This design comes from an exercise in tuning for small area, a short achievable clock period and few clock cycles per item on the open sky130 flow, not from production work.
At most, simulation tests tie the RTL to the original design; equivalence was not proved.
Some runs may be left out. An edit can pass the tests and still lose a function that they never use.
For runs 2 to 6 and 13, only the layout was checked, not whether the RTL still works.

==> design/flow/run.sh <==
#!/bin/bash
# synth_recipe.tcl (not shown) runs the flow's synth.tcl, then flattens the netlist and writes it again
# the make line also repeats each setting of config.mk as NAME=value (left out here)
make -C /OpenROAD-flow-scripts/flow DESIGN_CONFIG=/design/flow/config.mk WORK_HOME=/design/flow/orfs CLKGATE_MAP_FILE= SYNTH_SCRIPT=/design/flow/synth_recipe.tcl finish
==> design/flow/config.mk <==
export PLATFORM = sky130hd
export DESIGN_NAME = multiplier
export DESIGN_NICKNAME = multiplier
export VERILOG_FILES = /design/flow/design.v
export SDC_FILE = /design/flow/constraint.sdc
export NUM_CORES = 4
export LEC_CHECK = 0
export CAP_MARGIN = 20
export CORE_MARGIN = 2
export CORE_UTILIZATION = 40
export SLEW_MARGIN = 20
==> design/flow/constraint.sdc <==
create_clock -name core_clock -period 8.0 [get_ports {clk}]
set_input_delay 1.6000 -clock core_clock [delete_from_list [all_inputs] [get_ports {clk}]]
set_output_delay 1.6000 -clock core_clock [all_outputs]
set_load 0.01 [all_outputs]
==> design/flow/design.v <==
module multiplier(
    input clk,
    input logic valid_in,
    input logic[31:0] a,
    input logic[31:0] b,
    output logic valid_out,
    output logic[63:0] r
);
    logic[31:0] mp, mp_next;
    logic[63:0] mc, mc_next;
    logic[63:0] acc, acc_next;
    logic[5:0] i, i_next;
    logic[3:0] mp_nibble;
    assign mp_nibble = mp[3:0];
    assign mp_next = ((valid_in ==1) ? a : ((i <= 7) ? mp>>4 : mp));
    assign mc_next = ((valid_in ==1) ? {32'b0, b} : ((i <= 7) ? mc<<4 : mc));
    assign acc_next = ((valid_in ==1) ? 0 : ((i <= 7) ? acc + mp_nibble * mc : acc));
    assign i_next = ((valid_in ==1) ? 0 : ((i <= 7) ? ((mp == 0) ? 8 : i + 1) : i));
    always_ff @(posedge clk) begin
        mp <= mp_next;
        mc <= mc_next;
        acc <= acc_next;
        i <= i_next;
        if (i_next==8) begin
            r <= acc_next;
            valid_out <= 1;
        end
        else begin
            r <= r;
            valid_out <= 0;
        end
    end
endmodule
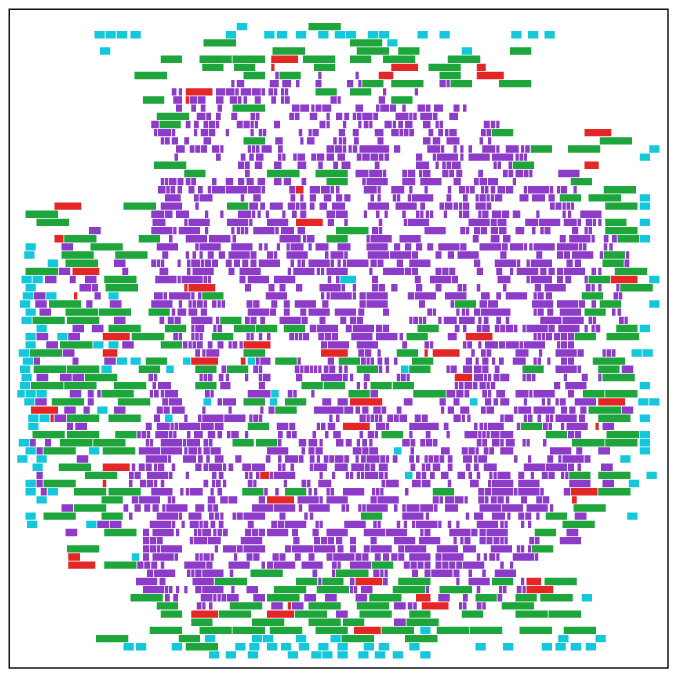
Figure 1: run 1, cell classes on the final placement.
Scale: 3 px per um.
| class | color | cells | share of their area |
|---|---|---|---|
| remaining logic cells | purple | 1638 | 60% |
| remaining buffers and delay cells | cyan | 143 | 6.9% |
| clock drivers and dummy loads | red | 52 | 4.5% |
| registers | green | 231 | 29% |

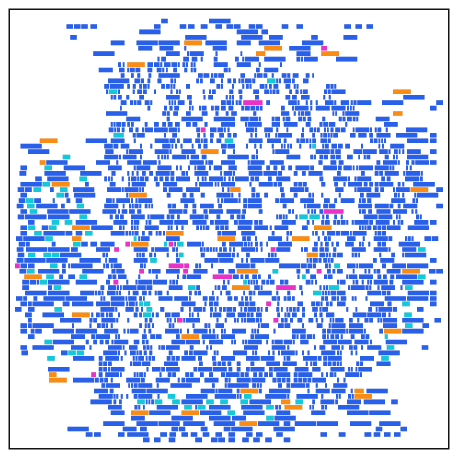
Figure 2: run 1, cells by drive strength.
Scale: 2 px per um.
| size | color | cells | share | most used |
|---|---|---|---|---|
| x6 and larger | orange | 39 | 1.9% | clkbuf_16 |
| x3 and x4 | magenta | 21 | 1.0% | buf_4 |
| x1 and smaller | blue | 1924 | 93% | inv_1 |
| x2 | cyan | 80 | 3.9% | mux2_2 |

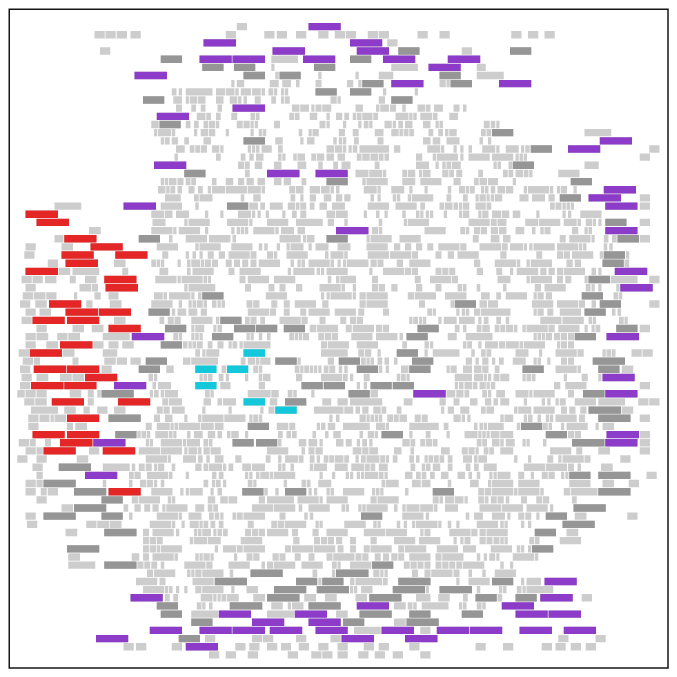
Figure 3: run 1, register map, names as in the netlist.
Scale: 3 px per um. Other sequential cells in the stronger gray, the rest of the logic in the fainter gray.
| netlist name | color | flops |
|---|---|---|
| `r` | purple | 64 |
| `mp` | red | 32 |
| `i` | cyan | 6 |
not colored: 129

==> results.rst, run 1 <==
.. list-table::
   :header-rows: 1

   * - Metric
     - Value
   * - Number of synthesized flops with an enable pin
     - 128
   * - Tightest slew margin relative to the limit
     - 29.3%
   * - Via count
     - 13.8k
   * - Remaining design rule violation count
     - 0
   * - Flip-flop and latch count after synthesis
     - approximately 230
   * - CTS tree
     - built
   * - Design Area, Final
     - 0.0212 mm^2
   * - Reg2Reg Launch Point
     - mp[1]$_DFFE_PP_
   * - Post-synthesis sequential area ratio
     - 31.9%
   * - # placed instances
     - 2612
   * - Global-route total usage across every layer
     - 20.4%
   * - Worst hold-check slack
     - 463 ps
   * - Top-count cell post-synth
     - inv_1
   * - Remaining Overflow, GRT
     - 0
   * - Setup repair after global routing missed its margin
     - no
   * - Vertical extent of the die
     - approximately 220 um
   * - Largest clock skew in the final design
     - 14.7 ps
   * - Result of the run
     - finished clean
   * - Setup slack of the most critical reg-to-reg path
     - 1830 ps
   * - HP Class
     - reg -> reg
   * - Delay of the slowest cell on the worst path
     - 950 ps
   * - Shortest clock period the worst path allows after layout
     - a little over 6000 ps
   * - Top cells by area in the synthesized netlist
     - edfxtp_1 (21%), fa_1 (20%), dfxtp_1 (11%)
   * - Boundary Pins
     - 131
   * - Most frequent cells in the layout
     - inv_1 (307), and2_1 (242), nand2_1 (209)
   * - Post-route ant nets
     - 0
   * - Post-Place Worst Slack
     - 1960 ps
   * - Number of hold-slack violations in the final timing report
     - 0
   * - Max Clk Rate
     - roughly 160 MHz
   * - Count of H-tree levels built during CTS
     - 1
   * - Number of non-filler instances in the completed layout
     - 2664
   * - Core ar.
     - 0.0455 mm^2
   * - Detailed Routing Iterations Pass 1
     - 5
   * - Source-to-sink clock delay at the later pin of the worst-skew pair
     - 580 ps
   * - Most frequent cells after synthesis
     - inv_1 (308), and2_1 (242), nand2_1 (209)
   * - Die area
     - 0.0480 mm^2
   * - Crit. End Element
     - flop
   * - Number of placement rows
     - 78
   * - Count of inserted antenna diode cells
     - 0
   * - Fraction of final layout cells with drive strength greater than 1
     - under 10%
   * - Number of cells produced by synthesis
     - 1971
   * - Hold path start
     - mc[63]$_SDFFE_PP0N_
   * - Final slew viol count
     - 0
   * - Critical Path Source Type
     - flop
   * - Cell count of the worst reg-to-reg path
     - 17
   * - Worst Max-Slew Pin Slew
     - 1060 ps
   * - Gate family responsible for the most delay along the worst path
     - adder cells
   * - Number of global-route vias before repair
     - 14.6k
   * - First-pass GRT wire length
     - around 78 mm
   * - Horizontal extent of the die
     - 219 um
   * - Crit path max fanout
     - 35
   * - Antenna violations before repair
     - 0
   * - Pin count of the biggest net entering global routing
     - 62
   * - Fin worst setup slack
     - 1830 ps
   * - Cells along the critical path
     - buf_4 -> and2_1 -> fa_1 -> fa_1 -> inv_1 -> fa_1 -> inv_1 -> ha_1 -> a21oi_2 -> o21ai_0 -> a221oi_1 -> nor2_1 -> a211oi_1 -> o21ai_1 -> or2_1 -> a211oi_2 -> mux2_1
   * - Sink Count
     - 231
   * - Global placer's final weighted congestion
     - 0.850
   * - Critical Path Most Common Cell
     - fa_1
   * - Worst Path Class, Setup
     - reg -> reg
   * - Cell accounting for the most synthesized area
     - edfxtp_1
   * - Final core utilization
     - 46.6%
   * - Critical Path Sink
     - r[63]$_DFFE_PP_
   * - Number of vias per cell after detailed routing
     - 5.16
   * - Post-Synthesis Net Count
     - ~2.3k
   * - Registers with the most flip-flops
     - acc (64), mc (64), r (64)
   * - Violation count after the first detailed-route iteration
     - 785
   * - Total number of yosys warnings
     - 1
   * - Hold Path End
     - mc[63]$_SDFFE_PP0N_
   * - Routed wire per std cell
     - 17.6 um
   * - HPWL after detailed placement
     - 35.1 mm
   * - Layout Area Growth over Synthesis
     - 14.7%
   * - Worst R2R End
     - r[63]$_DFFE_PP_
   * - Critical Path AT
     - 6490 ps
   * - Crit path required time
     - 8320 ps
   * - Count of hold-fix buffers inserted at cts
     - 0
   * - Setup TNS
     - 0 ps
   * - Post-detailed-routing wire length
     - 46.9 mm
   * - Post-synth top flop
     - edfxtp_1
   * - Deepest clock path buffer count
     - 3
   * - CTS resizes
     - 0
   * - Clock-pin slew reported for the worst setup and hold paths after clock tree synthesis
     - approximately 60 ps
   * - Syn Area/Cell
     - between 9 and 10 um^2
   * - Initial core utilization
     - about two fifths
   * - Post-CTS Setup Repair Bufs
     - 0
   * - Critical path depth in cells
     - 17
   * - Most common cell after layout, fill and taps aside
     - inv_1
   * - Fraction of synthesized cell area taken by the top area cell type
     - 20.8%
   * - Number of buffers created by CTS
     - 28
   * - Area of the mapped netlist
     - around 0.018 mm^2
   * - CP startpoint
     - mp[1]$_DFFE_PP_
   * - Number of violations of the max-capacitance limit
     - 0
   * - Yosys cell types
     - 74
   * - Critical path's slowest cell
     - edfxtp_1
   * - Worst path bufs/invs
     - 3
Testbench counts for the RTL of run 1, summed over its fixed seeds: cycles 119,980, items 16,000.
-- run 1: layer usage --
layer / GRT usage, % / part of all wire, % / wire length (um) / vias up
li1: - / - / - / 6585
met1: 26.5 / 44 / 20400 / 6745
met2: 35.1 / 48 / 22700 / 341
met3: 2.91 / 4.7 / 2220 / 82
met4: 6.71 / 3.4 / 1580 / 0
met5: 0 / 0 / 0 / -
-- run 1: area by class of cell --
class                   count  area [um^2]
fillers                  4399        24300
clock buffers              40          817
inverters                 309         1160
flip-flops and latches    231         5910
multi-input cells        1329        11100
well taps                 600          751
repair buffers            143         1400
clock inverters            12          113
-- run 1: kinds of logic (layout without fill, tap and decap cells) --
| family | after synthesis | after routing | share of synthesized area [%] |
|---|---|---|---|
| adders and majority gates | 250 | 250 | 24.3 |
| buffers and inverters | 411 | 504 | 8.41 |
| and+or+nand+nor | 637 | 637 | 17.8 |
| xor gates and xnor gates | 45 | 45 | 2.13 |
| AOI/OAI and AO/OA | 338 | 338 | 11.8 |
| DFF | 231 | 231 | 31.9 |
| muxes | 59 | 59 | 3.58 |
==> inputs of run 2 (changes only) <==
==> design/flow/design.v (replaced) <==
module multiplier(
    input clk,
    input logic valid_in,
    input logic[31:0] a,
    input logic[31:0] b,
    output logic valid_out,
    output logic[63:0] r
);
    logic [31:0] A, B;
    logic v;
    always_ff @(posedge clk) begin
        if (valid_in) begin
            A <= a;
            B <= b;
            v <= 1'b1;
        end
    end
    assign valid_out = v;
    assign r = {32'b0, A} * {32'b0, B};
endmodule
==> run 2 against run 1 <==
  * Routed wire length increased by 120%
  * Setup slack got worse by 3300 ps
  * Now fails the layout checks on negative setup slack
  * Fmax decreased by 35%
  * Flip-flop and latch count decreased by 167
  * Sequential share of layout area decreased by 23 points
  * Non-clock buffer count increased by 512
  * Largest cell class unchanged
  * Highest routed layer unchanged
==> results.rst, run 2 <==
.. list-table::
   :header-rows: 1

   * - Metric
     - Value
   * - Result of the run
     - finished with violations
   * - Violated layout checks
     - negative setup slack
   * - Sequential share of cell area
     - 4.36%
   * - Dominant kind of cell by area
     - multi-input gates
   * - Routed wire length on met2
     - 56.5 mm
   * - Post-Synthesis Net Count
     - 4985
   * - Syn Area/Cell
     - roughly 9.4 um^2
   * - Detailed Routing Iterations Pass 1
     - 5
   * - Synth Area in Adders
     - between 60 and 70%
   * - Global placer's final weighted congestion
     - 0.897
   * - HPWL after detailed placement
     - 87.0 mm
   * - Storage cell area
     - 0.00192 mm^2
   * - Layout buffering overhead excluding clock cells
     - 13.7%
   * - Met3 track demand over resource
     - 1.77%
   * - Post-route ant nets
     - 0
   * - Sink Count
     - 64
   * - Number of filler instances in the final layout
     - between 8k and 9k
   * - Shortest clock period the worst path allows after layout
     - 9520 ps
   * - First-pass GRT wire length
     - 162 mm
   * - Crit path required time
     - 6400 ps
   * - Routed wire per std cell
     - roughly 19 um
   * - TAP cells
     - 1155
   * - Final slew viol count
     - 0
   * - Post-Place Worst Slack
     - -1600 ps
   * - Number of placement rows
     - roughly 110
   * - Sequential cells
     - 64
   * - Horizontal extent of the die
     - 301 um
   * - Total number of yosys warnings
     - 1
   * - Number of synthesized flops with an enable pin
     - 64
   * - Number of violations of the max-capacitance limit
     - 0
   * - Routed wl met3
     - a little over 3 mm
   * - Number of non-clock inverters in the layout
     - 863
   * - Remaining design rule violation count
     - 0
   * - Met1 GRT Util
     - 27.7%
   * - Proportion of cell area spent on the clock network
     - less than 1%
   * - Number of hold-slack violations in the final timing report
     - 0
   * - Area of the mapped netlist
     - 0.0353 mm^2
   * - Post-synthesis sequential area ratio
     - roughly 5.4%
   * - Most frequent cells in the layout
     - inv_1 (834), fa_1 (820), and2_1 (571)
   * - Plain + repair buffers
     - 655
   * - Multiplexer fraction of the synthesized cell area
     - less than 1%
   * - Met2 Usage GRT
     - between 40% and 50%
   * - Remaining Overflow, GRT
     - 0
   * - Worst Path Class, Setup
     - reg -> out
   * - Uppermost signal routing layer after detailed routing
     - met4
   * - Via count
     - around 27k
   * - Setup repair after global routing missed its margin
     - yes
   * - Multi-input combinational cell area
     - 0.0310 mm^2
   * - Post-synth top flop
     - edfxtp_1
   * - Setup Viol. Count Final
     - ~50
   * - Metal-1 WL
     - 38.7 mm
   * - CTS tree
     - built
   * - Most Used Layer, Global Route
     - met2
   * - Max Clk Rate
     - around 110 MHz
   * - Pin count of the biggest net entering global routing
     - 57
   * - Number of buffers created by CTS
     - 9
   * - Global-route total usage across every layer
     - 23.4%
   * - Xor/xnor share of the synthesized area
     - 1.46%
   * - Core ar.
     - 0.0870 mm^2
   * - Synth Area in Simple Gates
     - 17.4%
   * - Top cells by area in the synthesized netlist
     - fa_1 (51%), and2_1 (11%), ha_1 (9.3%)
   * - Count of inserted antenna diode cells
     - 0
   * - Count of hold-fix buffers inserted at cts
     - 0
   * - HP Class
     - in -> reg
   * - Fraction of synthesized cell area taken by the top area cell type
     - 50.8%
   * - Crit. End Element
     - output port
   * - Fin worst setup slack
     - -1520 ps
   * - Initial core utilization
     - between 40% and 50%
   * - Critical Path Source Type
     - flop
   * - Worst Max-Slew Pin Slew
     - 1040 ps
   * - Fraction of final layout cells with drive strength greater than 1
     - 21.9%
   * - Die area
     - 0.0906 mm^2
   * - Crit path max fanout
     - 6
   * - Violation count after the first detailed-route iteration
     - 1322
   * - Clock-pin slew reported for the worst setup and hold paths after clock tree synthesis
     - around 90 ps
   * - Share of cell area taken by multi-input logic gates
     - 70.5%
   * - Tightest slew margin relative to the limit
     - 30.4%
   * - Count of H-tree levels built during CTS
     - 3
   * - Post-synthesis compound-gate area fraction
     - 3.84%
   * - Worst hold-check slack
     - 1560 ps
   * - Post-detailed-routing wire length
     - 103 mm
[run 2: worst max-delay path: stages (launching register included)]
cell	delay, ps
edfxtp_1	360
buf_6	150
buf_4	160
buf_4	150
nand2_1	80
fa_1	530
fa_1	510
fa_1	540
fa_2	480
fa_1	550
fa_2	640
fa_1	440
fa_1	510
inv_2	50
ha_4	260
nand4_1	210
or4_4	500
or3_4	380
a31oi_4	150
buf_6	140
a31o_4	180
buf_6	110
a21oi_2	50
xnor2_1	210
buf_2	170
[run 2: worst paths after layout]
kind,start,to,slack (ps),cells past startpoint
worst max-delay path,A[8]$_DFFE_PP_,r[50],-1520,24
worst min-delay path,valid_in,B[0]$_DFFE_PP_,1560,1
[run 2: metrics by stage]
stage | TNS [ps] | utilization (%) | instances
floorplan | -6840 | - | 3760
global placement | -52450 | 47.4 | 5257
detailed placement | -54000 | 47.4 | 5257
CTS | -49090 | 49.3 | 5312
global route | -62130 | 50.6 | 5358
finish | -50360 | 50.6 | 5358
[run 2: what timing repair did]
item,4_1_cts,5_1_grt
endpoints found under the hold margin,0,0
pin swaps,156,191
setup endpoints to repair,55,55
resized for setup,472,200
gates cloned,1,4
setup buffers,40,51
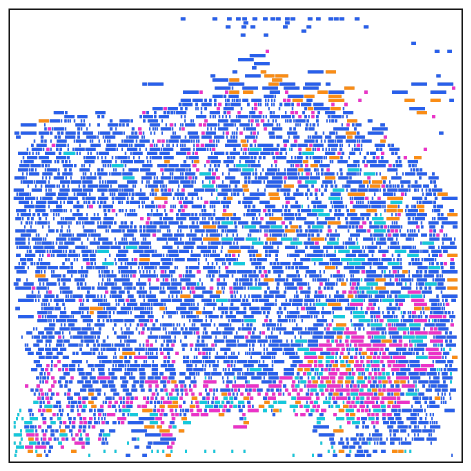
Figure 4: run 2, cells by drive strength.
Scale: 1.5 px per um.
| size | color | cells | share | most used |
|---|---|---|---|---|
| x2 | cyan | 244 | 5.8% | fa_2 |
| x1 and smaller | blue | 3282 | 78% | inv_1 |
| x6 and larger | orange | 160 | 3.8% | buf_6 |
| x3 and x4 | magenta | 517 | 12% | buf_4 |

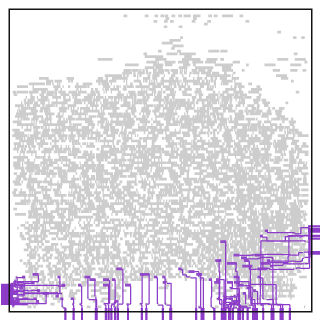
Figure 5: run 2, wires at chosen ports, followed through buffers.
Scale: 1 px per um.
| port | color | bits | direction | edge | end cells | buffers | wire |
|---|---|---|---|---|---|---|---|
| `r` | purple | 64 | output | 41 bottom, 15 left, 8 right | 64 | 65 | 2660 um |

==> inputs of run 3 (changes only) <==
==> design/flow/design.v (replaced) <==
module multiplier(
    input clk,
    input logic valid_in,
    input logic[31:0] a,
    input logic[31:0] b,
    output logic valid_out,
    output logic[63:0] r
);
    localparam int K  = 4;
    localparam int NC = 32 / K;
    localparam int CW = $clog2(NC + 1);
    logic [31:0] A, B;
    logic [63:0] acc;
    logic [CW-1:0] cnt;
    logic [NC-1:0] za, zb, pa, pb;
    logic [CW-1:0] na, nb;
    logic swap;
    always_comb begin
        for (int i = 0; i < NC; i++) begin
            za[i] = |a[i*K +: K];
            zb[i] = |b[i*K +: K];
        end
        pa[NC-1] = za[NC-1];
        pb[NC-1] = zb[NC-1];
        for (int i = NC - 2; i >= 0; i--) begin
            pa[i] = pa[i+1] | za[i];
            pb[i] = pb[i+1] | zb[i];
        end
        na = '0;
        nb = '0;
        for (int i = 0; i < NC; i++) begin
            na = na + CW'(pa[i]);
            nb = nb + CW'(pb[i]);
        end
        swap = |(pa & ~pb);
    end
    logic [K-1:0] chunk;
    assign chunk = A[(cnt - 1'b1) * K +: K];
    always_ff @(posedge clk) begin
        if (valid_in) begin
            A   <= swap ? b : a;
            B   <= swap ? a : b;
            cnt <= swap ? nb : na;
            acc <= '0;
        end else if (cnt != 0) begin
            acc <= (acc << K) + chunk * B;
            cnt <= cnt - 1'b1;
        end
    end
    assign valid_out = (cnt == 0);
    assign r = acc;
endmodule
==> run 3 against run 2 <==
  * Count of clock-buffer cells in the layout increased by 8
  * Die area decreased by 67%
  * Non-clock buffer count decreased by 514
  * Global-route usage decreased by 4.0 points
  * Cell area decreased by 69%
  * Area after synthesis decreased by 67%
  * Largest cell class unchanged
  * Now clean on timing, DRC and antenna
==> results.rst, run 3 <==
.. list-table::
   :header-rows: 1

   * - Metric
     - Value
   * - Result of the run
     - finished clean
   * - Synth Area in Simple Gates
     - a little under a fifth
   * - Cell count of the worst reg-to-reg path
     - 21
   * - Most common cell after layout, fill and taps aside
     - inv_1
   * - Count of inserted antenna diode cells
     - 0
   * - Worst Max-Slew Pin Slew
     - 1030 ps
   * - Final core utilization
     - 48.2%
   * - Sink Count
     - 132
   * - Post-Synthesis Net Count
     - 1428
   * - Cells along the critical path
     - inv_1 -> ha_1 -> mux4_2 -> a22oi_1 -> nor2_1 -> buf_4 -> and2_1 -> fa_1 -> fa_1 -> inv_1 -> fa_1 -> inv_1 -> ha_1 -> nand4_1 -> nor2_1 -> nand3_1 -> a211oi_1 -> o21ai_1 -> a2111oi_1 -> xnor2_1 -> o21ai_0
   * - Final slew viol count
     - 0
   * - Multiplexer fraction of the synthesized cell area
     - ~7.7%
   * - Number of placement rows
     - 62
   * - Syn Area/Cell
     - about 9.5 um^2
   * - Deepest clock path buffer count
     - 2
   * - Violation count after the first detailed-route iteration
     - 498
   * - Crit. End Element
     - flop
   * - Gate family responsible for the most delay along the worst path
     - adder cells
   * - Instance count along the most critical hold path
     - 2
   * - Worst R2R End
     - acc[54]$_SDFFE_PP0N_
   * - Reg2Reg Launch Point
     - cnt[0]$_DFFE_PP_
   * - Number of non-filler instances in the completed layout
     - 1713
   * - Post-synth top flop
     - edfxtp_1
   * - Pin count of the biggest net entering global routing
     - 63
   * - Global-route total usage across every layer
     - about 20%
   * - Critical Path Sink
     - acc[54]$_SDFFE_PP0N_
   * - Count of hold-fix buffers inserted at cts
     - 0
   * - Remaining design rule violation count
     - 0
   * - Crit path max fanout
     - 32
   * - Number of cells produced by synthesis
     - between 1k and 1.5k
   * - Post-synthesis sequential area ratio
     - 28.8%
   * - Routed wire per std cell
     - 16.7 um
   * - Number of filler instances in the final layout
     - 2756
   * - Synth Area in Adders
     - 22.7%
   * - Number of buffers created by CTS
     - 17
   * - Clock-pin slew reported for the worst setup and hold paths after clock tree synthesis
     - about 70 ps
   * - Flip-flop and latch count after synthesis
     - 132
   * - Number of hold-slack violations in the final timing report
     - 0
   * - Remaining Overflow, GRT
     - 0
   * - Critical path depth in cells
     - 21
   * - Die area
     - just over 0.03 mm^2
   * - Most frequent cells in the layout
     - inv_1 (138), clkdlybuf4s50_1 (129), and2_1 (125)
   * - Count of H-tree levels built during CTS
     - 4
   * - Critical Path Source Type
     - flop
   * - Vertical extent of the die
     - 174 um
   * - HP Class
     - reg -> reg
   * - Post-synthesis compound-gate area fraction
     - 12.7%
   * - Post-detailed-routing wire length
     - approximately 29 mm
   * - Max Clk Rate
     - around 140 MHz
   * - HPWL after detailed placement
     - 22.4 mm
   * - Detailed Routing Iterations Pass 1
     - 5
   * - Worst path bufs/invs
     - 4
   * - Number of vias per cell after detailed routing
     - 5.15
   * - Shortest clock period the worst path allows after layout
     - a little over 7000 ps
   * - Fraction of synthesized cell area taken by the top area cell type
     - 17.7%
   * - Dominant combinational cell family by area after synthesis
     - adder cells
   * - Area of the mapped netlist
     - around 0.012 mm^2
   * - # placed instances
     - 1681
   * - Horizontal extent of the die
     - ~170 um
   * - Crit path required time
     - 8270 ps
   * - Setup repair after global routing missed its margin
     - no
   * - Xor/xnor share of the synthesized area
     - 3.34%
   * - Hold path start
     - acc[13]$_SDFFE_PP0N_
   * - Setup TNS
     - 0 ps
   * - Yosys cell types
     - 73
   * - Delay of the slowest cell on the worst path
     - 600 ps
   * - First-pass GRT wire length
     - 46.7 mm
   * - CTS tree
     - built
   * - Tightest slew margin relative to the limit
     - a little under a third
   * - CP startpoint
     - cnt[0]$_DFFE_PP_
   * - CTS resizes
     - 0
   * - Global placer's final weighted congestion
     - 0.859
   * - Worst hold-check slack
     - 476 ps
   * - Antenna violations before repair
     - 0
   * - Top-count cell post-synth
     - inv_1
==> run 3: cell types whose count changed after synthesis, sizes merged, moves of 64 or more <==
cell	delta
and2	-477
clkbuf	-180
dfxtp	+64
fa	-799
ha	-209
inv	-724
nand2	-382
==> run 3: final cells by class <==
type | instances | area [um^2] | share of cell area [%]
well taps | 384 | 480 | 3.49
clock buffers | 17 | 425 | 3.09
clock inverters | 15 | 179 | 1.30
repair buffers | 141 | 1380 | 10.0
multi-input cells | 884 | 7450 | 54.1
flip-flops and latches | 132 | 3320 | 24.1
inverters | 140 | 526 | 3.82
==> run 3: routing by layer <==
layer  vias up  track usage [%]  routed length (um)
li1       4356                -                   -
met1      4219             28.6               14300
met2       213             29.8               12700
met3        33             2.41                1130
met4         0             6.09                 587
met5         -                0                   0
==> run 3: metrics by stage <==
step                setup WS [ps]  cell area (um^2)
floorplan                    1360             11500
global placement             1080             13200
detailed placement            935             13200
CTS                           912             13800
global route                  392             13800
finish                        923             13800
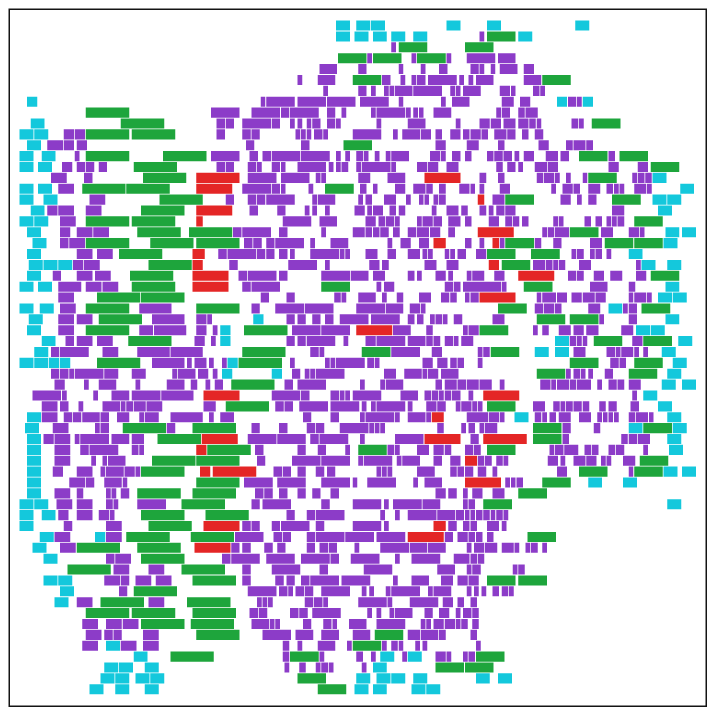
Figure 6: run 3, cell classes on the final placement.
Scale: 4 px per um.
| class | color | cells | share of their area |
|---|---|---|---|
| registers | green | 132 | 25% |
| remaining logic cells | purple | 1024 | 60% |
| remaining buffers and delay cells | cyan | 141 | 10% |
| clock drivers and dummy loads | red | 32 | 4.5% |

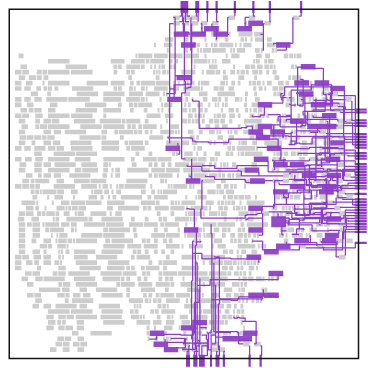
Figure 7: run 3, wires at chosen ports, followed through buffers.
Scale: 2 px per um.
| port | color | bits | direction | edge | end cells | buffers | wire |
|---|---|---|---|---|---|---|---|
| `r` | purple | 64 | output | 39 right, 13 bottom, 12 top | 64 | 64 | 3720 um |

==> inputs of run 4 (changes only) <==
--- a/design/flow/design.v
+++ b/design/flow/design.v
@@ -13,6 +13,8 @@
     logic [63:0] acc;
     logic [CW-1:0] cnt;
+    logic [K-1:0] C;
     logic [NC-1:0] za, zb, pa, pb;
     logic [CW-1:0] na, nb;
+    logic [K-1:0] ta, tb;
     logic swap;
     always_comb begin
@@ -29,12 +31,25 @@
         na = '0;
         nb = '0;
+        ta = '0;
+        tb = '0;
         for (int i = 0; i < NC; i++) begin
             na = na + CW'(pa[i]);
             nb = nb + CW'(pb[i]);
+            if (i == NC - 1) begin
+                ta = ta | a[i*K +: K];
+                tb = tb | b[i*K +: K];
+            end else begin
+                ta = ta | (a[i*K +: K] & {K{~pa[i+1]}});
+                tb = tb | (b[i*K +: K] & {K{~pb[i+1]}});
+            end
         end
         swap = |(pa & ~pb);
     end
-    logic [K-1:0] chunk;
-    assign chunk = A[(cnt - 1'b1) * K +: K];
+    logic [K-1:0] nxt;
+    always_comb begin
+        nxt = '0;
+        for (int i = 0; i < NC - 1; i++)
+            if (cnt == CW'(i + 2)) nxt = A[i*K +: K];
+    end
     always_ff @(posedge clk) begin
         if (valid_in) begin
@@ -42,8 +57,10 @@
             B   <= swap ? a : b;
             cnt <= swap ? nb : na;
+            C   <= swap ? tb : ta;
             acc <= '0;
         end else if (cnt != 0) begin
-            acc <= (acc << K) + chunk * B;
+            acc <= (acc << K) + C * B;
             cnt <= cnt - 1'b1;
+            C   <= nxt;
         end
     end
==> run 4 against run 3 <==
  * Still clean
  * First-iteration DRC count is 40% higher
  * Die area is 3.7% higher
  * Cell area rose by 3.6%
  * Clock skew shrank 6.1 ps
  * Hold slack worse by 8.1 ps
  * Register-to-register slack improved by 1100 ps
  * Flip-flop and latch count unchanged
  * Sequential share of layout area is 0.85 points lower
  * Count of clock-buffer cells in the layout is 2 higher
  * Critical path type is now in -> reg
  * Largest cell class unchanged
==> results.rst, run 4 <==
.. list-table::
   :header-rows: 1

   * - Metric
     - Value
   * - First-pass GRT wire length
     - 53.3 mm
   * - Post-synthesis sequential area ratio
     - ~28%
   * - Critical path depth in cells
     - 17
   * - Flip-flop and latch count after synthesis
     - 132
   * - Plain + repair buffers
     - 137
   * - Delay of the slowest cell on the worst path
     - 700 ps
   * - Sink Count
     - approximately 130
   * - Global-route total usage across every layer
     - a little over a fifth
   * - HPWL after detailed placement
     - approximately 25 mm
   * - Crit path max fanout
     - 9
   * - Count of inserted antenna diode cells
     - 0
   * - Sequential cells
     - 132
   * - Result of the run
     - finished clean
   * - Syn Area/Cell
     - 8.96 um^2
   * - Antenna violations before repair
     - 0
   * - Boundary Pins
     - 131
   * - Area of the mapped netlist
     - 0.0120 mm^2
   * - Registers with the most flip-flops
     - acc (64), B (32), A (28)
   * - Share of cell area taken by multi-input logic gates
     - ~54%
   * - Yosys cell types
     - 62
   * - Number of non-clock inverters in the layout
     - 175
   * - Critical Path Source Type
     - input port
   * - Routed wire per std cell
     - 17.7 um
   * - Setup slack of the most critical reg-to-reg path
     - roughly 2100 ps
   * - CTS resizes
     - 0
   * - Worst Max-Slew Pin Slew
     - about 1000 ps
   * - Dominant kind of cell by area
     - multi-input gates
   * - Via count
     - approximately 9.9k
   * - Number of non-filler instances in the completed layout
     - 1838
   * - Vertical extent of the die
     - around 180 um
   * - Sequential share of cell area
     - 23.3%
   * - Clock-pin slew reported for the worst setup and hold paths after clock tree synthesis
     - about 60 ps
   * - Fin worst setup slack
     - 1620 ps
   * - Number of global-route vias before repair
     - 9892
   * - Cells along the critical path
     - clkdlybuf4s50_1 -> or4_1 -> or4_4 -> inv_2 -> nand2_1 -> or3_1 -> nor3_1 -> ha_1 -> inv_1 -> fa_1 -> fa_1 -> inv_1 -> ha_1 -> inv_1 -> fa_1 -> mux2_2 -> mux2i_1
   * - Global placer's final weighted congestion
     - 0.946
   * - Most common cell after layout, fill and taps aside
     - inv_1
   * - Hold path start
     - acc[8]$_SDFFE_PP0N_
-- run 4: cell count changes in the layout (fill, tap and decap cells not counted), sizes merged, moves of 9 or more --
cell   previous run  this run
nor3             14        33
a21oi            60       100
nand2            96       109
a31oi             9        31
a21o             24        33
nor2             62        41
inv             143       175
and3              6        16
-- run 4: cells by family (layout without fill, tap and decap cells) --
group	count (synthesis)	in the layout	share of synthesized area (%)
compound gates	301	301	15.5
xor+xnor	37	37	2.70
fa+ha+maj	153	153	22.0
buf+inv	234	344	7.45
flops	132	132	27.7
mux	66	66	6.11
simple gates	415	415	18.5
-- run 4: metal layers --
metal	global-route usage [%]	wire, um	share of wire (%)
met2	33.4	14400	44
met3	3.35	1530	4.7
met5	0	0	0
met4	6.82	687	2.1
met1	30.9	15900	49
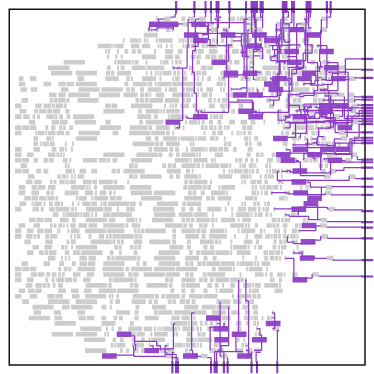
Figure 8: run 4, wires at chosen ports, followed through buffers.
Scale: 2 px per um.
| port | color | bits | direction | edge | end cells | buffers | wire |
|---|---|---|---|---|---|---|---|
| `r` | purple | 64 | output | 29 right, 24 top, 11 bottom | 64 | 64 | 3000 um |

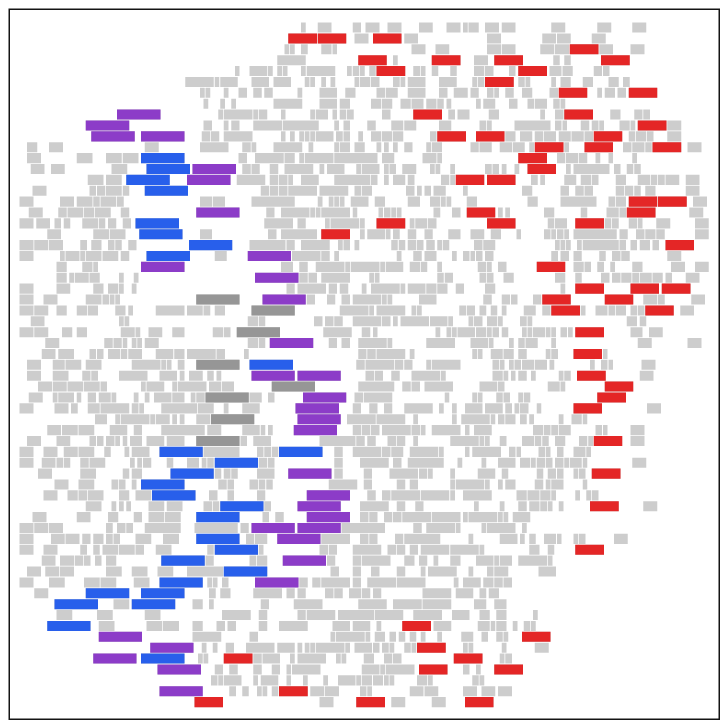
Figure 9: run 4, register map, names as in the netlist.
Scale: 4 px per um. Other sequential cells in the stronger gray, the rest of the logic in the fainter gray.
| netlist name | color | flops |
|---|---|---|
| `A` | blue | 28 |
| `B` | purple | 32 |
| `acc` | red | 64 |
not colored: 8

==> inputs of run 5 (changes only) <==
--- a/design/flow/config.mk
+++ b/design/flow/config.mk
@@ -6,6 +6,8 @@
 export NUM_CORES = 4
 export LEC_CHECK = 0
+export ABC_CLOCK_PERIOD_IN_PS = 3500
 export CAP_MARGIN = 20
 export CORE_MARGIN = 2
-export CORE_UTILIZATION = 40
+export CORE_UTILIZATION = 60
+export SETUP_SLACK_MARGIN = 4.5
 export SLEW_MARGIN = 20
==> run 5 against run 4 <==
  * Still clean on timing, DRC and antenna
  * Routed wire length is 40% higher
  * Clock skew is 6.8 ps higher
  * Count of clock-buffer cells in the layout is 2 lower
  * Non-clock buffer count is 146 higher
  * Register-to-register slack better by 870 ps
  * Via count is 26% higher
  * Critical path depth is 2 higher
  * Critical path type unchanged
  * Largest cell class unchanged
==> results.rst, run 5 <==
.. list-table::
   :header-rows: 1

   * - Metric
     - Value
   * - Result of the run
     - finished clean
   * - Area post-placement
     - 0.0139 mm^2
   * - Flip-flop and latch count after synthesis
     - 132
   * - Worst hold-check slack
     - ~470 ps
   * - Cell accounting for the most synthesized area
     - edfxtp_1
   * - Number of vias per cell after detailed routing
     - ~6.7
   * - Final slew viol count
     - 0
   * - Die area
     - ~0.021 mm^2
   * - Critical Path Source Type
     - input port
   * - Post-synth top flop
     - edfxtp_1
   * - Reg2Reg Launch Point
     - C[3]$_DFFE_PP_
   * - Fraction of final layout cells with drive strength greater than 1
     - between 20% and 30%
   * - Uppermost signal routing layer after detailed routing
     - met4
   * - # placed instances
     - 1683
   * - Number of placement rows
     - 51
   * - Worst Path Class, Setup
     - in -> reg
   * - Routed wire length on met2
     - between 20 and 25 mm
   * - Total number of yosys warnings
     - 1
   * - Global placer's final weighted congestion
     - around 0.96
   * - Number of global-route vias before repair
     - 11.8k
   * - Post-Synthesis Net Count
     - around 1.6k
   * - CTS resizes
     - 225
   * - Vertical extent of the die
     - 145 um
   * - Remaining design rule violation count
     - 0
   * - Critical path's slowest cell
     - or4_4
   * - CP startpoint
     - a[31]
   * - Multi-input combinational cell area
     - 0.00919 mm^2
   * - Setup slack of the most critical reg-to-reg path
     - 2930 ps
   * - Most Used Layer, Global Route
     - met2
   * - Number of cells produced by synthesis
     - around 1.3k
   * - Syn Area/Cell
     - 8.96 um^2
   * - Sequential cells
     - ~130
   * - Clock-pin slew reported for the worst setup and hold paths after clock tree synthesis
     - 70 ps
   * - Shortest clock period the worst path allows after layout
     - 5630 ps
   * - Cell count of the worst reg-to-reg path
     - 20
   * - Worst Max-Slew Pin Slew
     - 1200 ps
   * - Horizontal extent of the die
     - between 100 and 150 um
   * - Most common cell after layout, fill and taps aside
     - inv_1
   * - Count of hold-fix buffers inserted at cts
     - 0
   * - Detailed Routing Iterations Pass 1
     - 14
   * - Crit. End Element
     - flop
   * - Setup TNS
     - 0 ps
   * - Crit path required time
     - 8280 ps
   * - Deepest clock path buffer count
     - 2
   * - Top-count cell post-synth
     - inv_1
   * - Number of synthesized flops with an enable pin
     - 68
   * - Met1 GRT Util
     - 48.8%
   * - HP Class
     - reg -> reg
   * - Sequential share of cell area
     - 19.5%
   * - Critical path depth in cells
     - 19
   * - Fraction of synthesized cell area taken by the top area cell type
     - 17.0%
   * - Tightest slew margin relative to the limit
     - between 10% and 20%
   * - Critical Path Sink
     - cnt[1]$_DFFE_PP_
   * - Dominant kind of cell by area
     - multi-input gates
   * - Number of non-clock inverters in the layout
     - 175
   * - Setup repair after global routing missed its margin
     - yes
   * - Max Clk Rate
     - ~180 MHz
   * - CLK BUF
     - 17
   * - Core ar.
     - 0.0195 mm^2
   * - Proportion of cell area spent on the clock network
     - ~3.6%
   * - Remaining Overflow, GRT
     - 0
   * - Post-detailed-routing wire length
     - 45.5 mm
   * - Top cells by area in the synthesized netlist
     - edfxtp_1 (17%), fa_1 (16%), dfxtp_1 (11%)
   * - Number of non-filler instances in the completed layout
     - 1861
   * - Post-Place Worst Slack
     - between 1000 and 1500 ps
   * - Worst R2R End
     - acc[59]$_SDFFE_PP0N_
   * - Count of inserted antenna diode cells
     - 0
   * - Gate family responsible for the most delay along the worst path
     - adder cells
   * - Plain + repair buffers
     - approximately 280
   * - Cells along the critical path
     - dlygate4sd2_1 -> or4_4 -> inv_4 -> and4_4 -> and2_4 -> inv_1 -> nor2_2 -> nand2_2 -> nor2_2 -> ha_1 -> inv_1 -> fa_1 -> fa_1 -> inv_1 -> ha_1 -> inv_1 -> fa_1 -> mux2_4 -> mux2i_1
   * - Most frequent cells after synthesis
     - inv_1 (172), and2_1 (129), nand2_1 (109)
   * - Layout Area Growth over Synthesis
     - 42.0%
   * - Critical Path AT
     - 5910 ps
   * - Via count
     - 12.4k
   * - Worst path bufs/invs
     - 6
   * - Post-synthesis sequential area ratio
     - between 20 and 30%
   * - Crit path max fanout
     - 3
   * - #MultiIn Comb
     - 974
   * - Layout buffering overhead excluding clock cells
     - 17.0%
   * - Met2 Usage GRT
     - around three fifths
   * - CTS tree
     - built
   * - Number of buffers created by CTS
     - 17
   * - Sink Count
     - around 130
   * - Number of filler instances in the final layout
     - 937
   * - Fin worst setup slack
     - 2370 ps
   * - First-pass GRT wire length
     - 63.3 mm
   * - Share of cell area taken by multi-input logic gates
     - 54.0%
   * - Routed wl met3
     - roughly 4.9 mm
   * - Count of H-tree levels built during CTS
     - 4
   * - Metal-1 WL
     - between 15 and 20 mm
   * - Pin count of the biggest net entering global routing
     - 84
   * - Boundary Pins
     - ~130
   * - Post-CTS Setup Repair Bufs
     - 96
   * - Global-route total usage across every layer
     - a little under two fifths
   * - Storage cell area
     - 0.00332 mm^2
   * - Source-to-sink clock delay at the later pin of the worst-skew pair
     - 440 ps
   * - Yosys cell types
     - 62
[run 5: cell counts after synthesis]
Identical to the previous run, type by type.
[run 5: worst min-delay path by stage]
stage                                     from  slack [ps]              endpoint
final                      acc[8]$_SDFFE_PP0N_         470   acc[8]$_SDFFE_PP0N_
after global routing      acc[19]$_SDFFE_PP0N_         520  acc[19]$_SDFFE_PP0N_
after CTS                  acc[8]$_SDFFE_PP0N_         480   acc[8]$_SDFFE_PP0N_
after detailed placement   acc[8]$_SDFFE_PP0N_         470   acc[8]$_SDFFE_PP0N_
after global placement    acc[20]$_SDFFE_PP0N_         460  acc[20]$_SDFFE_PP0N_
after floorplan           acc[32]$_SDFFE_PP0N_         490  acc[32]$_SDFFE_PP0N_
[run 5: cell families (layout without fill, tap and decap cells)]
| family | count (synthesis) | after routing | share of synthesized area, % |
|---|---|---|---|
| AOI/OAI and AO/OA | 301 | 302 | 15.5 |
| and+or+nand+nor | 415 | 416 | 18.5 |
| xor gates and xnor gates | 37 | 37 | 2.70 |
| DFF | 132 | 132 | 27.7 |
| muxes | 66 | 66 | 6.11 |
| buffers and inverters | 234 | 490 | 7.45 |
| adders and majority gates | 153 | 153 | 22.0 |
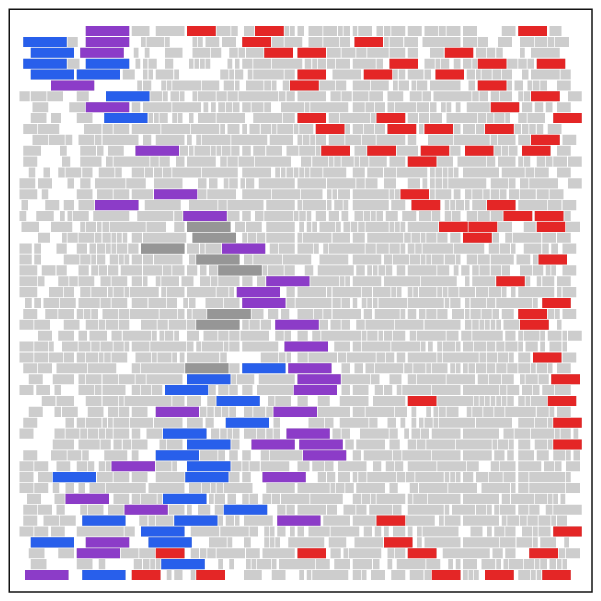
Figure 10: run 5, register map, names as in the netlist.
Scale: 4 px per um. Other sequential cells in the stronger gray, the rest of the logic in the fainter gray.
| netlist name | color | flops |
|---|---|---|
| `acc` | red | 64 |
| `A` | blue | 28 |
| `B` | purple | 32 |
not colored: 8

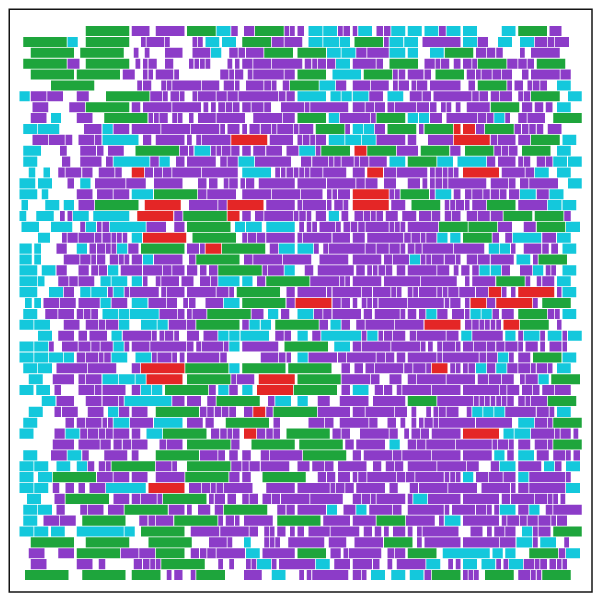
Figure 11: run 5, cell classes on the final placement.
Scale: 4 px per um.
| class | color | cells | share of their area |
|---|---|---|---|
| remaining logic cells | purple | 1149 | 59% |
| clock drivers and dummy loads | red | 32 | 3.6% |
| registers | green | 132 | 20% |
| remaining buffers and delay cells | cyan | 283 | 17% |

--- run 6: outline of the changes from run 5 ---
design/flow/design.v: 69 -> 4275 lines; modules unchanged: 0
  multiplier: edited, 69 -> 4275 lines
==> design/flow/flow/run.sh (new file) <==
#!/bin/bash
# The standard layout, with Yosys's generic abc pass in synth's fine stage
# skipped (SYNTH_ARGS=-noabc) so that extract_fa maps the RTL's carry-save
# full adders to adder cells without inverters between them. Everything else,
# including the final abc mapping, is the standard flow.
set -euo pipefail
cd "$(dirname "$0")/.."
bash standard.sh SYNTH_ARGS=-noabc finish > standard_make.log 2>&1
==> design/flow/standard.sh (new file) <==
#!/bin/bash
# synth_recipe.tcl (not shown) runs the flow's synth.tcl, then flattens the netlist and writes it again
# the make line also repeats each setting of config.mk as NAME=value (left out here)
make -C /OpenROAD-flow-scripts/flow DESIGN_CONFIG=/design/flow/config.mk WORK_HOME=/design/flow/orfs CLKGATE_MAP_FILE= SYNTH_SCRIPT=/design/flow/synth_recipe.tcl "${@:-finish}"
--- a/design/flow/config.mk
+++ b/design/flow/config.mk
@@ -6,8 +6,8 @@
 export NUM_CORES = 4
 export LEC_CHECK = 0
-export ABC_CLOCK_PERIOD_IN_PS = 3500
+export ABC_CLOCK_PERIOD_IN_PS = 3000
 export CAP_MARGIN = 20
 export CORE_MARGIN = 2
 export CORE_UTILIZATION = 60
-export SETUP_SLACK_MARGIN = 4.5
+export SETUP_SLACK_MARGIN = 2.5
 export SLEW_MARGIN = 20
removed: design/flow/run.sh
==> run 6 against run 5 <==
  * Still clean on timing, DRC and antenna
  * Hold slack better by 1100 ps
  * Cell area up 140%
  * Routed wire length rose to 3.4 times the previous value
  * Sequential share of layout area down 10 points
  * Synthesized cell count rose to 3.4 times the previous value
  * Critical path depth down 7
  * Count of clock-buffer cells in the layout unchanged
  * Area after synthesis rose to 2.9 times the previous value
==> results.rst, run 6 <==
.. list-table::
   :header-rows: 1

   * - Metric
     - Value
   * - Worst path bufs/invs
     - 3
   * - HP Class
     - in -> reg
   * - Cell accounting for the most synthesized area
     - fa_1
   * - Synth Area in Simple Gates
     - 15.8%
   * - Critical path depth in cells
     - 12
   * - Setup repair after global routing missed its margin
     - yes
   * - Number of buffers created by CTS
     - 17
   * - Number of placement rows
     - 88
   * - Crit path max fanout
     - 25
   * - Shortest clock period the worst path allows after layout
     - 5580 ps
   * - HPWL after detailed placement
     - 108 mm
   * - Number of cells produced by synthesis
     - 4501
   * - Yosys cell types
     - 73
   * - Most frequent cells after synthesis
     - nor2_1 (686), nand2_1 (590), clkbuf_1 (482)
   * - Count of H-tree levels built during CTS
     - 4
   * - Fraction of final layout cells with drive strength greater than 1
     - roughly 15%
   * - Top-count cell post-synth
     - nor2_1
   * - Pin count of the biggest net entering global routing
     - 72
   * - Critical path's slowest cell
     - fa_2
   * - Top cells by area in the synthesized netlist
     - fa_1 (27%), edfxtp_1 (11%), a221oi_1 (9.7%)
   * - Register bank with the most flops
     - xr
   * - Remaining Overflow, GRT
     - 0
   * - Setup TNS
     - 0 ps
   * - Worst Max-Slew Pin Slew
     - 1010 ps
   * - Registers with the most flip-flops
     - xr (64), yr (63)
   * - Hold Path End
     - xr[0]$_DFFE_PP_
   * - Critical Path Source Type
     - input port
   * - Area of the mapped netlist
     - 0.0351 mm^2
   * - Most common cell after layout, fill and taps aside
     - nor2_1
   * - Number of hold-slack violations in the final timing report
     - 0
   * - CTS resizes
     - 358
   * - Boundary Pins
     - ~130
   * - Initial core utilization
     - 60.7%
   * - Hold path start
     - a[1]
   * - Die area
     - 0.0604 mm^2
   * - CTS tree
     - built
   * - Remaining design rule violation count
     - 0
   * - Critical Path Sink
     - yr[30]$_DFFE_PP_
   * - Setup Viol. Count Final
     - 0
   * - Most frequent cells in the layout
     - nor2_1 (669), nand2_1 (576), fa_1 (435)
   * - Fraction of synthesized cell area taken by the top area cell type
     - between 20% and 30%
   * - Global-route total usage across every layer
     - 49.9%
   * - Gate family responsible for the most delay along the worst path
     - adder cells
   * - Via count
     - 37.1k
   * - Post-synth top flop
     - edfxtp_1
   * - Final slew viol count
     - 0
   * - Number of violations of the max-capacitance limit
     - 0
   * - Clock-pin slew reported for the worst setup and hold paths after clock tree synthesis
     - 60 ps
   * - Synth Area in Adders
     - 34.5%
   * - Sink Count
     - around 130
   * - Critical Path Most Common Cell
     - fa_2
   * - Routed wire per std cell
     - 29.9 um
   * - Antenna violations before repair
     - 10
   * - Count of hold-fix buffers inserted at cts
     - 0
   * - Violation count after the first detailed-route iteration
     - 6250
   * - Worst Path Class, Setup
     - in -> reg
   * - Number of global-route vias before repair
     - about 33k
   * - Cells along the critical path
     - buf_16 -> buf_6 -> inv_1 -> nand2_2 -> o21ai_0 -> a21oi_2 -> ha_1 -> fa_1 -> fa_2 -> fa_2 -> fa_2 -> fa_1
   * - Instance count along the most critical hold path
     - 1
   * - Cell at the root of the clock tree
     - clkbuf_16
   * - Vertical extent of the die
     - ~250 um
   * - First-pass GRT wire length
     - 223 mm
   * - CP startpoint
     - a[17]
   * - Detailed Routing Iterations Pass 1
     - 10
   * - Post-synthesis sequential area ratio
     - 10.9%
   * - Crit. End Element
     - flop
   * - Global placer's final weighted congestion
     - around 1.0
   * - Post-route ant nets
     - 0
   * - Number of vias per cell after detailed routing
     - 7.22
   * - Total number of yosys warnings
     - 1
   * - Syn Area/Cell
     - approximately 8 um^2
   * - Layout Area Growth over Synthesis
     - 14.2%
   * - Result of the run
     - finished clean
   * - Post-Synthesis Net Count
     - 5218
   * - Critical Path AT
     - 5780 ps
   * - Post-CTS Setup Repair Bufs
     - 36
   * - Number of synthesized flops with an enable pin
     - 127
   * - Horizontal extent of the die
     - 246 um
   * - Max Clk Rate
     - around 180 MHz
   * - Post-detailed-routing wire length
     - about 150 mm
   * - Crit path required time
     - 8200 ps
   * - Xor/xnor share of the synthesized area
     - 3.12%
   * - Post-synthesis compound-gate area fraction
     - 27.2%
   * - Ratio of final minimum period to clock period
     - 69.7%
   * - Deepest clock path buffer count
     - 2
   * - Tightest slew margin relative to the limit
     - about a third
   * - Multiplexer fraction of the synthesized cell area
     - less than 1%
   * - Flip-flop and latch count after synthesis
     - 127
   * - Core ar.
     - 0.0578 mm^2
   * - Delay of the slowest cell on the worst path
     - 540 ps
   * - Dominant combinational cell family by area after synthesis
     - adder cells
-- run 6: cell count changes after synthesis, sizes merged, moves of 275 or more --
cell and change:
nor2 +645, nand2 +481, clkbuf +435, a221oi +389
fa +372, a21oi +275
-- run 6: area by class of cell --
type	count	area, um^2
inverters	212	821
flip-flops and latches	127	3810
fillers	4800	17700
multi-input cells	3593	30000
repair buffers	403	3910
well taps	765	957
clock buffers	17	425
clock inverters	15	150
diodes	7	17.5
-- run 6: routing by layer --
| metal | vias to the layer above | routed length, um | track usage [%] |
|---|---|---|---|
| li1 | 15535 | - | - |
| met1 | 17463 | 55800 | 67.1 |
| met2 | 3395 | 60400 | 68.1 |
| met3 | 675 | 28300 | 23.8 |
| met4 | 10 | 9020 | 20.6 |
| met5 | - | 117 | 1.55 |
-- run 6: through the flow --
stage	util [%]	std cells	hold slack, ps	instance area, um^2	worst slack (ps)
floorplan	-	4501	1700	35900	2400
global placement	63.8	5009	2030	36900	906
detailed placement	63.8	5009	2030	36900	874
CTS	67.4	5093	1550	39000	2490
global route	69.3	5133	1550	40100	2370
finish	69.3	5139	1570	40100	2420
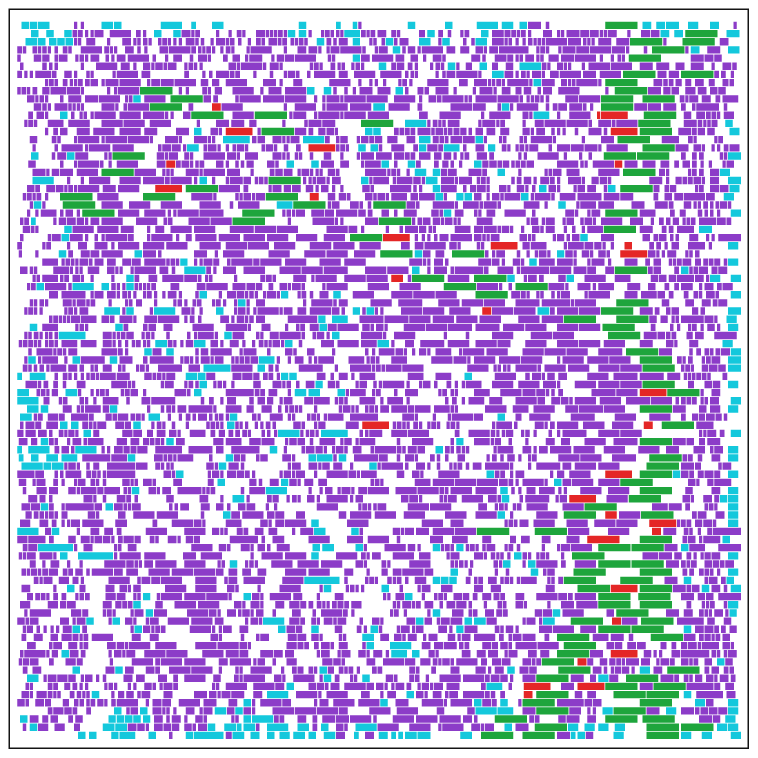
Figure 12: run 6, cell classes on the final placement.
Scale: 3 px per um.
| class | color | cells | share of their area |
|---|---|---|---|
| clock drivers and dummy loads | red | 32 | 1.5% |
| remaining buffers and delay cells | cyan | 403 | 10% |
| registers | green | 127 | 9.8% |
| remaining logic cells | purple | 3805 | 79% |

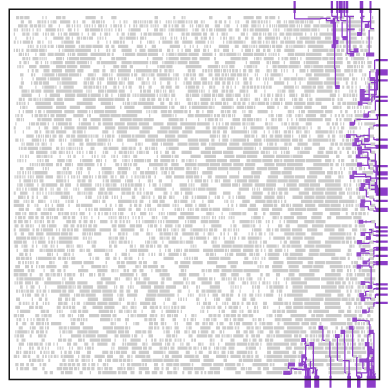
Figure 13: run 6, wires at chosen ports, followed through buffers.
Scale: 1.5 px per um.
| port | color | bits | direction | edge | end cells | buffers | wire |
|---|---|---|---|---|---|---|---|
| `r` | purple | 64 | output | 36 right, 18 bottom, 10 top | 64 | 64 | 1260 um |

## Run 7: large edit since run 6, in outline
design/flow/design.v: 4275 -> 5791 lines; modules unchanged: 0
  multiplier: edited, 4275 -> 5791 lines
==> design/flow/run.sh (new file) <==
#!/bin/bash
# synth_recipe.tcl (not shown) runs the flow's synth.tcl, then flattens the netlist and writes it again
# the make line also repeats each setting of config.mk as NAME=value (left out here)
make -C /OpenROAD-flow-scripts/flow DESIGN_CONFIG=/design/flow/config.mk WORK_HOME=/design/flow/orfs CLKGATE_MAP_FILE= SYNTH_SCRIPT=/design/flow/synth_recipe.tcl finish
--- a/design/flow/config.mk
+++ b/design/flow/config.mk
@@ -6,8 +6,6 @@
 export NUM_CORES = 4
 export LEC_CHECK = 0
-export ABC_CLOCK_PERIOD_IN_PS = 3000
 export CAP_MARGIN = 20
 export CORE_MARGIN = 2
-export CORE_UTILIZATION = 60
-export SETUP_SLACK_MARGIN = 2.5
+export CORE_UTILIZATION = 40
 export SLEW_MARGIN = 20
removed: design/flow/flow/run.sh
removed: design/flow/standard.sh
==> run 7 against run 6 <==
  * Still clean
  * Sequential share of layout area about the same
  * Critical endpoint is now yr[29]$_DFFE_PP_
  * Via count shrank 30%
==> results.rst, run 7 <==
.. list-table::
   :header-rows: 1

   * - Metric
     - Value
   * - Post-detailed-routing wire length
     - 117 mm
   * - CTS tree
     - built
   * - Number of vias per cell after detailed routing
     - 5.10
   * - Die area
     - between 0.09 and 0.1 mm^2
   * - Met1 GRT Util
     - 38.3%
   * - Design Area, Final
     - just under 0.04 mm^2
   * - Core ar.
     - ~0.09 mm^2
   * - Fin worst setup slack
     - between 1000 and 1500 ps
   * - Number of violations of the max-capacitance limit
     - 0
   * - Dominant combinational cell family by area after synthesis
     - adder cells
   * - Remaining design rule violation count
     - 0
   * - Number of non-filler instances in the completed layout
     - 5057
   * - Clock-pin slew reported for the worst setup and hold paths after clock tree synthesis
     - roughly 60 ps
   * - Critical Path AT
     - 6910 ps
   * - Pin count of the biggest net entering global routing
     - 73
   * - Number of synthesized flops with an enable pin
     - 125
   * - Post-Place Worst Slack
     - 885 ps
   * - Result of the run
     - finished clean
   * - Syn Area/Cell
     - 9.35 um^2
   * - Xor/xnor share of the synthesized area
     - 1.36%
   * - HP Class
     - in -> reg
   * - Area post-placement
     - 0.0386 mm^2
   * - Vertical extent of the die
     - approximately 300 um
   * - Setup Viol. Count Final
     - 0
   * - Multiplexer fraction of the synthesized cell area
     - 0.0282%
   * - Top-count cell post-synth
     - inv_1
   * - Post-route ant nets
     - 0
   * - Violation count after the first detailed-route iteration
     - 2170
   * - First-pass GRT wire length
     - 178 mm
   * - Initial core utilization
     - 40.3%
   * - HPWL after detailed placement
     - 91.5 mm
   * - Max Clk Rate
     - 149 MHz
   * - Ratio of final minimum period to clock period
     - 84.1%
   * - Worst Max-Slew Pin Slew
     - 1140 ps
   * - Number of placement rows
     - 109
   * - Synth Area in Simple Gates
     - 17.2%
   * - Worst hold-check slack
     - 1710 ps
   * - Global placer's final weighted congestion
     - 0.991
   * - Cell accounting for the most synthesized area
     - fa_1
Testbench counts for the RTL of run 7, summed over its fixed seeds: cycles 16,000, items 16,000.
[run 7: cell types whose count changed after synthesis, moves of 43 or more]
cell | before | now
inv_1 | 206 | 994
nor2_1 | 686 | 43
and2_1 | 44 | 594
fa_1 | 469 | 900
a221oi_1 | 389 | 2
a21oi_1 | 373 | 77
clkbuf_1 | 482 | 196
a211oi_1 | 218 | 6
buf_1 | 94 | 0
o21ai_0 | 114 | 22
nand2_1 | 590 | 500
ha_1 | 182 | 93
o22ai_1 | 62 | 2
maj3_1 | 43 | 0
[run 7: path summary, 6_finish.rpt]
path | start | slack, ps | end | depth (start not counted)
worst max-delay path | a[12] | 1270 | yr[29]$_DFFE_PP_ | 13
worst min-delay path | valid_in | 1710 | xr[2]$_DFFE_PP_ | 1
[run 7: final cells by class]
| class | instances | area, um^2 | share of cell area [%] |
|---|---|---|---|
| Sequential cell | 125 | 3750 | 9.56 |
| Timing Repair Buffer | 262 | 2350 | 5.99 |
| Clock inverter | 14 | 253 | 0.644 |
| Tap cell | 1165 | 1460 | 3.71 |
| Antenna cell | 4 | 10.0 | 0.0255 |
| Multi-Input combinational cell | 2474 | 27300 | 69.5 |
| Inverter | 995 | 3730 | 9.52 |
| Clock buffer | 18 | 429 | 1.09 |
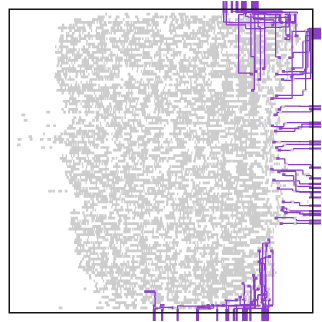
Figure 14: run 7, wires at chosen ports, followed through buffers.
Scale: 1 px per um.
| port | color | bits | direction | edge | end cells | buffers | wire |
|---|---|---|---|---|---|---|---|
| `r` | purple | 64 | output | 28 right, 22 bottom, 14 top | 64 | 64 | 3220 um |

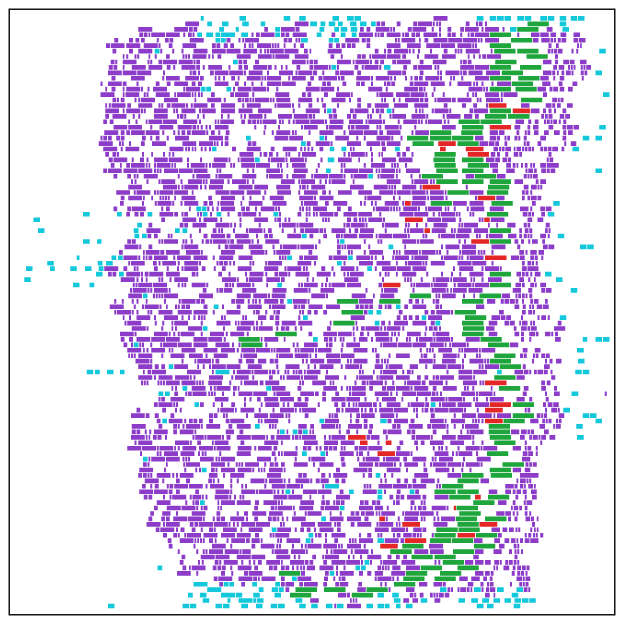
Figure 15: run 7, cell classes on the final placement.
Scale: 2 px per um.
| class | color | cells | share of their area |
|---|---|---|---|
| clock drivers and dummy loads | red | 32 | 1.8% |
| remaining logic cells | purple | 3469 | 82% |
| registers | green | 125 | 9.9% |
| remaining buffers and delay cells | cyan | 262 | 6.2% |

==> inputs of run 8 (changes only) <==
==> design/flow/flow/run.sh (new file) <==
#!/bin/bash
# The standard layout, with Yosys's generic abc pass in synth's fine stage
# skipped (SYNTH_ARGS=-noabc) so that extract_fa maps the RTL's carry-save
# full adders to adder cells without inverters between them. Everything else,
# including the final abc mapping, is the standard flow.
set -euo pipefail
cd "$(dirname "$0")/.."
bash standard.sh SYNTH_ARGS=-noabc finish > standard_make.log 2>&1
==> design/flow/standard.sh (new file) <==
#!/bin/bash
# synth_recipe.tcl (not shown) runs the flow's synth.tcl, then flattens the netlist and writes it again
# the make line also repeats each setting of config.mk as NAME=value (left out here)
make -C /OpenROAD-flow-scripts/flow DESIGN_CONFIG=/design/flow/config.mk WORK_HOME=/design/flow/orfs CLKGATE_MAP_FILE= SYNTH_SCRIPT=/design/flow/synth_recipe.tcl "${@:-finish}"
removed: design/flow/run.sh
==> run 8 against run 7 <==
  * Critical path depth is the same
  * Critical path type is now reg -> out
  * Die area shrank 6.8%
  * Cell count shrank 23%
  * Non-clock buffer count shrank 65
  * Count of clock-buffer cells in the layout grew 4
==> results.rst, run 8 <==
.. list-table::
   :header-rows: 1

   * - Metric
     - Value
   * - Setup repair after global routing missed its margin
     - no
   * - Post-CTS Setup Repair Bufs
     - 0
   * - Registers with the most flip-flops
     - xr (63), yr (62)
   * - Yosys cell types
     - 63
   * - Number of cells produced by synthesis
     - 2816
   * - Met3 track demand over resource
     - slightly above 6%
   * - Clock-pin slew reported for the worst setup and hold paths after clock tree synthesis
     - 70 ps
   * - Setup Viol. Count Final
     - 0
   * - Crit path max fanout
     - 4
   * - Cells along the critical path
     - ha_1 -> fa_1 -> a211oi_1 -> o32ai_2 -> a31o_2 -> a31oi_2 -> o21ai_1 -> buf_4 -> a311oi_1 -> nor4bb_1 -> a31oi_1 -> xnor2_1 -> clkdlybuf4s50_1
   * - Violation count after the first detailed-route iteration
     - 2421
   * - Uppermost signal routing layer after detailed routing
     - met5
   * - CTS resizes
     - 0
   * - Number of synthesized flops with an enable pin
     - between 100 and 150
   * - Flip-flop and latch count after synthesis
     - 125
   * - Layout Area Growth over Synthesis
     - 8.55%
   * - Gate family responsible for the most delay along the worst path
     - compound AO/OA/AOI/OAI gates
   * - Area of the mapped netlist
     - roughly 0.033 mm^2
   * - Deepest clock path buffer count
     - 2
   * - CP startpoint
     - xr[1]$_DFFE_PP_
   * - Routed wire length on met2
     - 54.5 mm
   * - Worst path bufs/invs
     - 2
   * - Critical Path Sink
     - r[61]
   * - Post-synth top flop
     - edfxtp_1
   * - Worst Max-Slew Pin Slew
     - 1170 ps
   * - Register bank with the most flops
     - xr
   * - Pin count of the biggest net entering global routing
     - 70
   * - Number of vias per cell after detailed routing
     - 5.89
   * - Ratio of final minimum period to clock period
     - 85.7%
   * - Boundary Pins
     - ~130
   * - Number of violations of the max-capacitance limit
     - 0
   * - Cell at the root of the clock tree
     - clkbuf_16
   * - Cell accounting for the most synthesized area
     - fa_1
   * - Worst Path Class, Setup
     - reg -> out
   * - Post-detailed-routing wire length
     - around 120 mm
   * - Post-Place Worst Slack
     - 983 ps
   * - Storage cell area
     - 0.00375 mm^2
   * - Remaining design rule violation count
     - 0
   * - Most frequent cells after synthesis
     - and2_1 (1034), fa_1 (900), clkbuf_1 (213)
   * - Post-Synthesis Net Count
     - 3875
   * - Most Used Layer, Global Route
     - met2
   * - Post-route ant nets
     - 0
   * - Fraction of final layout cells with drive strength greater than 1
     - between 5 and 6%
   * - HP Class
     - in -> reg
   * - Final slew viol count
     - 0
   * - Crit. End Element
     - output port
   * - # placed instances
     - 3868
   * - Delay of the slowest cell on the worst path
     - 950 ps
   * - Max Clk Rate
     - 146 MHz
   * - Met2 Usage GRT
     - 45.0%
   * - Top-count cell post-synth
     - and2_1
   * - Number of hold-slack violations in the final timing report
     - 0
   * - Multi-input combinational cell area
     - 0.0285 mm^2
   * - Fraction of synthesized cell area taken by the top area cell type
     - ~54%
   * - Initial core utilization
     - between 40 and 50%
   * - Final core utilization
     - 43.8%
   * - Area post-placement
     - 0.0352 mm^2
   * - Top cells by area in the synthesized netlist
     - fa_1 (54%), and2_1 (20%), edfxtp_1 (11%)
   * - Worst hold-check slack
     - 1720 ps
   * - Detailed Routing Iterations Pass 1
     - 5
   * - HPWL after detailed placement
     - 84.6 mm
   * - Count of hold-fix buffers inserted at cts
     - 0
   * - Tightest slew margin relative to the limit
     - 21.6%
   * - Met1 GRT Util
     - 37.3%
   * - Vertical extent of the die
     - 292 um
   * - Design Area, Final
     - 0.0359 mm^2
   * - Syn Area/Cell
     - 11.7 um^2
   * - Critical path's slowest cell
     - a311oi_1
   * - Setup TNS
     - 0 ps
   * - Number of filler instances in the final layout
     - 7593
   * - Via count
     - 23.0k
   * - Number of non-filler instances in the completed layout
     - between 3k and 4k
   * - Critical path depth in cells
     - 13
   * - Routed wire per std cell
     - 30.0 um
   * - Fin worst setup slack
     - ~1100 ps
   * - Crit path required time
     - roughly 6400 ps
   * - Shortest clock period the worst path allows after layout
     - 6860 ps
   * - Result of the run
     - finished clean
   * - Number of global-route vias before repair
     - around 26k
   * - Global placer's final weighted congestion
     - 0.960
   * - Critical Path AT
     - 5260 ps
   * - Post-synthesis sequential area ratio
     - approximately 11%
   * - Metal-1 WL
     - ~46 mm
==> run 8: changes by cell type in the layout (fill, tap and decap cells not counted), moves of 13 or more <==
cell / change
and2_1: +440
buf_2: +26
buf_4: -58
clkdlybuf4s50_1: -26
inv_1: -980
nand2_1: -462
nor2_1: -13
o21ai_0: +14
==> run 8: kinds of logic (layout without fill, tap and decap cells) <==
family,count (synthesis),count (layout),synth area share [%]
other cells,1,10,0.0113
compound gates,224,224,4.60
flops,125,125,11.3
buf+inv,229,242,2.62
simple gates,1189,1189,22.0
mux,1,1,0.0303
xor+xnor,54,54,1.43
fa+ha+maj,993,993,58.0
==> run 8: cell type report <==
cell class / count / share of cell area (%)
Clock inverter: 9 / 0.533
Inverter: 14 / 0.146
Timing Repair Buffer: 197 / 4.58
Clock buffer: 22 / 1.24
Sequential cell: 125 / 10.5
Antenna cell: 9 / 0.0627
Multi-Input combinational cell: 2462 / 79.3
Tap cell: 1070 / 3.73
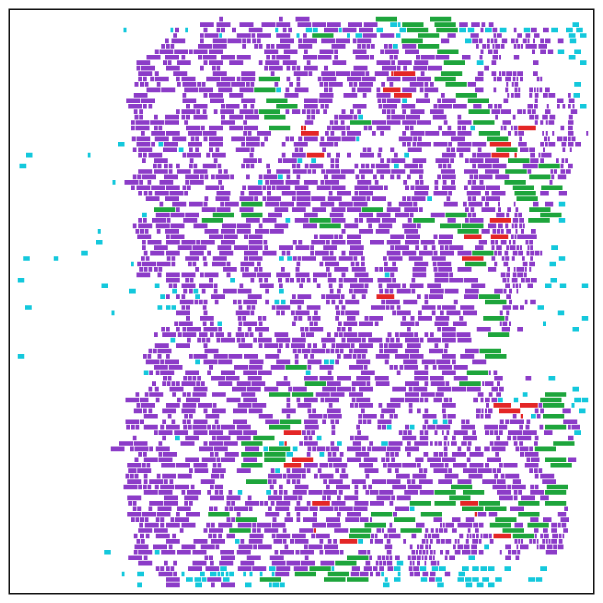
Figure 16: run 8, cell classes on the final placement.
Scale: 2 px per um.
| class | color | cells | share of their area |
|---|---|---|---|
| clock drivers and dummy loads | red | 31 | 1.8% |
| remaining buffers and delay cells | cyan | 197 | 4.8% |
| registers | green | 125 | 11% |
| remaining logic cells | purple | 2476 | 83% |

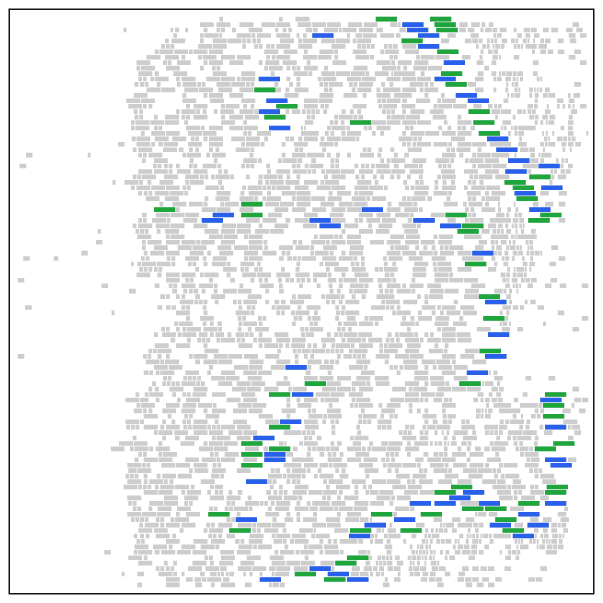
Figure 17: run 8, register map, names as in the netlist.
Scale: 2 px per um. Other cells in gray.
| netlist name | color | flops |
|---|---|---|
| `xr` | green | 63 |
| `yr` | blue | 62 |

==> inputs of run 9 (changes only) <==
--- a/design/flow/config.mk
+++ b/design/flow/config.mk
@@ -6,6 +6,7 @@
 export NUM_CORES = 4
 export LEC_CHECK = 0
+export ABC_CLOCK_PERIOD_IN_PS = 3000
 export CAP_MARGIN = 20
 export CORE_MARGIN = 2
-export CORE_UTILIZATION = 40
+export CORE_UTILIZATION = 60
 export SLEW_MARGIN = 20
==> run 9 against run 8 <==
  * Flip-flop and latch count did not move
  * Cell count fell by 9.7%
  * Synthesized cell count did not move
  * Count of clock-buffer cells in the layout fell by 5
  * Area after synthesis did not move
  * First-iteration DRC count fell by 12%
  * Global-route usage rose by 12 points
  * Sequential share of layout area rose by 0.17 points
  * Still clean
  * Via count fell by 0.51%
==> results.rst, run 9 <==
.. list-table::
   :header-rows: 1

   * - Metric
     - Value
   * - Result of the run
     - finished clean
   * - Routed wl met3
     - 13.6 mm
   * - Setup TNS
     - 0 ps
   * - Post-route ant nets
     - 0
   * - Met1 GRT Util
     - 56.1%
   * - Critical Path AT
     - roughly 5000 ps
   * - Xor/xnor share of the synthesized area
     - 1.43%
   * - Registers with the most flip-flops
     - xr (63), yr (62)
   * - Global placer's final weighted congestion
     - around 0.98
   * - Max Clk Rate
     - 151 MHz
   * - Top cells by area in the synthesized netlist
     - fa_1 (54%), and2_1 (20%), edfxtp_1 (11%)
   * - Global-route total usage across every layer
     - 40.6%
   * - Remaining design rule violation count
     - 0
   * - Register bank with the most flops
     - xr
   * - Cell at the root of the clock tree
     - clkbuf_16
   * - Number of buffers created by CTS
     - 17
   * - Most common cell after layout, fill and taps aside
     - and2_1
   * - Met2 Usage GRT
     - 61.2%
   * - Detailed Routing Iterations Pass 1
     - 6
   * - Routed wire per std cell
     - 31.1 um
   * - Storage cell area
     - 0.00375 mm^2
   * - Violation count after the first detailed-route iteration
     - 2136
   * - Number of hold-slack violations in the final timing report
     - 0
   * - Multi-input combinational cell area
     - 0.0285 mm^2
   * - Number of placement rows
     - 86
   * - Uppermost signal routing layer after detailed routing
     - met5
   * - Synth Area in Adders
     - 58.0%
   * - Met3 track demand over resource
     - 12.7%
   * - Worst Max-Slew Pin Slew
     - 1150 ps
   * - Clock-pin slew reported for the worst setup and hold paths after clock tree synthesis
     - about 60 ps
   * - Cell accounting for the most synthesized area
     - fa_1
   * - Synth Area in Simple Gates
     - 22.0%
   * - Most Used Layer, Global Route
     - met2
   * - Core ar.
     - 0.0548 mm^2
   * - Initial core utilization
     - 60.4%
   * - Count of H-tree levels built during CTS
     - 4
   * - Fraction of synthesized cell area taken by the top area cell type
     - 54.5%
   * - Critical Path Source Type
     - flop
   * - Most frequent cells after synthesis
     - and2_1 (1034), fa_1 (900), clkbuf_1 (213)
   * - Multiplexer fraction of the synthesized cell area
     - 0.0303%
   * - Remaining Overflow, GRT
     - 0
   * - Crit path max fanout
     - 4
   * - Post-synthesis sequential area ratio
     - around 11%
   * - Layout Area Growth over Synthesis
     - 6.85%
   * - Top-count cell post-synth
     - and2_1
   * - First-pass GRT wire length
     - 165 mm
   * - Fraction of final layout cells with drive strength greater than 1
     - 5.21%
   * - Most frequent cells in the layout
     - and2_1 (1034), fa_1 (900), edfxtp_1 (125)
   * - Dominant combinational cell family by area after synthesis
     - adder cells
   * - HPWL after detailed placement
     - 79.4 mm
   * - Boundary Pins
     - 131
   * - Sink Count
     - 125
   * - Setup Viol. Count Final
     - 0
   * - Area of the mapped netlist
     - between 0.03 and 0.04 mm^2
   * - Number of cells produced by synthesis
     - 2816
   * - Routed wire length on met2
     - roughly 49 mm
   * - Metal-1 WL
     - 43.0 mm
   * - Syn Area/Cell
     - 11.7 um^2
   * - Flip-flop and latch count after synthesis
     - 125
   * - Post-synthesis compound-gate area fraction
     - under 10%
   * - Horizontal extent of the die
     - 239 um
   * - Post-detailed-routing wire length
     - between 100 and 150 mm
   * - Setup repair after global routing missed its margin
     - no
   * - Yosys cell types
     - 63
   * - CTS resizes
     - 0
   * - Vertical extent of the die
     - 239 um
   * - Total number of yosys warnings
     - 1
   * - Pin count of the biggest net entering global routing
     - 68
   * - HP Class
     - in -> reg
   * - Hold path start
     - valid_in
   * - Count of hold-fix buffers inserted at cts
     - 0
   * - Number of violations of the max-capacitance limit
     - 0
   * - Post-CTS Setup Repair Bufs
     - 0
   * - Tightest slew margin relative to the limit
     - 23.4%
   * - CP startpoint
     - xr[1]$_DFFE_PP_
   * - Deepest clock path buffer count
     - 2
   * - Final slew viol count
     - 0
   * - Crit path required time
     - 6400 ps
   * - Die area
     - 0.0570 mm^2
   * - Number of synthesized flops with an enable pin
     - roughly 130
   * - CTS tree
     - built
   * - Antenna violations before repair
     - 6
   * - Worst Path Class, Setup
     - reg -> out
   * - Shortest clock period the worst path allows after layout
     - 6610 ps
   * - Crit. End Element
     - output port
   * - Number of vias per cell after detailed routing
     - about 6.5
   * - Number of filler instances in the final layout
     - 4237
[run 9: final cells by class]
type / count / area share [%]
Multi-Input combinational cell: 2462 / 80.5
Sequential cell: 125 / 10.6
Timing Repair Buffer: 192 / 4.54
Tap cell: 704 / 2.49
Clock buffer: 17 / 1.20
Clock inverter: 13 / 0.474
Inverter: 14 / 0.149
Antenna cell: 1 / 0.00708
[run 9: critical path, stage by stage (launching register included)]
cell             delay, ps
edfxtp_1               370
ha_1                   240
fa_1                   430
a211oi_1               450
o32ai_2                200
a31o_2                 310
a31oi_2                310
o21ai_1                290
a311oi_1               790
nor2_1                 190
a31oi_1                240
xnor2_1                150
clkdlybuf4s50_1        560
[run 9: through the flow]
stage,setup slack [ps],hold slack [ps],utilization (%),instances,area (um^2)
2_1_floorplan,2190,1710,-,2816,33100
3_3_place_gp,1230,2300,63.4,3497,34700
3_5_place_dp,1170,2300,63.4,3497,34700
4_1_cts,1380,1790,64.5,3527,35300
5_1_grt,1090,1830,64.5,3527,35300
6_report,1390,1780,64.5,3528,35300
[run 9: worst paths after layout]
path                      endpoint  slack, ps  cells past startpoint
setup / recovery             r[49]       1390                     12
hold / removal    yr[48]$_DFFE_PP_       1780                      1
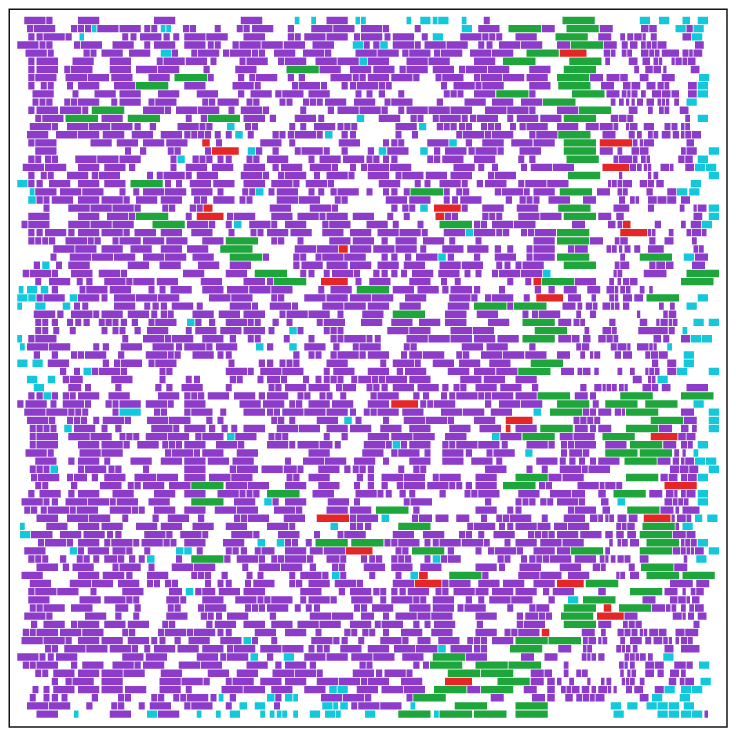
Figure 18: run 9, cell classes on the final placement.
Scale: 3 px per um.
| class | color | cells | share of their area |
|---|---|---|---|
| registers | green | 125 | 11% |
| remaining buffers and delay cells | cyan | 192 | 4.7% |
| remaining logic cells | purple | 2476 | 83% |
| clock drivers and dummy loads | red | 30 | 1.7% |

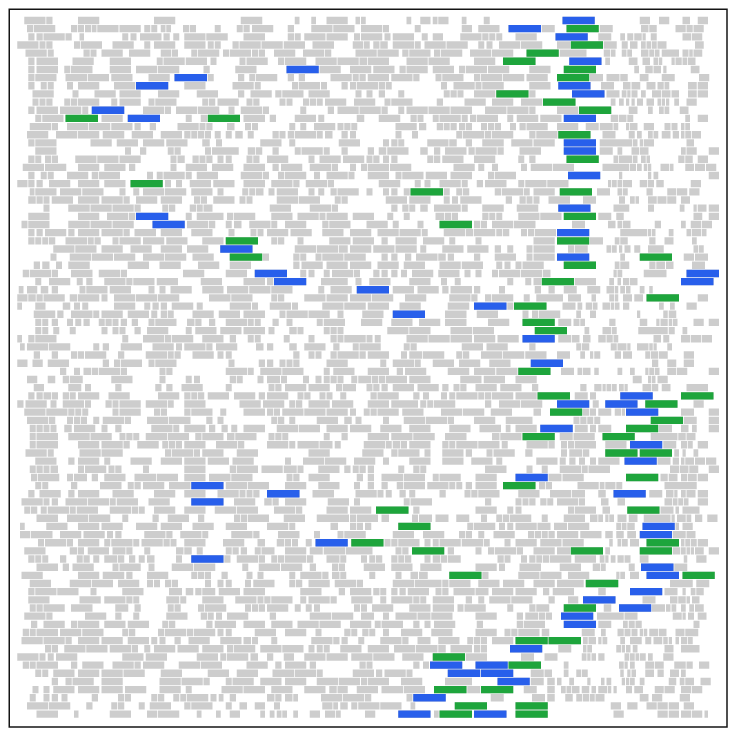
Figure 19: run 9, register map, names as in the netlist.
Scale: 3 px per um. Other cells in gray.
| netlist name | color | flops |
|---|---|---|
| `yr` | blue | 62 |
| `xr` | green | 63 |

==> inputs of run 10 (changes only) <==
--- a/design/flow/config.mk
+++ b/design/flow/config.mk
@@ -10,3 +10,4 @@
 export CORE_MARGIN = 2
 export CORE_UTILIZATION = 60
+export SETUP_SLACK_MARGIN = 3.5
 export SLEW_MARGIN = 20
==> run 10 against run 9 <==
  * Synthesized cell count did not move
  * Routed wire length rose by 12%
  * Via count rose by 7.0%
  * Cell area rose by 16%
  * Area after synthesis did not move
  * Setup slack improved by 1200 ps
  * Hold slack got worse by 180 ps
  * Highest routed layer unchanged
==> results.rst, run 10 <==
.. list-table::
   :header-rows: 1

   * - Metric
     - Value
   * - CLK BUF
     - 18
   * - Registers with the most flip-flops
     - xr (63), yr (62)
   * - Crit path required time
     - ~8200 ps
   * - Plain + repair buffers
     - 383
   * - Routed wl met3
     - 17.1 mm
   * - Critical Path Source Type
     - input port
   * - TAP cells
     - around 700
   * - Fraction of synthesized cell area taken by the top area cell type
     - a little over half
   * - Storage cell area
     - 0.00375 mm^2
   * - Number of non-filler instances in the completed layout
     - 3733
   * - Number of synthesized flops with an enable pin
     - 125
   * - Flip-flop and latch count after synthesis
     - 125
   * - Via count
     - 24.5k
   * - Xor/xnor share of the synthesized area
     - under 10%
   * - Yosys cell types
     - 63
   * - Remaining Overflow, GRT
     - 0
   * - Crit. End Element
     - flop
   * - Metal-1 WL
     - roughly 44 mm
   * - Pin count of the biggest net entering global routing
     - 79
   * - Final slew viol count
     - 0
   * - Post-Place Worst Slack
     - 1040 ps
   * - Number of non-clock inverters in the layout
     - 14
   * - Gate family responsible for the most delay along the worst path
     - adder cells
   * - Initial core utilization
     - 60.4%
   * - Number of cells produced by synthesis
     - 2816
   * - Post-detailed-routing wire length
     - between 100 and 150 mm
   * - Fraction of final layout cells with drive strength greater than 1
     - approximately 36%
   * - Horizontal extent of the die
     - approximately 240 um
   * - Ratio of final minimum period to clock period
     - around two thirds
   * - Cell at the root of the clock tree
     - clkbuf_16
   * - Global-route total usage across every layer
     - 44.9%
   * - Crit path max fanout
     - 6
   * - Die area
     - 0.0570 mm^2
   * - Critical Path AT
     - 5650 ps
   * - Layout Area Growth over Synthesis
     - 23.7%
   * - Core ar.
     - 0.0548 mm^2
   * - Top-count cell post-synth
     - and2_1
   * - Count of H-tree levels built during CTS
     - 4
   * - #MultiIn Comb
     - 2462
   * - Area post-placement
     - approximately 0.036 mm^2
   * - Remaining design rule violation count
     - 0
   * - Cell accounting for the most synthesized area
     - fa_1
   * - Uppermost signal routing layer after detailed routing
     - met5
   * - Most frequent cells after synthesis
     - and2_1 (1034), fa_1 (900), clkbuf_1 (213)
   * - Multiplexer fraction of the synthesized cell area
     - 0.0303%
   * - Result of the run
     - finished clean
   * - Setup Viol. Count Final
     - 0
   * - Post-synth top flop
     - edfxtp_1
   * - Dominant combinational cell family by area after synthesis
     - adder cells
   * - Clock-pin slew reported for the worst setup and hold paths after clock tree synthesis
     - 80 ps
   * - Cells along the critical path
     - buf_12 -> buf_12 -> buf_16 -> and2_1 -> fa_2 -> fa_2 -> fa_1 -> fa_2 -> fa_2 -> fa_2 -> fa_2
   * - Layout buffering overhead excluding clock cells
     - 11.5%
   * - Worst path bufs/invs
     - 3
   * - Worst Path Class, Setup
     - in -> reg
   * - Worst hold-check slack
     - 1600 ps
   * - Violation count after the first detailed-route iteration
     - 2396
   * - Met2 Usage GRT
     - between 60% and 70%
   * - Syn Area/Cell
     - 11.7 um^2
   * - Synth Area in Simple Gates
     - roughly 22%
   * - Vertical extent of the die
     - 239 um
   * - Final core utilization
     - approximately three quarters
   * - Boundary Pins
     - 131
   * - Deepest clock path buffer count
     - 2
   * - First-pass GRT wire length
     - 180 mm
   * - Most Used Layer, Global Route
     - met2
   * - Register bank with the most flops
     - xr
   * - Met3 track demand over resource
     - between 15 and 20%
   * - Max Clk Rate
     - 184 MHz
   * - Area of the mapped netlist
     - 0.0331 mm^2
   * - Total number of yosys warnings
     - 1
   * - # placed instances
     - 3508
   * - Dominant kind of cell by area
     - multi-input gates
   * - HP Class
     - in -> reg
   * - Setup TNS
     - 0 ps
   * - Post-Synthesis Net Count
     - 3875
   * - CTS tree
     - built
   * - Number of hold-slack violations in the final timing report
     - 0
   * - Tightest slew margin relative to the limit
     - 27.0%
   * - HPWL after detailed placement
     - 77.1 mm
   * - Fin worst setup slack
     - 2550 ps
   * - Setup repair after global routing missed its margin
     - yes
   * - Number of filler instances in the final layout
     - 3513
   * - Global placer's final weighted congestion
     - about 0.94
   * - Sink Count
     - between 100 and 150
   * - Number of global-route vias before repair
     - 27.3k
   * - Detailed Routing Iterations Pass 1
     - 7
   * - Routed wire per std cell
     - 33.0 um
run 10: cell count changes in the layout (fill, tap and decap cells not counted), moves of 47 or more:
| cell | previous run | this run |
|---|---|---|
| fa_1 | 900 | 512 |
| fa_2 | 0 | 388 |
| and2_1 | 1034 | 881 |
| and2_4 | 0 | 153 |
| buf_6 | 0 | 106 |
| clkdlybuf4s50_1 | 94 | 10 |
| buf_12 | 1 | 48 |
run 10: worst min path at each step:
stage | cells after the start | from | endpoint | slack (ps)
detailed placement | 1 | valid_in | yr[4]$_DFFE_PP_ | 2140
finish | 2 | b[0] | xr[0]$_DFFE_PP_ | 1600
CTS | 2 | b[0] | xr[0]$_DFFE_PP_ | 1560
floorplan | 0 | valid_in | xr[0]$_DFFE_PP_ | 1710
global route | 2 | b[0] | xr[0]$_DFFE_PP_ | 1590
global placement | 1 | valid_in | yr[4]$_DFFE_PP_ | 2140
run 10: logic make-up (layout without fill, tap and decap cells):
family | after synthesis | in the layout
xor gates and xnor gates | 54 | 54
other | 1 | 14
muxes | 1 | 1
and+or+nand+nor | 1189 | 1189
adders and majority gates | 993 | 993
buffers and inverters | 229 | 429
DFF | 125 | 125
AOI/OAI and AO/OA | 224 | 224
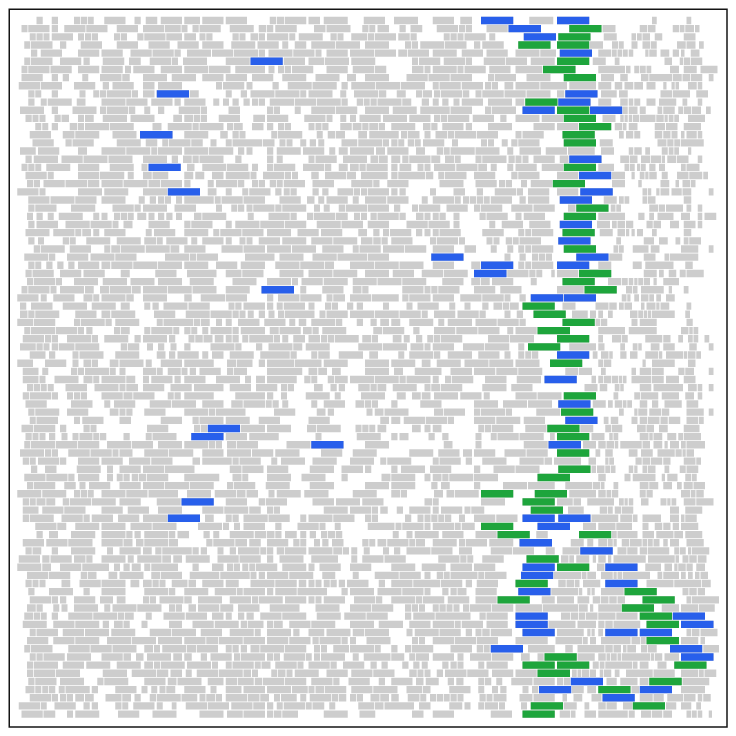
Figure 20: run 10, register map, names as in the netlist.
Scale: 3 px per um. Other cells in gray.
| netlist name | color | flops |
|---|---|---|
| `yr` | blue | 62 |
| `xr` | green | 63 |

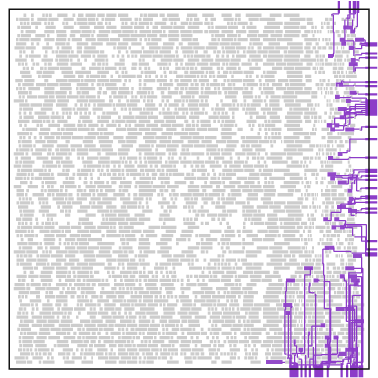
Figure 21: run 10, wires at chosen ports, followed through buffers.
Scale: 1.5 px per um.
| port | color | bits | direction | edge | end cells | buffers | wire |
|---|---|---|---|---|---|---|---|
| `r` | purple | 64 | output | 33 right, 26 bottom, 5 top | 64 | 64 | 2070 um |

==> inputs of run 11 (changes only) <==
--- a/design/flow/config.mk
+++ b/design/flow/config.mk
@@ -10,4 +10,4 @@
 export CORE_MARGIN = 2
 export CORE_UTILIZATION = 60
-export SETUP_SLACK_MARGIN = 3.5
+export SETUP_SLACK_MARGIN = 2.5
 export SLEW_MARGIN = 20
==> run 11 against run 10 <==
  * Still clean on timing, DRC and antenna
  * Cell count down 4.3%
  * Die area unchanged
  * Critical path depth increased by 1
  * Core utilization fell by 7.5 points
  * Count of clock-buffer cells in the layout is the same
  * Sequential share of layout area grew 1.0 points
  * Routed wire length down 7.6%
  * Setup slack worse by 140 ps
  * Highest routed layer unchanged
==> results.rst, run 11 <==
.. list-table::
   :header-rows: 1

   * - Metric
     - Value
   * - Post-route ant nets
     - 0
   * - Shortest clock period the worst path allows after layout
     - 5590 ps
   * - Sink Count
     - 125
   * - Instance count along the most critical hold path
     - 2
   * - Vertical extent of the die
     - 239 um
   * - Setup Viol. Count Final
     - 0
   * - Critical Path Sink
     - yr[36]$_DFFE_PP_
   * - Detailed Routing Iterations Pass 1
     - 5
   * - CP startpoint
     - a[7]
   * - Most common cell after layout, fill and taps aside
     - and2_1
   * - Cell accounting for the most synthesized area
     - fa_1
   * - Post-Place Worst Slack
     - 955 ps
   * - Total number of yosys warnings
     - 1
   * - Die area
     - 0.0570 mm^2
   * - Clock-pin slew reported for the worst setup and hold paths after clock tree synthesis
     - approximately 70 ps
   * - Synth Area in Simple Gates
     - 22.0%
   * - Fraction of final layout cells with drive strength greater than 1
     - 11.9%
   * - Core ar.
     - 0.0548 mm^2
   * - Fraction of synthesized cell area taken by the top area cell type
     - 54.5%
   * - Worst hold-check slack
     - 1700 ps
   * - Post-synthesis compound-gate area fraction
     - 4.60%
   * - Synth Area in Adders
     - 58.0%
   * - Number of global-route vias before repair
     - 26.0k
   * - Number of placement rows
     - between 80 and 90
   * - Global-route total usage across every layer
     - 41.8%
   * - Worst Max-Slew Pin Slew
     - 1090 ps
   * - Crit. End Element
     - flop
   * - Number of vias per cell after detailed routing
     - 6.50
   * - Flip-flop and latch count after synthesis
     - 125
   * - Critical Path AT
     - 5820 ps
   * - Routed wire per std cell
     - around 32 um
   * - Final slew viol count
     - 0
   * - Xor/xnor share of the synthesized area
     - 1.43%
   * - Top cells by area in the synthesized netlist
     - fa_1 (54%), and2_1 (20%), edfxtp_1 (11%)
   * - # placed instances
     - 3471
   * - Number of synthesized flops with an enable pin
     - 125
   * - Number of violations of the max-capacitance limit
     - 0
   * - Number of non-filler instances in the completed layout
     - 3573
   * - Initial core utilization
     - 60.4%
   * - Multiplexer fraction of the synthesized cell area
     - 0.0303%
   * - Via count
     - 23.2k
   * - Fin worst setup slack
     - 2410 ps
   * - First-pass GRT wire length
     - 168 mm
   * - Number of buffers created by CTS
     - 17
   * - Area post-placement
     - around 0.035 mm^2
   * - Remaining Overflow, GRT
     - 0
   * - Final core utilization
     - 67.2%
   * - Layout Area Growth over Synthesis
     - 11.3%
   * - Boundary Pins
     - 131
   * - Crit path max fanout
     - 5
   * - Registers with the most flip-flops
     - xr (63), yr (62)
   * - Hold path start
     - a[1]
   * - Ratio of final minimum period to clock period
     - 69.9%
   * - Result of the run
     - finished clean
   * - Setup TNS
     - 0 ps
   * - Number of hold-slack violations in the final timing report
     - 0
run 11: cell counts after synthesis:
No cell type changed its count.
run 11: final cells by class:
| cell class | count | area, um^2 | area share, % |
|---|---|---|---|
| clock buffer | 18 | 429 | 1.17 |
| timing repair buffer | 229 | 2580 | 7.02 |
| inverter | 14 | 52.6 | 0.143 |
| tap | 704 | 881 | 2.39 |
| multi-input combinational | 2462 | 28900 | 78.6 |
| sequential | 125 | 3750 | 10.2 |
| clock inverter | 14 | 160 | 0.435 |
| antenna | 7 | 17.5 | 0.0476 |
run 11: metal layers:
metal,vias to the layer above,GRT usage (%),wire length (um)
met5,-,0,24
met4,4,17.8,4370
met3,277,13.4,14300
met2,1616,62.4,51600
met1,12335,56.9,43400
li1,8991,-,-
run 11: timing repair:
action	in CTS	in global routing
gates resized for setup	213	120
setup endpoints to repair	104	57
buffers inserted	29	21
pin swaps	35	58
gates cloned	10	3
run 11: critical path: cells and delay by family:
family	cells	cell delay, ps
adder cells (fa/ha/maj)	8	3700
buffers and inverters	3	370
AND/OR/NAND/NOR	1	150
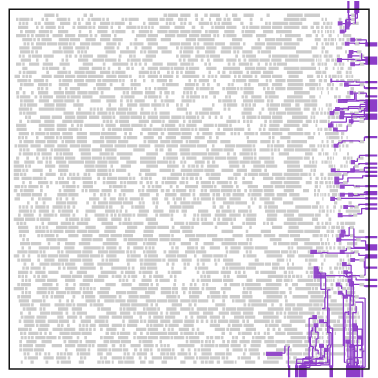
Figure 22: run 11, wires at chosen ports, followed through buffers.
Scale: 1.5 px per um.
| port | color | bits | direction | edge | end cells | buffers | wire |
|---|---|---|---|---|---|---|---|
| `r` | purple | 64 | output | 39 right, 21 bottom, 4 top | 64 | 64 | 1650 um |

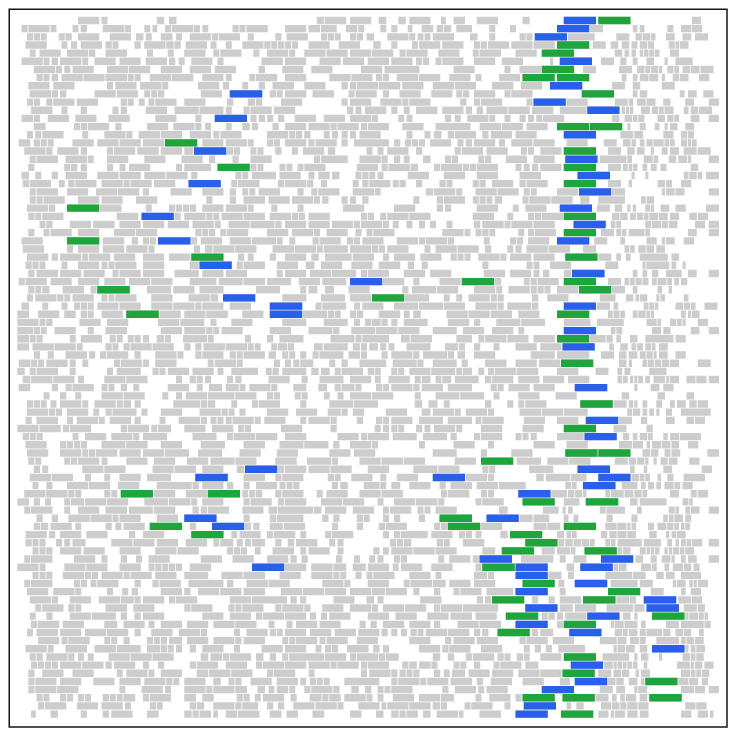
Figure 23: run 11, register map, names as in the netlist.
Scale: 3 px per um. Other cells in gray.
| netlist name | color | flops |
|---|---|---|
| `yr` | blue | 62 |
| `xr` | green | 63 |

==> inputs of run 12 (changes only) <==
--- a/design/flow/config.mk
+++ b/design/flow/config.mk
@@ -9,5 +9,5 @@
 export CAP_MARGIN = 20
 export CORE_MARGIN = 2
-export CORE_UTILIZATION = 60
+export CORE_UTILIZATION = 70
 export SETUP_SLACK_MARGIN = 2.5
 export SLEW_MARGIN = 20
==> run 12 against run 11 <==
  * Routed wire length decreased by 2.7%
  * Hold slack got worse by 57 ps
  * Die area decreased by 14%
  * Sequential share of layout area up 0.087 points
  * Area after synthesis did not move
  * Flip-flop and latch count is the same
  * Highest routed layer unchanged
  * Fmax rose by 1.2%
  * Still clean on timing, DRC and antenna
  * Synthesized cell count is the same
==> results.rst, run 12 <==
.. list-table::
   :header-rows: 1

   * - Metric
     - Value
   * - Result of the run
     - finished clean
   * - Count of inserted antenna diode cells
     - 18
   * - Violation count after the first detailed-route iteration
     - 3078
   * - Crit path required time
     - approximately 8000 ps
   * - Setup repair after global routing missed its margin
     - yes
   * - Tightest slew margin relative to the limit
     - between 30% and 40%
   * - Synth Area in Simple Gates
     - 22.0%
   * - Remaining design rule violation count
     - 0
   * - Number of violations of the max-capacitance limit
     - 0
   * - Fraction of final layout cells with drive strength greater than 1
     - 11.5%
   * - Design Area, Final
     - about 0.036 mm^2
   * - Routed wire per std cell
     - about 32 um
   * - Post-synth top flop
     - edfxtp_1
   * - Core ar.
     - 0.0466 mm^2
   * - Antenna violations before repair
     - 10
   * - Total number of yosys warnings
     - 1
   * - Vertical extent of the die
     - 221 um
   * - Via count
     - between 20k and 25k
   * - Syn Area/Cell
     - 11.7 um^2
   * - Routed wl met3
     - 17.4 mm
   * - Registers with the most flip-flops
     - xr (63), yr (62)
   * - Remaining Overflow, GRT
     - 0
   * - Gate family responsible for the most delay along the worst path
     - adder cells
   * - Number of buffers created by CTS
     - 17
   * - Worst path bufs/invs
     - 1
   * - Multiplexer fraction of the synthesized cell area
     - less than 1%
   * - Sequential share of cell area
     - just over 10%
   * - Post-detailed-routing wire length
     - 111 mm
   * - Xor/xnor share of the synthesized area
     - roughly 1.4%
   * - Post-Synthesis Net Count
     - 3875
   * - Worst hold-check slack
     - between 1500 and 2000 ps
   * - Routed wire length on met2
     - 48.9 mm
   * - Crit path max fanout
     - 32
   * - Storage cell area
     - 0.00375 mm^2
   * - Max Clk Rate
     - between 150 and 200 MHz
   * - Yosys cell types
     - 63
   * - Register bank with the most flops
     - xr
   * - Number of vias per cell after detailed routing
     - 6.96
   * - Most Used Layer, Global Route
     - met2
   * - TAP cells
     - 607
   * - Deepest clock path buffer count
     - 2
   * - Proportion of synthesized flip-flops having asynchronous set or reset
     - 0%
   * - Shortest clock period the worst path allows after layout
     - 5520 ps
   * - Delay of the slowest cell on the worst path
     - 560 ps
   * - Setup TNS
     - 0 ps
   * - CTS tree
     - built
   * - Pin count of the biggest net entering global routing
     - 72
   * - Setup Viol. Count Final
     - 0
   * - Worst Path Class, Setup
     - in -> reg
   * - Met1 GRT Util
     - 58.5%
   * - Final slew viol count
     - 0
   * - Number of global-route vias before repair
     - between 20k and 30k
   * - Number of placement rows
     - 79
   * - Post-synthesis compound-gate area fraction
     - under 10%
   * - #MultiIn Comb
     - 2462
   * - Sequential cells
     - roughly 130
   * - Met2 Usage GRT
     - between 60% and 70%
   * - Number of cells produced by synthesis
     - 2816
   * - Most frequent cells after synthesis
     - and2_1 (1034), fa_1 (900), clkbuf_1 (213)
   * - # placed instances
     - 3380
   * - Number of filler instances in the final layout
     - 2864
   * - Count of H-tree levels built during CTS
     - 4
   * - Area post-placement
     - 0.0346 mm^2
   * - Hold Path End
     - xr[0]$_DFFE_PP_
   * - First-pass GRT wire length
     - 165 mm
   * - Critical path's slowest cell
     - fa_1
   * - Clock-pin slew reported for the worst setup and hold paths after clock tree synthesis
     - ~60 ps
   * - Global placer's final weighted congestion
     - 1.00
   * - Ratio of final minimum period to clock period
     - 69.1%
   * - Detailed Routing Iterations Pass 1
     - 8
   * - CLK BUF
     - 17
   * - Worst Max-Slew Pin Slew
     - around 940 ps
   * - Most common cell after layout, fill and taps aside
     - and2_1
   * - Post-Place Worst Slack
     - 1120 ps
   * - Plain + repair buffers
     - 209
   * - Top-count cell post-synth
     - and2_1
   * - Post-route ant nets
     - 0
   * - Cells along the critical path
     - buf_4 -> and2_1 -> fa_1 -> fa_1 -> fa_1 -> fa_1 -> fa_2 -> fa_1 -> fa_2
   * - Sink Count
     - 125
   * - Post-synthesis sequential area ratio
     - 11.3%
   * - Layout buffering overhead excluding clock cells
     - around 6.4%
   * - Number of non-clock inverters in the layout
     - 14
   * - Area of the mapped netlist
     - 0.0331 mm^2
   * - Critical Path Source Type
     - input port
   * - Most frequent cells in the layout
     - and2_1 (1023), fa_1 (804), edfxtp_1 (125)
   * - Boundary Pins
     - 131
   * - Synth Area in Adders
     - 58.0%
   * - Top cells by area in the synthesized netlist
     - fa_1 (54%), and2_1 (20%), edfxtp_1 (11%)
   * - Fraction of synthesized cell area taken by the top area cell type
     - 54.5%
   * - Number of hold-slack violations in the final timing report
     - 0
   * - Number of synthesized flops with an enable pin
     - 125
   * - Share of cell area taken by multi-input logic gates
     - about four fifths
   * - Proportion of cell area spent on the clock network
     - 1.61%
   * - Multi-input combinational cell area
     - about 0.029 mm^2
   * - HPWL after detailed placement
     - 73.1 mm
   * - Flip-flop and latch count after synthesis
     - 125
[run 12: cell counts after synthesis]
Identical to the previous run, type by type.
[run 12: how the worst max path moves through the flow]
| stage | end | cells past startpoint | startpoint | slack, ps |
|---|---|---|---|---|
| after floorplan | yr[36]$_DFFE_PP_ | 10 | a[5] | 2420 |
| after global placement | yr[28]$_DFFE_PP_ | 10 | a[8] | 1120 |
| after detailed placement | yr[28]$_DFFE_PP_ | 10 | a[8] | 1120 |
| after CTS | r[49] | 13 | xr[1]$_DFFE_PP_ | 2490 |
| after global routing | r[47] | 11 | xr[10]$_DFFE_PP_ | 2330 |
| final | yr[38]$_DFFE_PP_ | 9 | b[7] | 2480 |
[run 12: timing repair]
action | in CTS | in global routing
endpoints found under the setup margin | 113 | 61
hold buffers | 0 | 0
gates cloned | 14 | 2
pin swaps | 27 | 70
buffers inserted | 13 | 8
gates resized for setup | 233 | 126
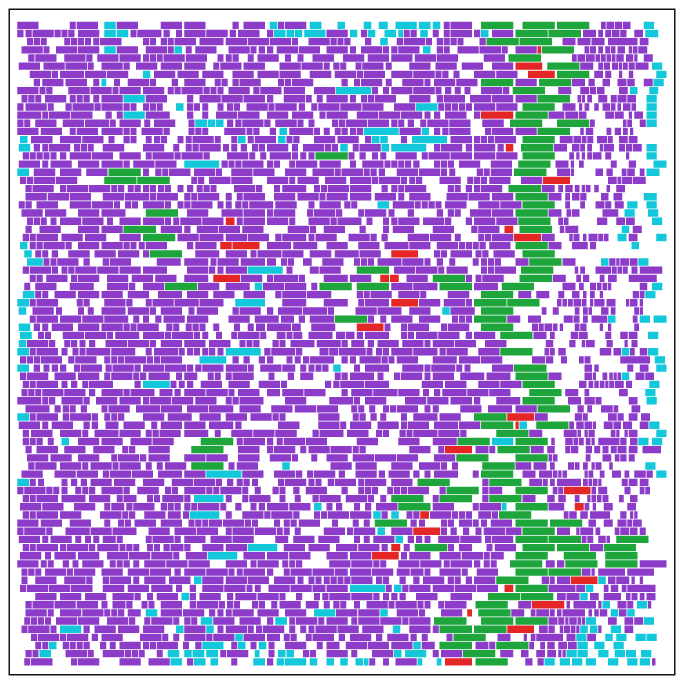
Figure 24: run 12, cell classes on the final placement.
Scale: 3 px per um.
| class | color | cells | share of their area |
|---|---|---|---|
| remaining logic cells | purple | 2476 | 81% |
| registers | green | 125 | 11% |
| clock drivers and dummy loads | red | 32 | 1.6% |
| remaining buffers and delay cells | cyan | 209 | 6.6% |

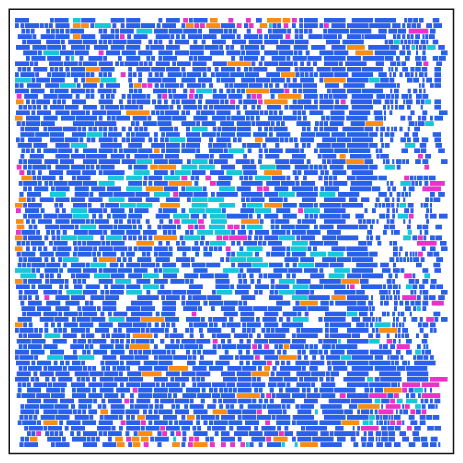
Figure 25: run 12, cells by drive strength.
Scale: 2 px per um.
| size | color | cells | share | most used |
|---|---|---|---|---|
| x1 and smaller | blue | 2514 | 88% | and2_1 |
| x6 and larger | orange | 81 | 2.9% | buf_6 |
| x3 and x4 | magenta | 113 | 4.0% | buf_4 |
| x2 | cyan | 134 | 4.7% | fa_2 |

--- run 13: outline of the changes from run 12 ---
design/flow/design.v: 5791 -> 5331 lines; modules unchanged: 0
  multiplier: edited, 5791 -> 5331 lines
--- a/design/flow/config.mk
+++ b/design/flow/config.mk
@@ -9,5 +9,5 @@
 export CAP_MARGIN = 20
 export CORE_MARGIN = 2
-export CORE_UTILIZATION = 70
+export CORE_UTILIZATION = 50
 export SETUP_SLACK_MARGIN = 2.5
 export SLEW_MARGIN = 20
==> run 13 against run 12 <==
  * Fmax hardly changed
  * Count of clock-buffer cells in the layout up 1
  * Flip-flop and latch count rose by 2
  * Critical path depth rose by 5
  * Routed wire length grew 3.7%
  * Synthesized cell count is 5.0% higher
  * Die area grew 21%
  * Global-route usage fell by 8.2 points
  * Cell count rose by 12%
  * Hold slack worse by 180 ps
  * Non-clock buffer count rose by 142
==> results.rst, run 13 <==
.. list-table::
   :header-rows: 1

   * - Metric
     - Value
   * - Proportion of cell area spent on the clock network
     - around 1.7%
   * - Final core utilization
     - approximately 62%
   * - Global placer's final weighted congestion
     - approximately 1.0
   * - Number of synthesized flops with an enable pin
     - approximately 130
   * - Boundary Pins
     - between 100 and 150
   * - Initial core utilization
     - 50.8%
   * - Sink Count
     - between 100 and 150
   * - CLK BUF
     - 18
   * - Result of the run
     - finished clean
   * - Die area
     - between 0.05 and 0.06 mm^2
   * - Remaining design rule violation count
     - 0
   * - Cell at the root of the clock tree
     - clkbuf_16
   * - Plain + repair buffers
     - 351
   * - Setup repair after global routing missed its margin
     - yes
   * - First-pass GRT wire length
     - about 170 mm
   * - Top cells by area in the synthesized netlist
     - fa_1 (33%), xnor2_1 (16%), edfxtp_1 (13%)
   * - Total number of yosys warnings
     - 1
   * - Post-Synthesis Net Count
     - about 3.7k
   * - Critical Path AT
     - ~5800 ps
   * - Fin worst setup slack
     - 2480 ps
   * - Yosys cell types
     - 62
   * - Met3 track demand over resource
     - 14.4%
   * - Post-detailed-routing wire length
     - about 110 mm
   * - Deepest clock path buffer count
     - 2
   * - Area of the mapped netlist
     - between 0.02 and 0.03 mm^2
   * - Layout Area Growth over Synthesis
     - 22.5%
   * - Met1 GRT Util
     - 50.9%
   * - Core ar.
     - between 0.05 and 0.06 mm^2
   * - Worst hold-check slack
     - 1470 ps
   * - Design Area, Final
     - roughly 0.035 mm^2
   * - Post-route ant nets
     - 0
   * - Violation count after the first detailed-route iteration
     - between 2k and 3k
   * - Ratio of final minimum period to clock period
     - 69.0%
   * - Critical Path Source Type
     - input port
   * - Post-synthesis sequential area ratio
     - 13.3%
   * - CTS tree
     - built
   * - Number of violations of the max-capacitance limit
     - 0
   * - Fraction of synthesized cell area taken by the top area cell type
     - 32.7%
   * - Most frequent cells in the layout
     - xnor2_1 (430), fa_1 (403), o22ai_1 (383)
   * - Routed wire length on met2
     - 47.9 mm
   * - Remaining Overflow, GRT
     - 0
   * - Post-CTS Setup Repair Bufs
     - 89
   * - Number of placement rows
     - 87
   * - Count of inserted antenna diode cells
     - 1
   * - Count of hold-fix buffers inserted at cts
     - 0
   * - Antenna violations before repair
     - 5
   * - Number of hold-slack violations in the final timing report
     - 0
   * - Number of non-filler instances in the completed layout
     - 3871
   * - Number of cells produced by synthesis
     - 2958
   * - Worst Path Class, Setup
     - in -> reg
   * - Most Used Layer, Global Route
     - met2
   * - Worst Max-Slew Pin Slew
     - 1050 ps
   * - Uppermost signal routing layer after detailed routing
     - met5
run 13: changes by cell type in the layout (fill, tap and decap cells not counted), moves of 107 or more:
cell     delta
fa_1      -401
o22ai_1   +383
xnor2_1   +398
buf_4     +107
and2_1   -1009
nand2_1   +139
inv_1     +173
run 13: logic make-up (layout without fill, tap and decap cells):
kind of cell / count (synthesis) / count (layout) / synth area share, %
DFF: 127 / 127 / 13.3
other: 1 / 2 / 0.0130
xor gates and xnor gates: 548 / 548 / 16.7
AOI/OAI and AO/OA: 779 / 779 / 16.9
and+or+nand+nor: 377 / 377 / 5.84
adders and majority gates: 665 / 665 / 41.2
buffers and inverters: 461 / 617 / 6.06
run 13: worst max-delay path, cell delays in order:
cell             delay, ps
clkdlybuf4s15_1        260
ha_1                   230
nand2b_4               170
buf_4                  160
inv_6                  110
buf_4                  150
xnor2_2                130
o22ai_1                150
ha_1                   260
fa_1                   540
fa_1                   480
fa_1                   600
fa_1                   460
fa_1                   450
run 13: final timing paths:
check,start,endpoint,depth (start not counted)
worst min-delay path,a[1],xr[0]$_DFFE_PP_,1
worst max-delay path,a[14],yr[45]$_DFFE_PP_,14
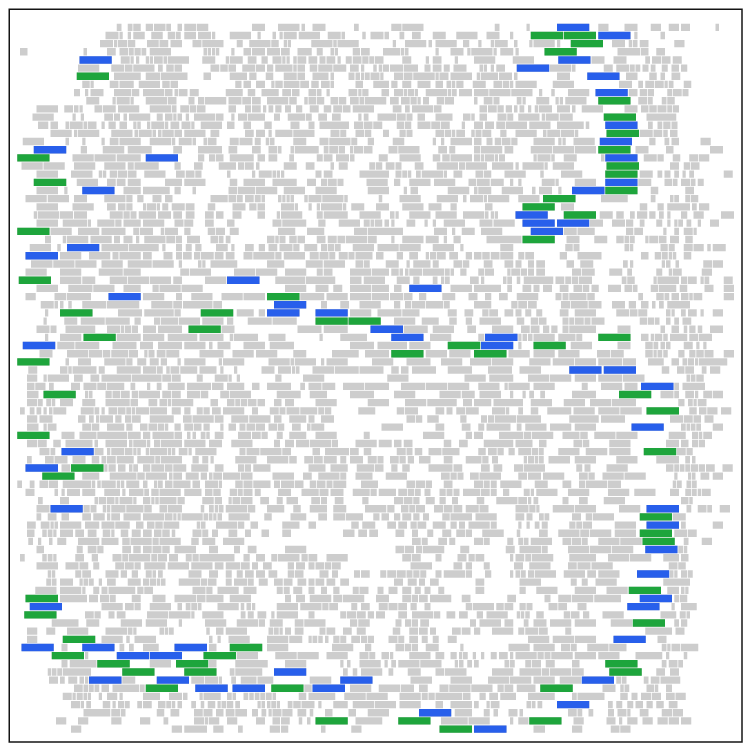
Figure 26: run 13, register map, names as in the netlist.
Scale: 3 px per um. Other cells in gray.
| netlist name | color | flops | where |
|---|---|---|---|
| `yr` | blue | 63 | all over the die |
| `xr` | green | 64 | all over the die |

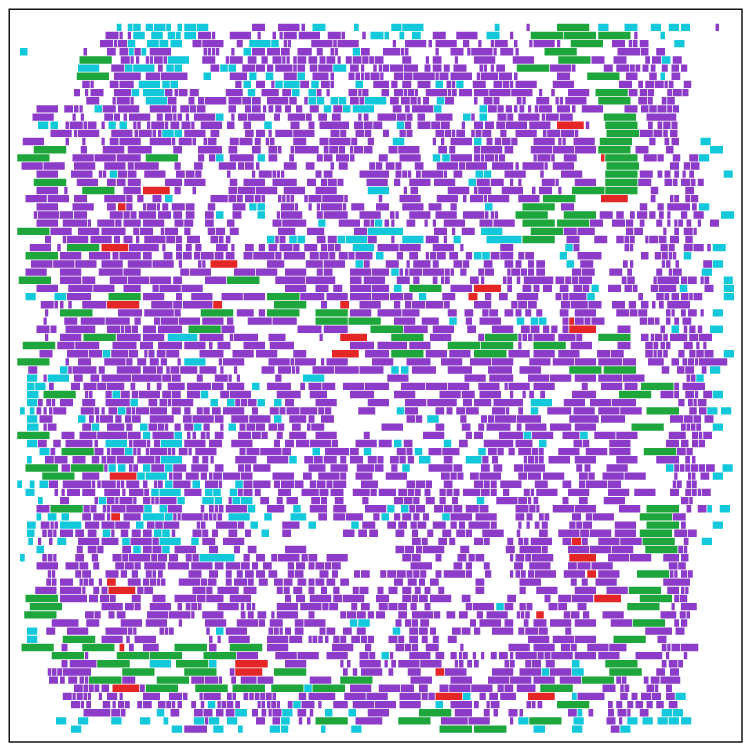
Figure 27: run 13, cell classes on the final placement.
Scale: 3 px per um.
| class | color | cells | share of their area |
|---|---|---|---|
| remaining buffers and delay cells | cyan | 351 | 9.7% |
| clock drivers and dummy loads | red | 32 | 1.7% |
| remaining logic cells | purple | 2604 | 77% |
| registers | green | 127 | 11% |

--- run 14: outline of the changes from run 13 ---
design/flow/design.v: 5331 -> 4431 lines; modules unchanged: 0
  multiplier: edited, 5331 -> 4431 lines
--- a/design/flow/config.mk
+++ b/design/flow/config.mk
@@ -9,5 +9,5 @@
 export CAP_MARGIN = 20
 export CORE_MARGIN = 2
-export CORE_UTILIZATION = 50
-export SETUP_SLACK_MARGIN = 2.5
+export CORE_UTILIZATION = 55
+export SETUP_SLACK_MARGIN = 3.0
 export SLEW_MARGIN = 20
==> run 14 against run 13 <==
  * Still clean
  * Count of clock-buffer cells in the layout fell by 1
  * Area after synthesis fell by 4.1%
  * Cell count fell by 1.5%
  * Non-clock buffer count rose by 172
  * Critical path depth rose by 1
  * First-iteration DRC count rose by 36%
  * Fmax rose by 1.2%
  * Cell area rose by 8.4%
  * Setup slack improved by 65 ps
  * Critical path type unchanged
  * Largest cell class unchanged
==> results.rst, run 14 <==
.. list-table::
   :header-rows: 1

   * - Metric
     - Value
   * - Critical Path AT
     - 5690 ps
   * - Max Clk Rate
     - 183 MHz
   * - Gate family responsible for the most delay along the worst path
     - adder cells
   * - Post-synth top flop
     - edfxtp_1
   * - Final slew viol count
     - 0
   * - Global-route total usage across every layer
     - 44.8%
   * - Setup Viol. Count Final
     - 0
   * - Multi-input combinational cell area
     - between 0.02 and 0.03 mm^2
   * - Count of H-tree levels built during CTS
     - 4
   * - Remaining Overflow, GRT
     - 0
   * - CLK BUF
     - 17
   * - Violation count after the first detailed-route iteration
     - roughly 4.1k
   * - Delay of the slowest cell on the worst path
     - around 570 ps
   * - Cell accounting for the most synthesized area
     - fa_1
   * - Fraction of synthesized cell area taken by the top area cell type
     - 34.0%
   * - Dominant kind of cell by area
     - multi-input gates
   * - Post-detailed-routing wire length
     - 123 mm
   * - Count of hold-fix buffers inserted at cts
     - 0
   * - Design Area, Final
     - 0.0382 mm^2
   * - Layout Area Growth over Synthesis
     - 38.4%
   * - #MultiIn Comb
     - 2326
   * - Share of cell area taken by multi-input logic gates
     - between 70% and 80%
   * - Sequential cells
     - about 130
   * - Initial core utilization
     - 55.3%
   * - First-pass GRT wire length
     - between 150 and 200 mm
   * - Vertical extent of the die
     - 228 um
   * - Result of the run
     - finished clean
   * - Setup repair after global routing missed its margin
     - yes
   * - Number of cells produced by synthesis
     - 2807
   * - Boundary Pins
     - 131
   * - Post-route ant nets
     - 0
   * - CTS tree
     - built
   * - Met1 GRT Util
     - a little under three fifths
   * - Remaining design rule violation count
     - 0
   * - Worst Path Class, Setup
     - in -> reg
   * - Area of the mapped netlist
     - 0.0276 mm^2
   * - Sequential share of cell area
     - under 10%
   * - Area post-placement
     - 0.0304 mm^2
   * - Clock-pin slew reported for the worst setup and hold paths after clock tree synthesis
     - 70 ps
   * - Plain + repair buffers
     - 523
   * - Post-Synthesis Net Count
     - approximately 3.5k
   * - Number of global-route vias before repair
     - 26.4k
   * - Top cells by area in the synthesized netlist
     - fa_1 (34%), xnor2_1 (16%), edfxtp_1 (14%)
   * - Tightest slew margin relative to the limit
     - 35.5%
   * - Number of buffers created by CTS
     - 17
   * - Register bank with the most flops
     - xr
   * - Routed wire length on met2
     - about 51 mm
   * - HP Class
     - in -> reg
   * - Critical Path Source Type
     - input port
   * - Most frequent cells in the layout
     - o22ai_1 (350), xnor2_1 (334), fa_1 (291)
   * - Deepest clock path buffer count
     - 2
   * - Number of violations of the max-capacitance limit
     - 0
   * - Crit. End Element
     - flop
   * - Count of inserted antenna diode cells
     - 2
   * - Post-Place Worst Slack
     - 1240 ps
   * - Proportion of cell area spent on the clock network
     - 1.44%
   * - Syn Area/Cell
     - 9.82 um^2
   * - CP startpoint
     - a[28]
   * - Flip-flop and latch count after synthesis
     - 127
   * - Most frequent cells after synthesis
     - xnor2_1 (501), fa_1 (468), o22ai_1 (460)
   * - Number of placement rows
     - 82
   * - Most common cell after layout, fill and taps aside
     - o22ai_1
   * - Yosys cell types
     - 66
   * - Number of synthesized flops with an enable pin
     - roughly 130
   * - Routed wl met3
     - 19.0 mm
   * - Critical Path Most Common Cell
     - fa_2
   * - Ratio of final minimum period to clock period
     - 68.2%
   * - Sink Count
     - 127
   * - Top-count cell post-synth
     - xnor2_1
   * - Critical path's slowest cell
     - fa_2
   * - Registers with the most flip-flops
     - xr (64), yr (63)
   * - Cells along the critical path
     - buf_8 -> ha_4 -> nor2b_4 -> buf_6 -> buf_12 -> buf_12 -> xor2_4 -> a22oi_2 -> fa_1 -> inv_2 -> fa_1 -> fa_2 -> fa_2 -> fa_2 -> fa_2
   * - Number of vias per cell after detailed routing
     - 7.06
Testbench counts for the RTL of run 14, summed over its fixed seeds: cycles 16,000, items 16,000.
[run 14: per-stage QoR]
| stage | util (%) | cells |
|---|---|---|
| after floorplan | - | 2807 |
| after global placement | 60.9 | 3442 |
| after detailed placement | 60.9 | 3442 |
| after CTS | 71.3 | 3716 |
| after global routing | 76.6 | 3811 |
| final | 76.6 | 3812 |
[run 14: cell families (layout without fill, tap and decap cells)]
kind of cell | count (synthesis) | after routing | synth area share [%]
AOI/OAI and AO/OA | 782 | 783 | 17.7
buffers and inverters | 355 | 685 | 4.90
adders and majority gates | 599 | 599 | 39.9
and+or+nand+nor | 399 | 399 | 6.38
DFF | 127 | 127 | 13.8
xor gates and xnor gates | 544 | 544 | 17.3
other | 1 | 3 | 0.0136
[run 14: final timing paths]
path	cells after the start	end
hold / removal	1	xr[0]$_DFFE_PP_
setup / recovery	15	yr[38]$_DFFE_PP_
[run 14: repair_timing]
item                                    CTS  global route
gates cloned                             30             2
endpoints found under the setup margin  146           103
gates resized for setup                 814           407
pin swaps                               163           205
setup buffers                           212            92
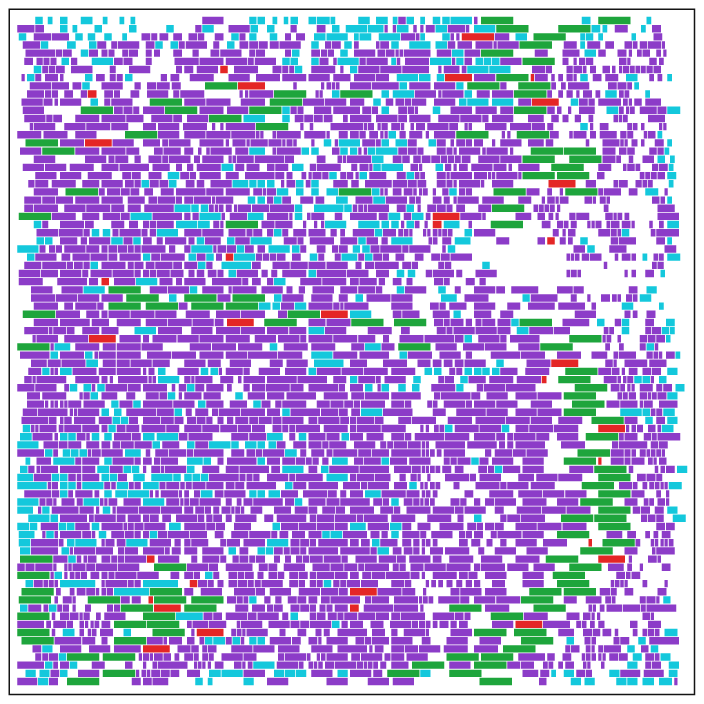
Figure 28: run 14, cell classes on the final placement.
Scale: 3 px per um.
| class | color | cells | share of their area |
|---|---|---|---|
| clock drivers and dummy loads | red | 32 | 1.5% |
| registers | green | 127 | 10% |
| remaining buffers and delay cells | cyan | 523 | 14% |
| remaining logic cells | purple | 2456 | 74% |

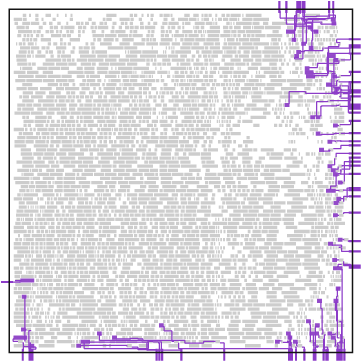
Figure 29: run 14, wires at chosen ports, followed through buffers.
Scale: 1.5 px per um.
| port | color | bits | direction | edge | end cells | buffers | wire |
|---|---|---|---|---|---|---|---|
| `r` | purple | 64 | output | 30 right, 24 bottom, 9 top, 1 left | 64 | 64 | 1810 um |

## afterwards: timing with drivers on the ports
In the flow no input, the clock included, has a driving cell. The finished layouts below were timed again as built, in two steps.
Step 1 sets driving cells, clkbuf_16 on the clock port and buf_2 on the other inputs (assumed; they add their load-dependent delay and slew).
Step 2 adds t to the input delays and takes it off the output delays; t is the mean of the earliest and latest rising clock arrival at the registers after step 1. Input paths then give back, and output paths get back, about the clock's delay inside the block.
a / b / c = ideal ports / drivers / drivers and shift; a / b = the first two.
run	shift t [ns]	setup WS [ns]	worst data-port slew with drivers (ns)	cell pins on the clock port's net
run 1	0.625	1.827 / 1.827 / 1.827	0.06	1
run 2	0.461	-1.520 / -1.581 / -1.120	0.09	1
run 3	0.474	0.923 / 0.923 / 0.923	0.03	1
run 4	0.487	1.622 / 1.655 / 1.168	0.05	1
run 5	0.487	2.375 / 2.408 / 1.921	0.05	1
run 6	0.526	2.424 / 2.398 / 1.872	0.17	1
run 7	0.505	1.274 / 1.242 / 0.737	0.12	1
run 8	0.538	1.145 / 1.076 / 0.864	0.08	1
run 9	0.540	1.394 / 1.334 / 1.030	0.05	1
run 10	0.504	2.554 / 2.557 / 2.053	0.13	1
run 11	0.532	2.410 / 2.432 / 1.900	0.07	1
run 12	0.512	2.476 / 2.499 / 1.997	0.11	1
run 13	0.541	2.477 / 2.433 / 1.969	0.07	1
run 14	0.561	2.542 / 2.556 / 1.995	0.12	1
The setup slack of run 6, which loses most, moves by -0.026 ns with the drivers and by -0.552 ns with both steps.
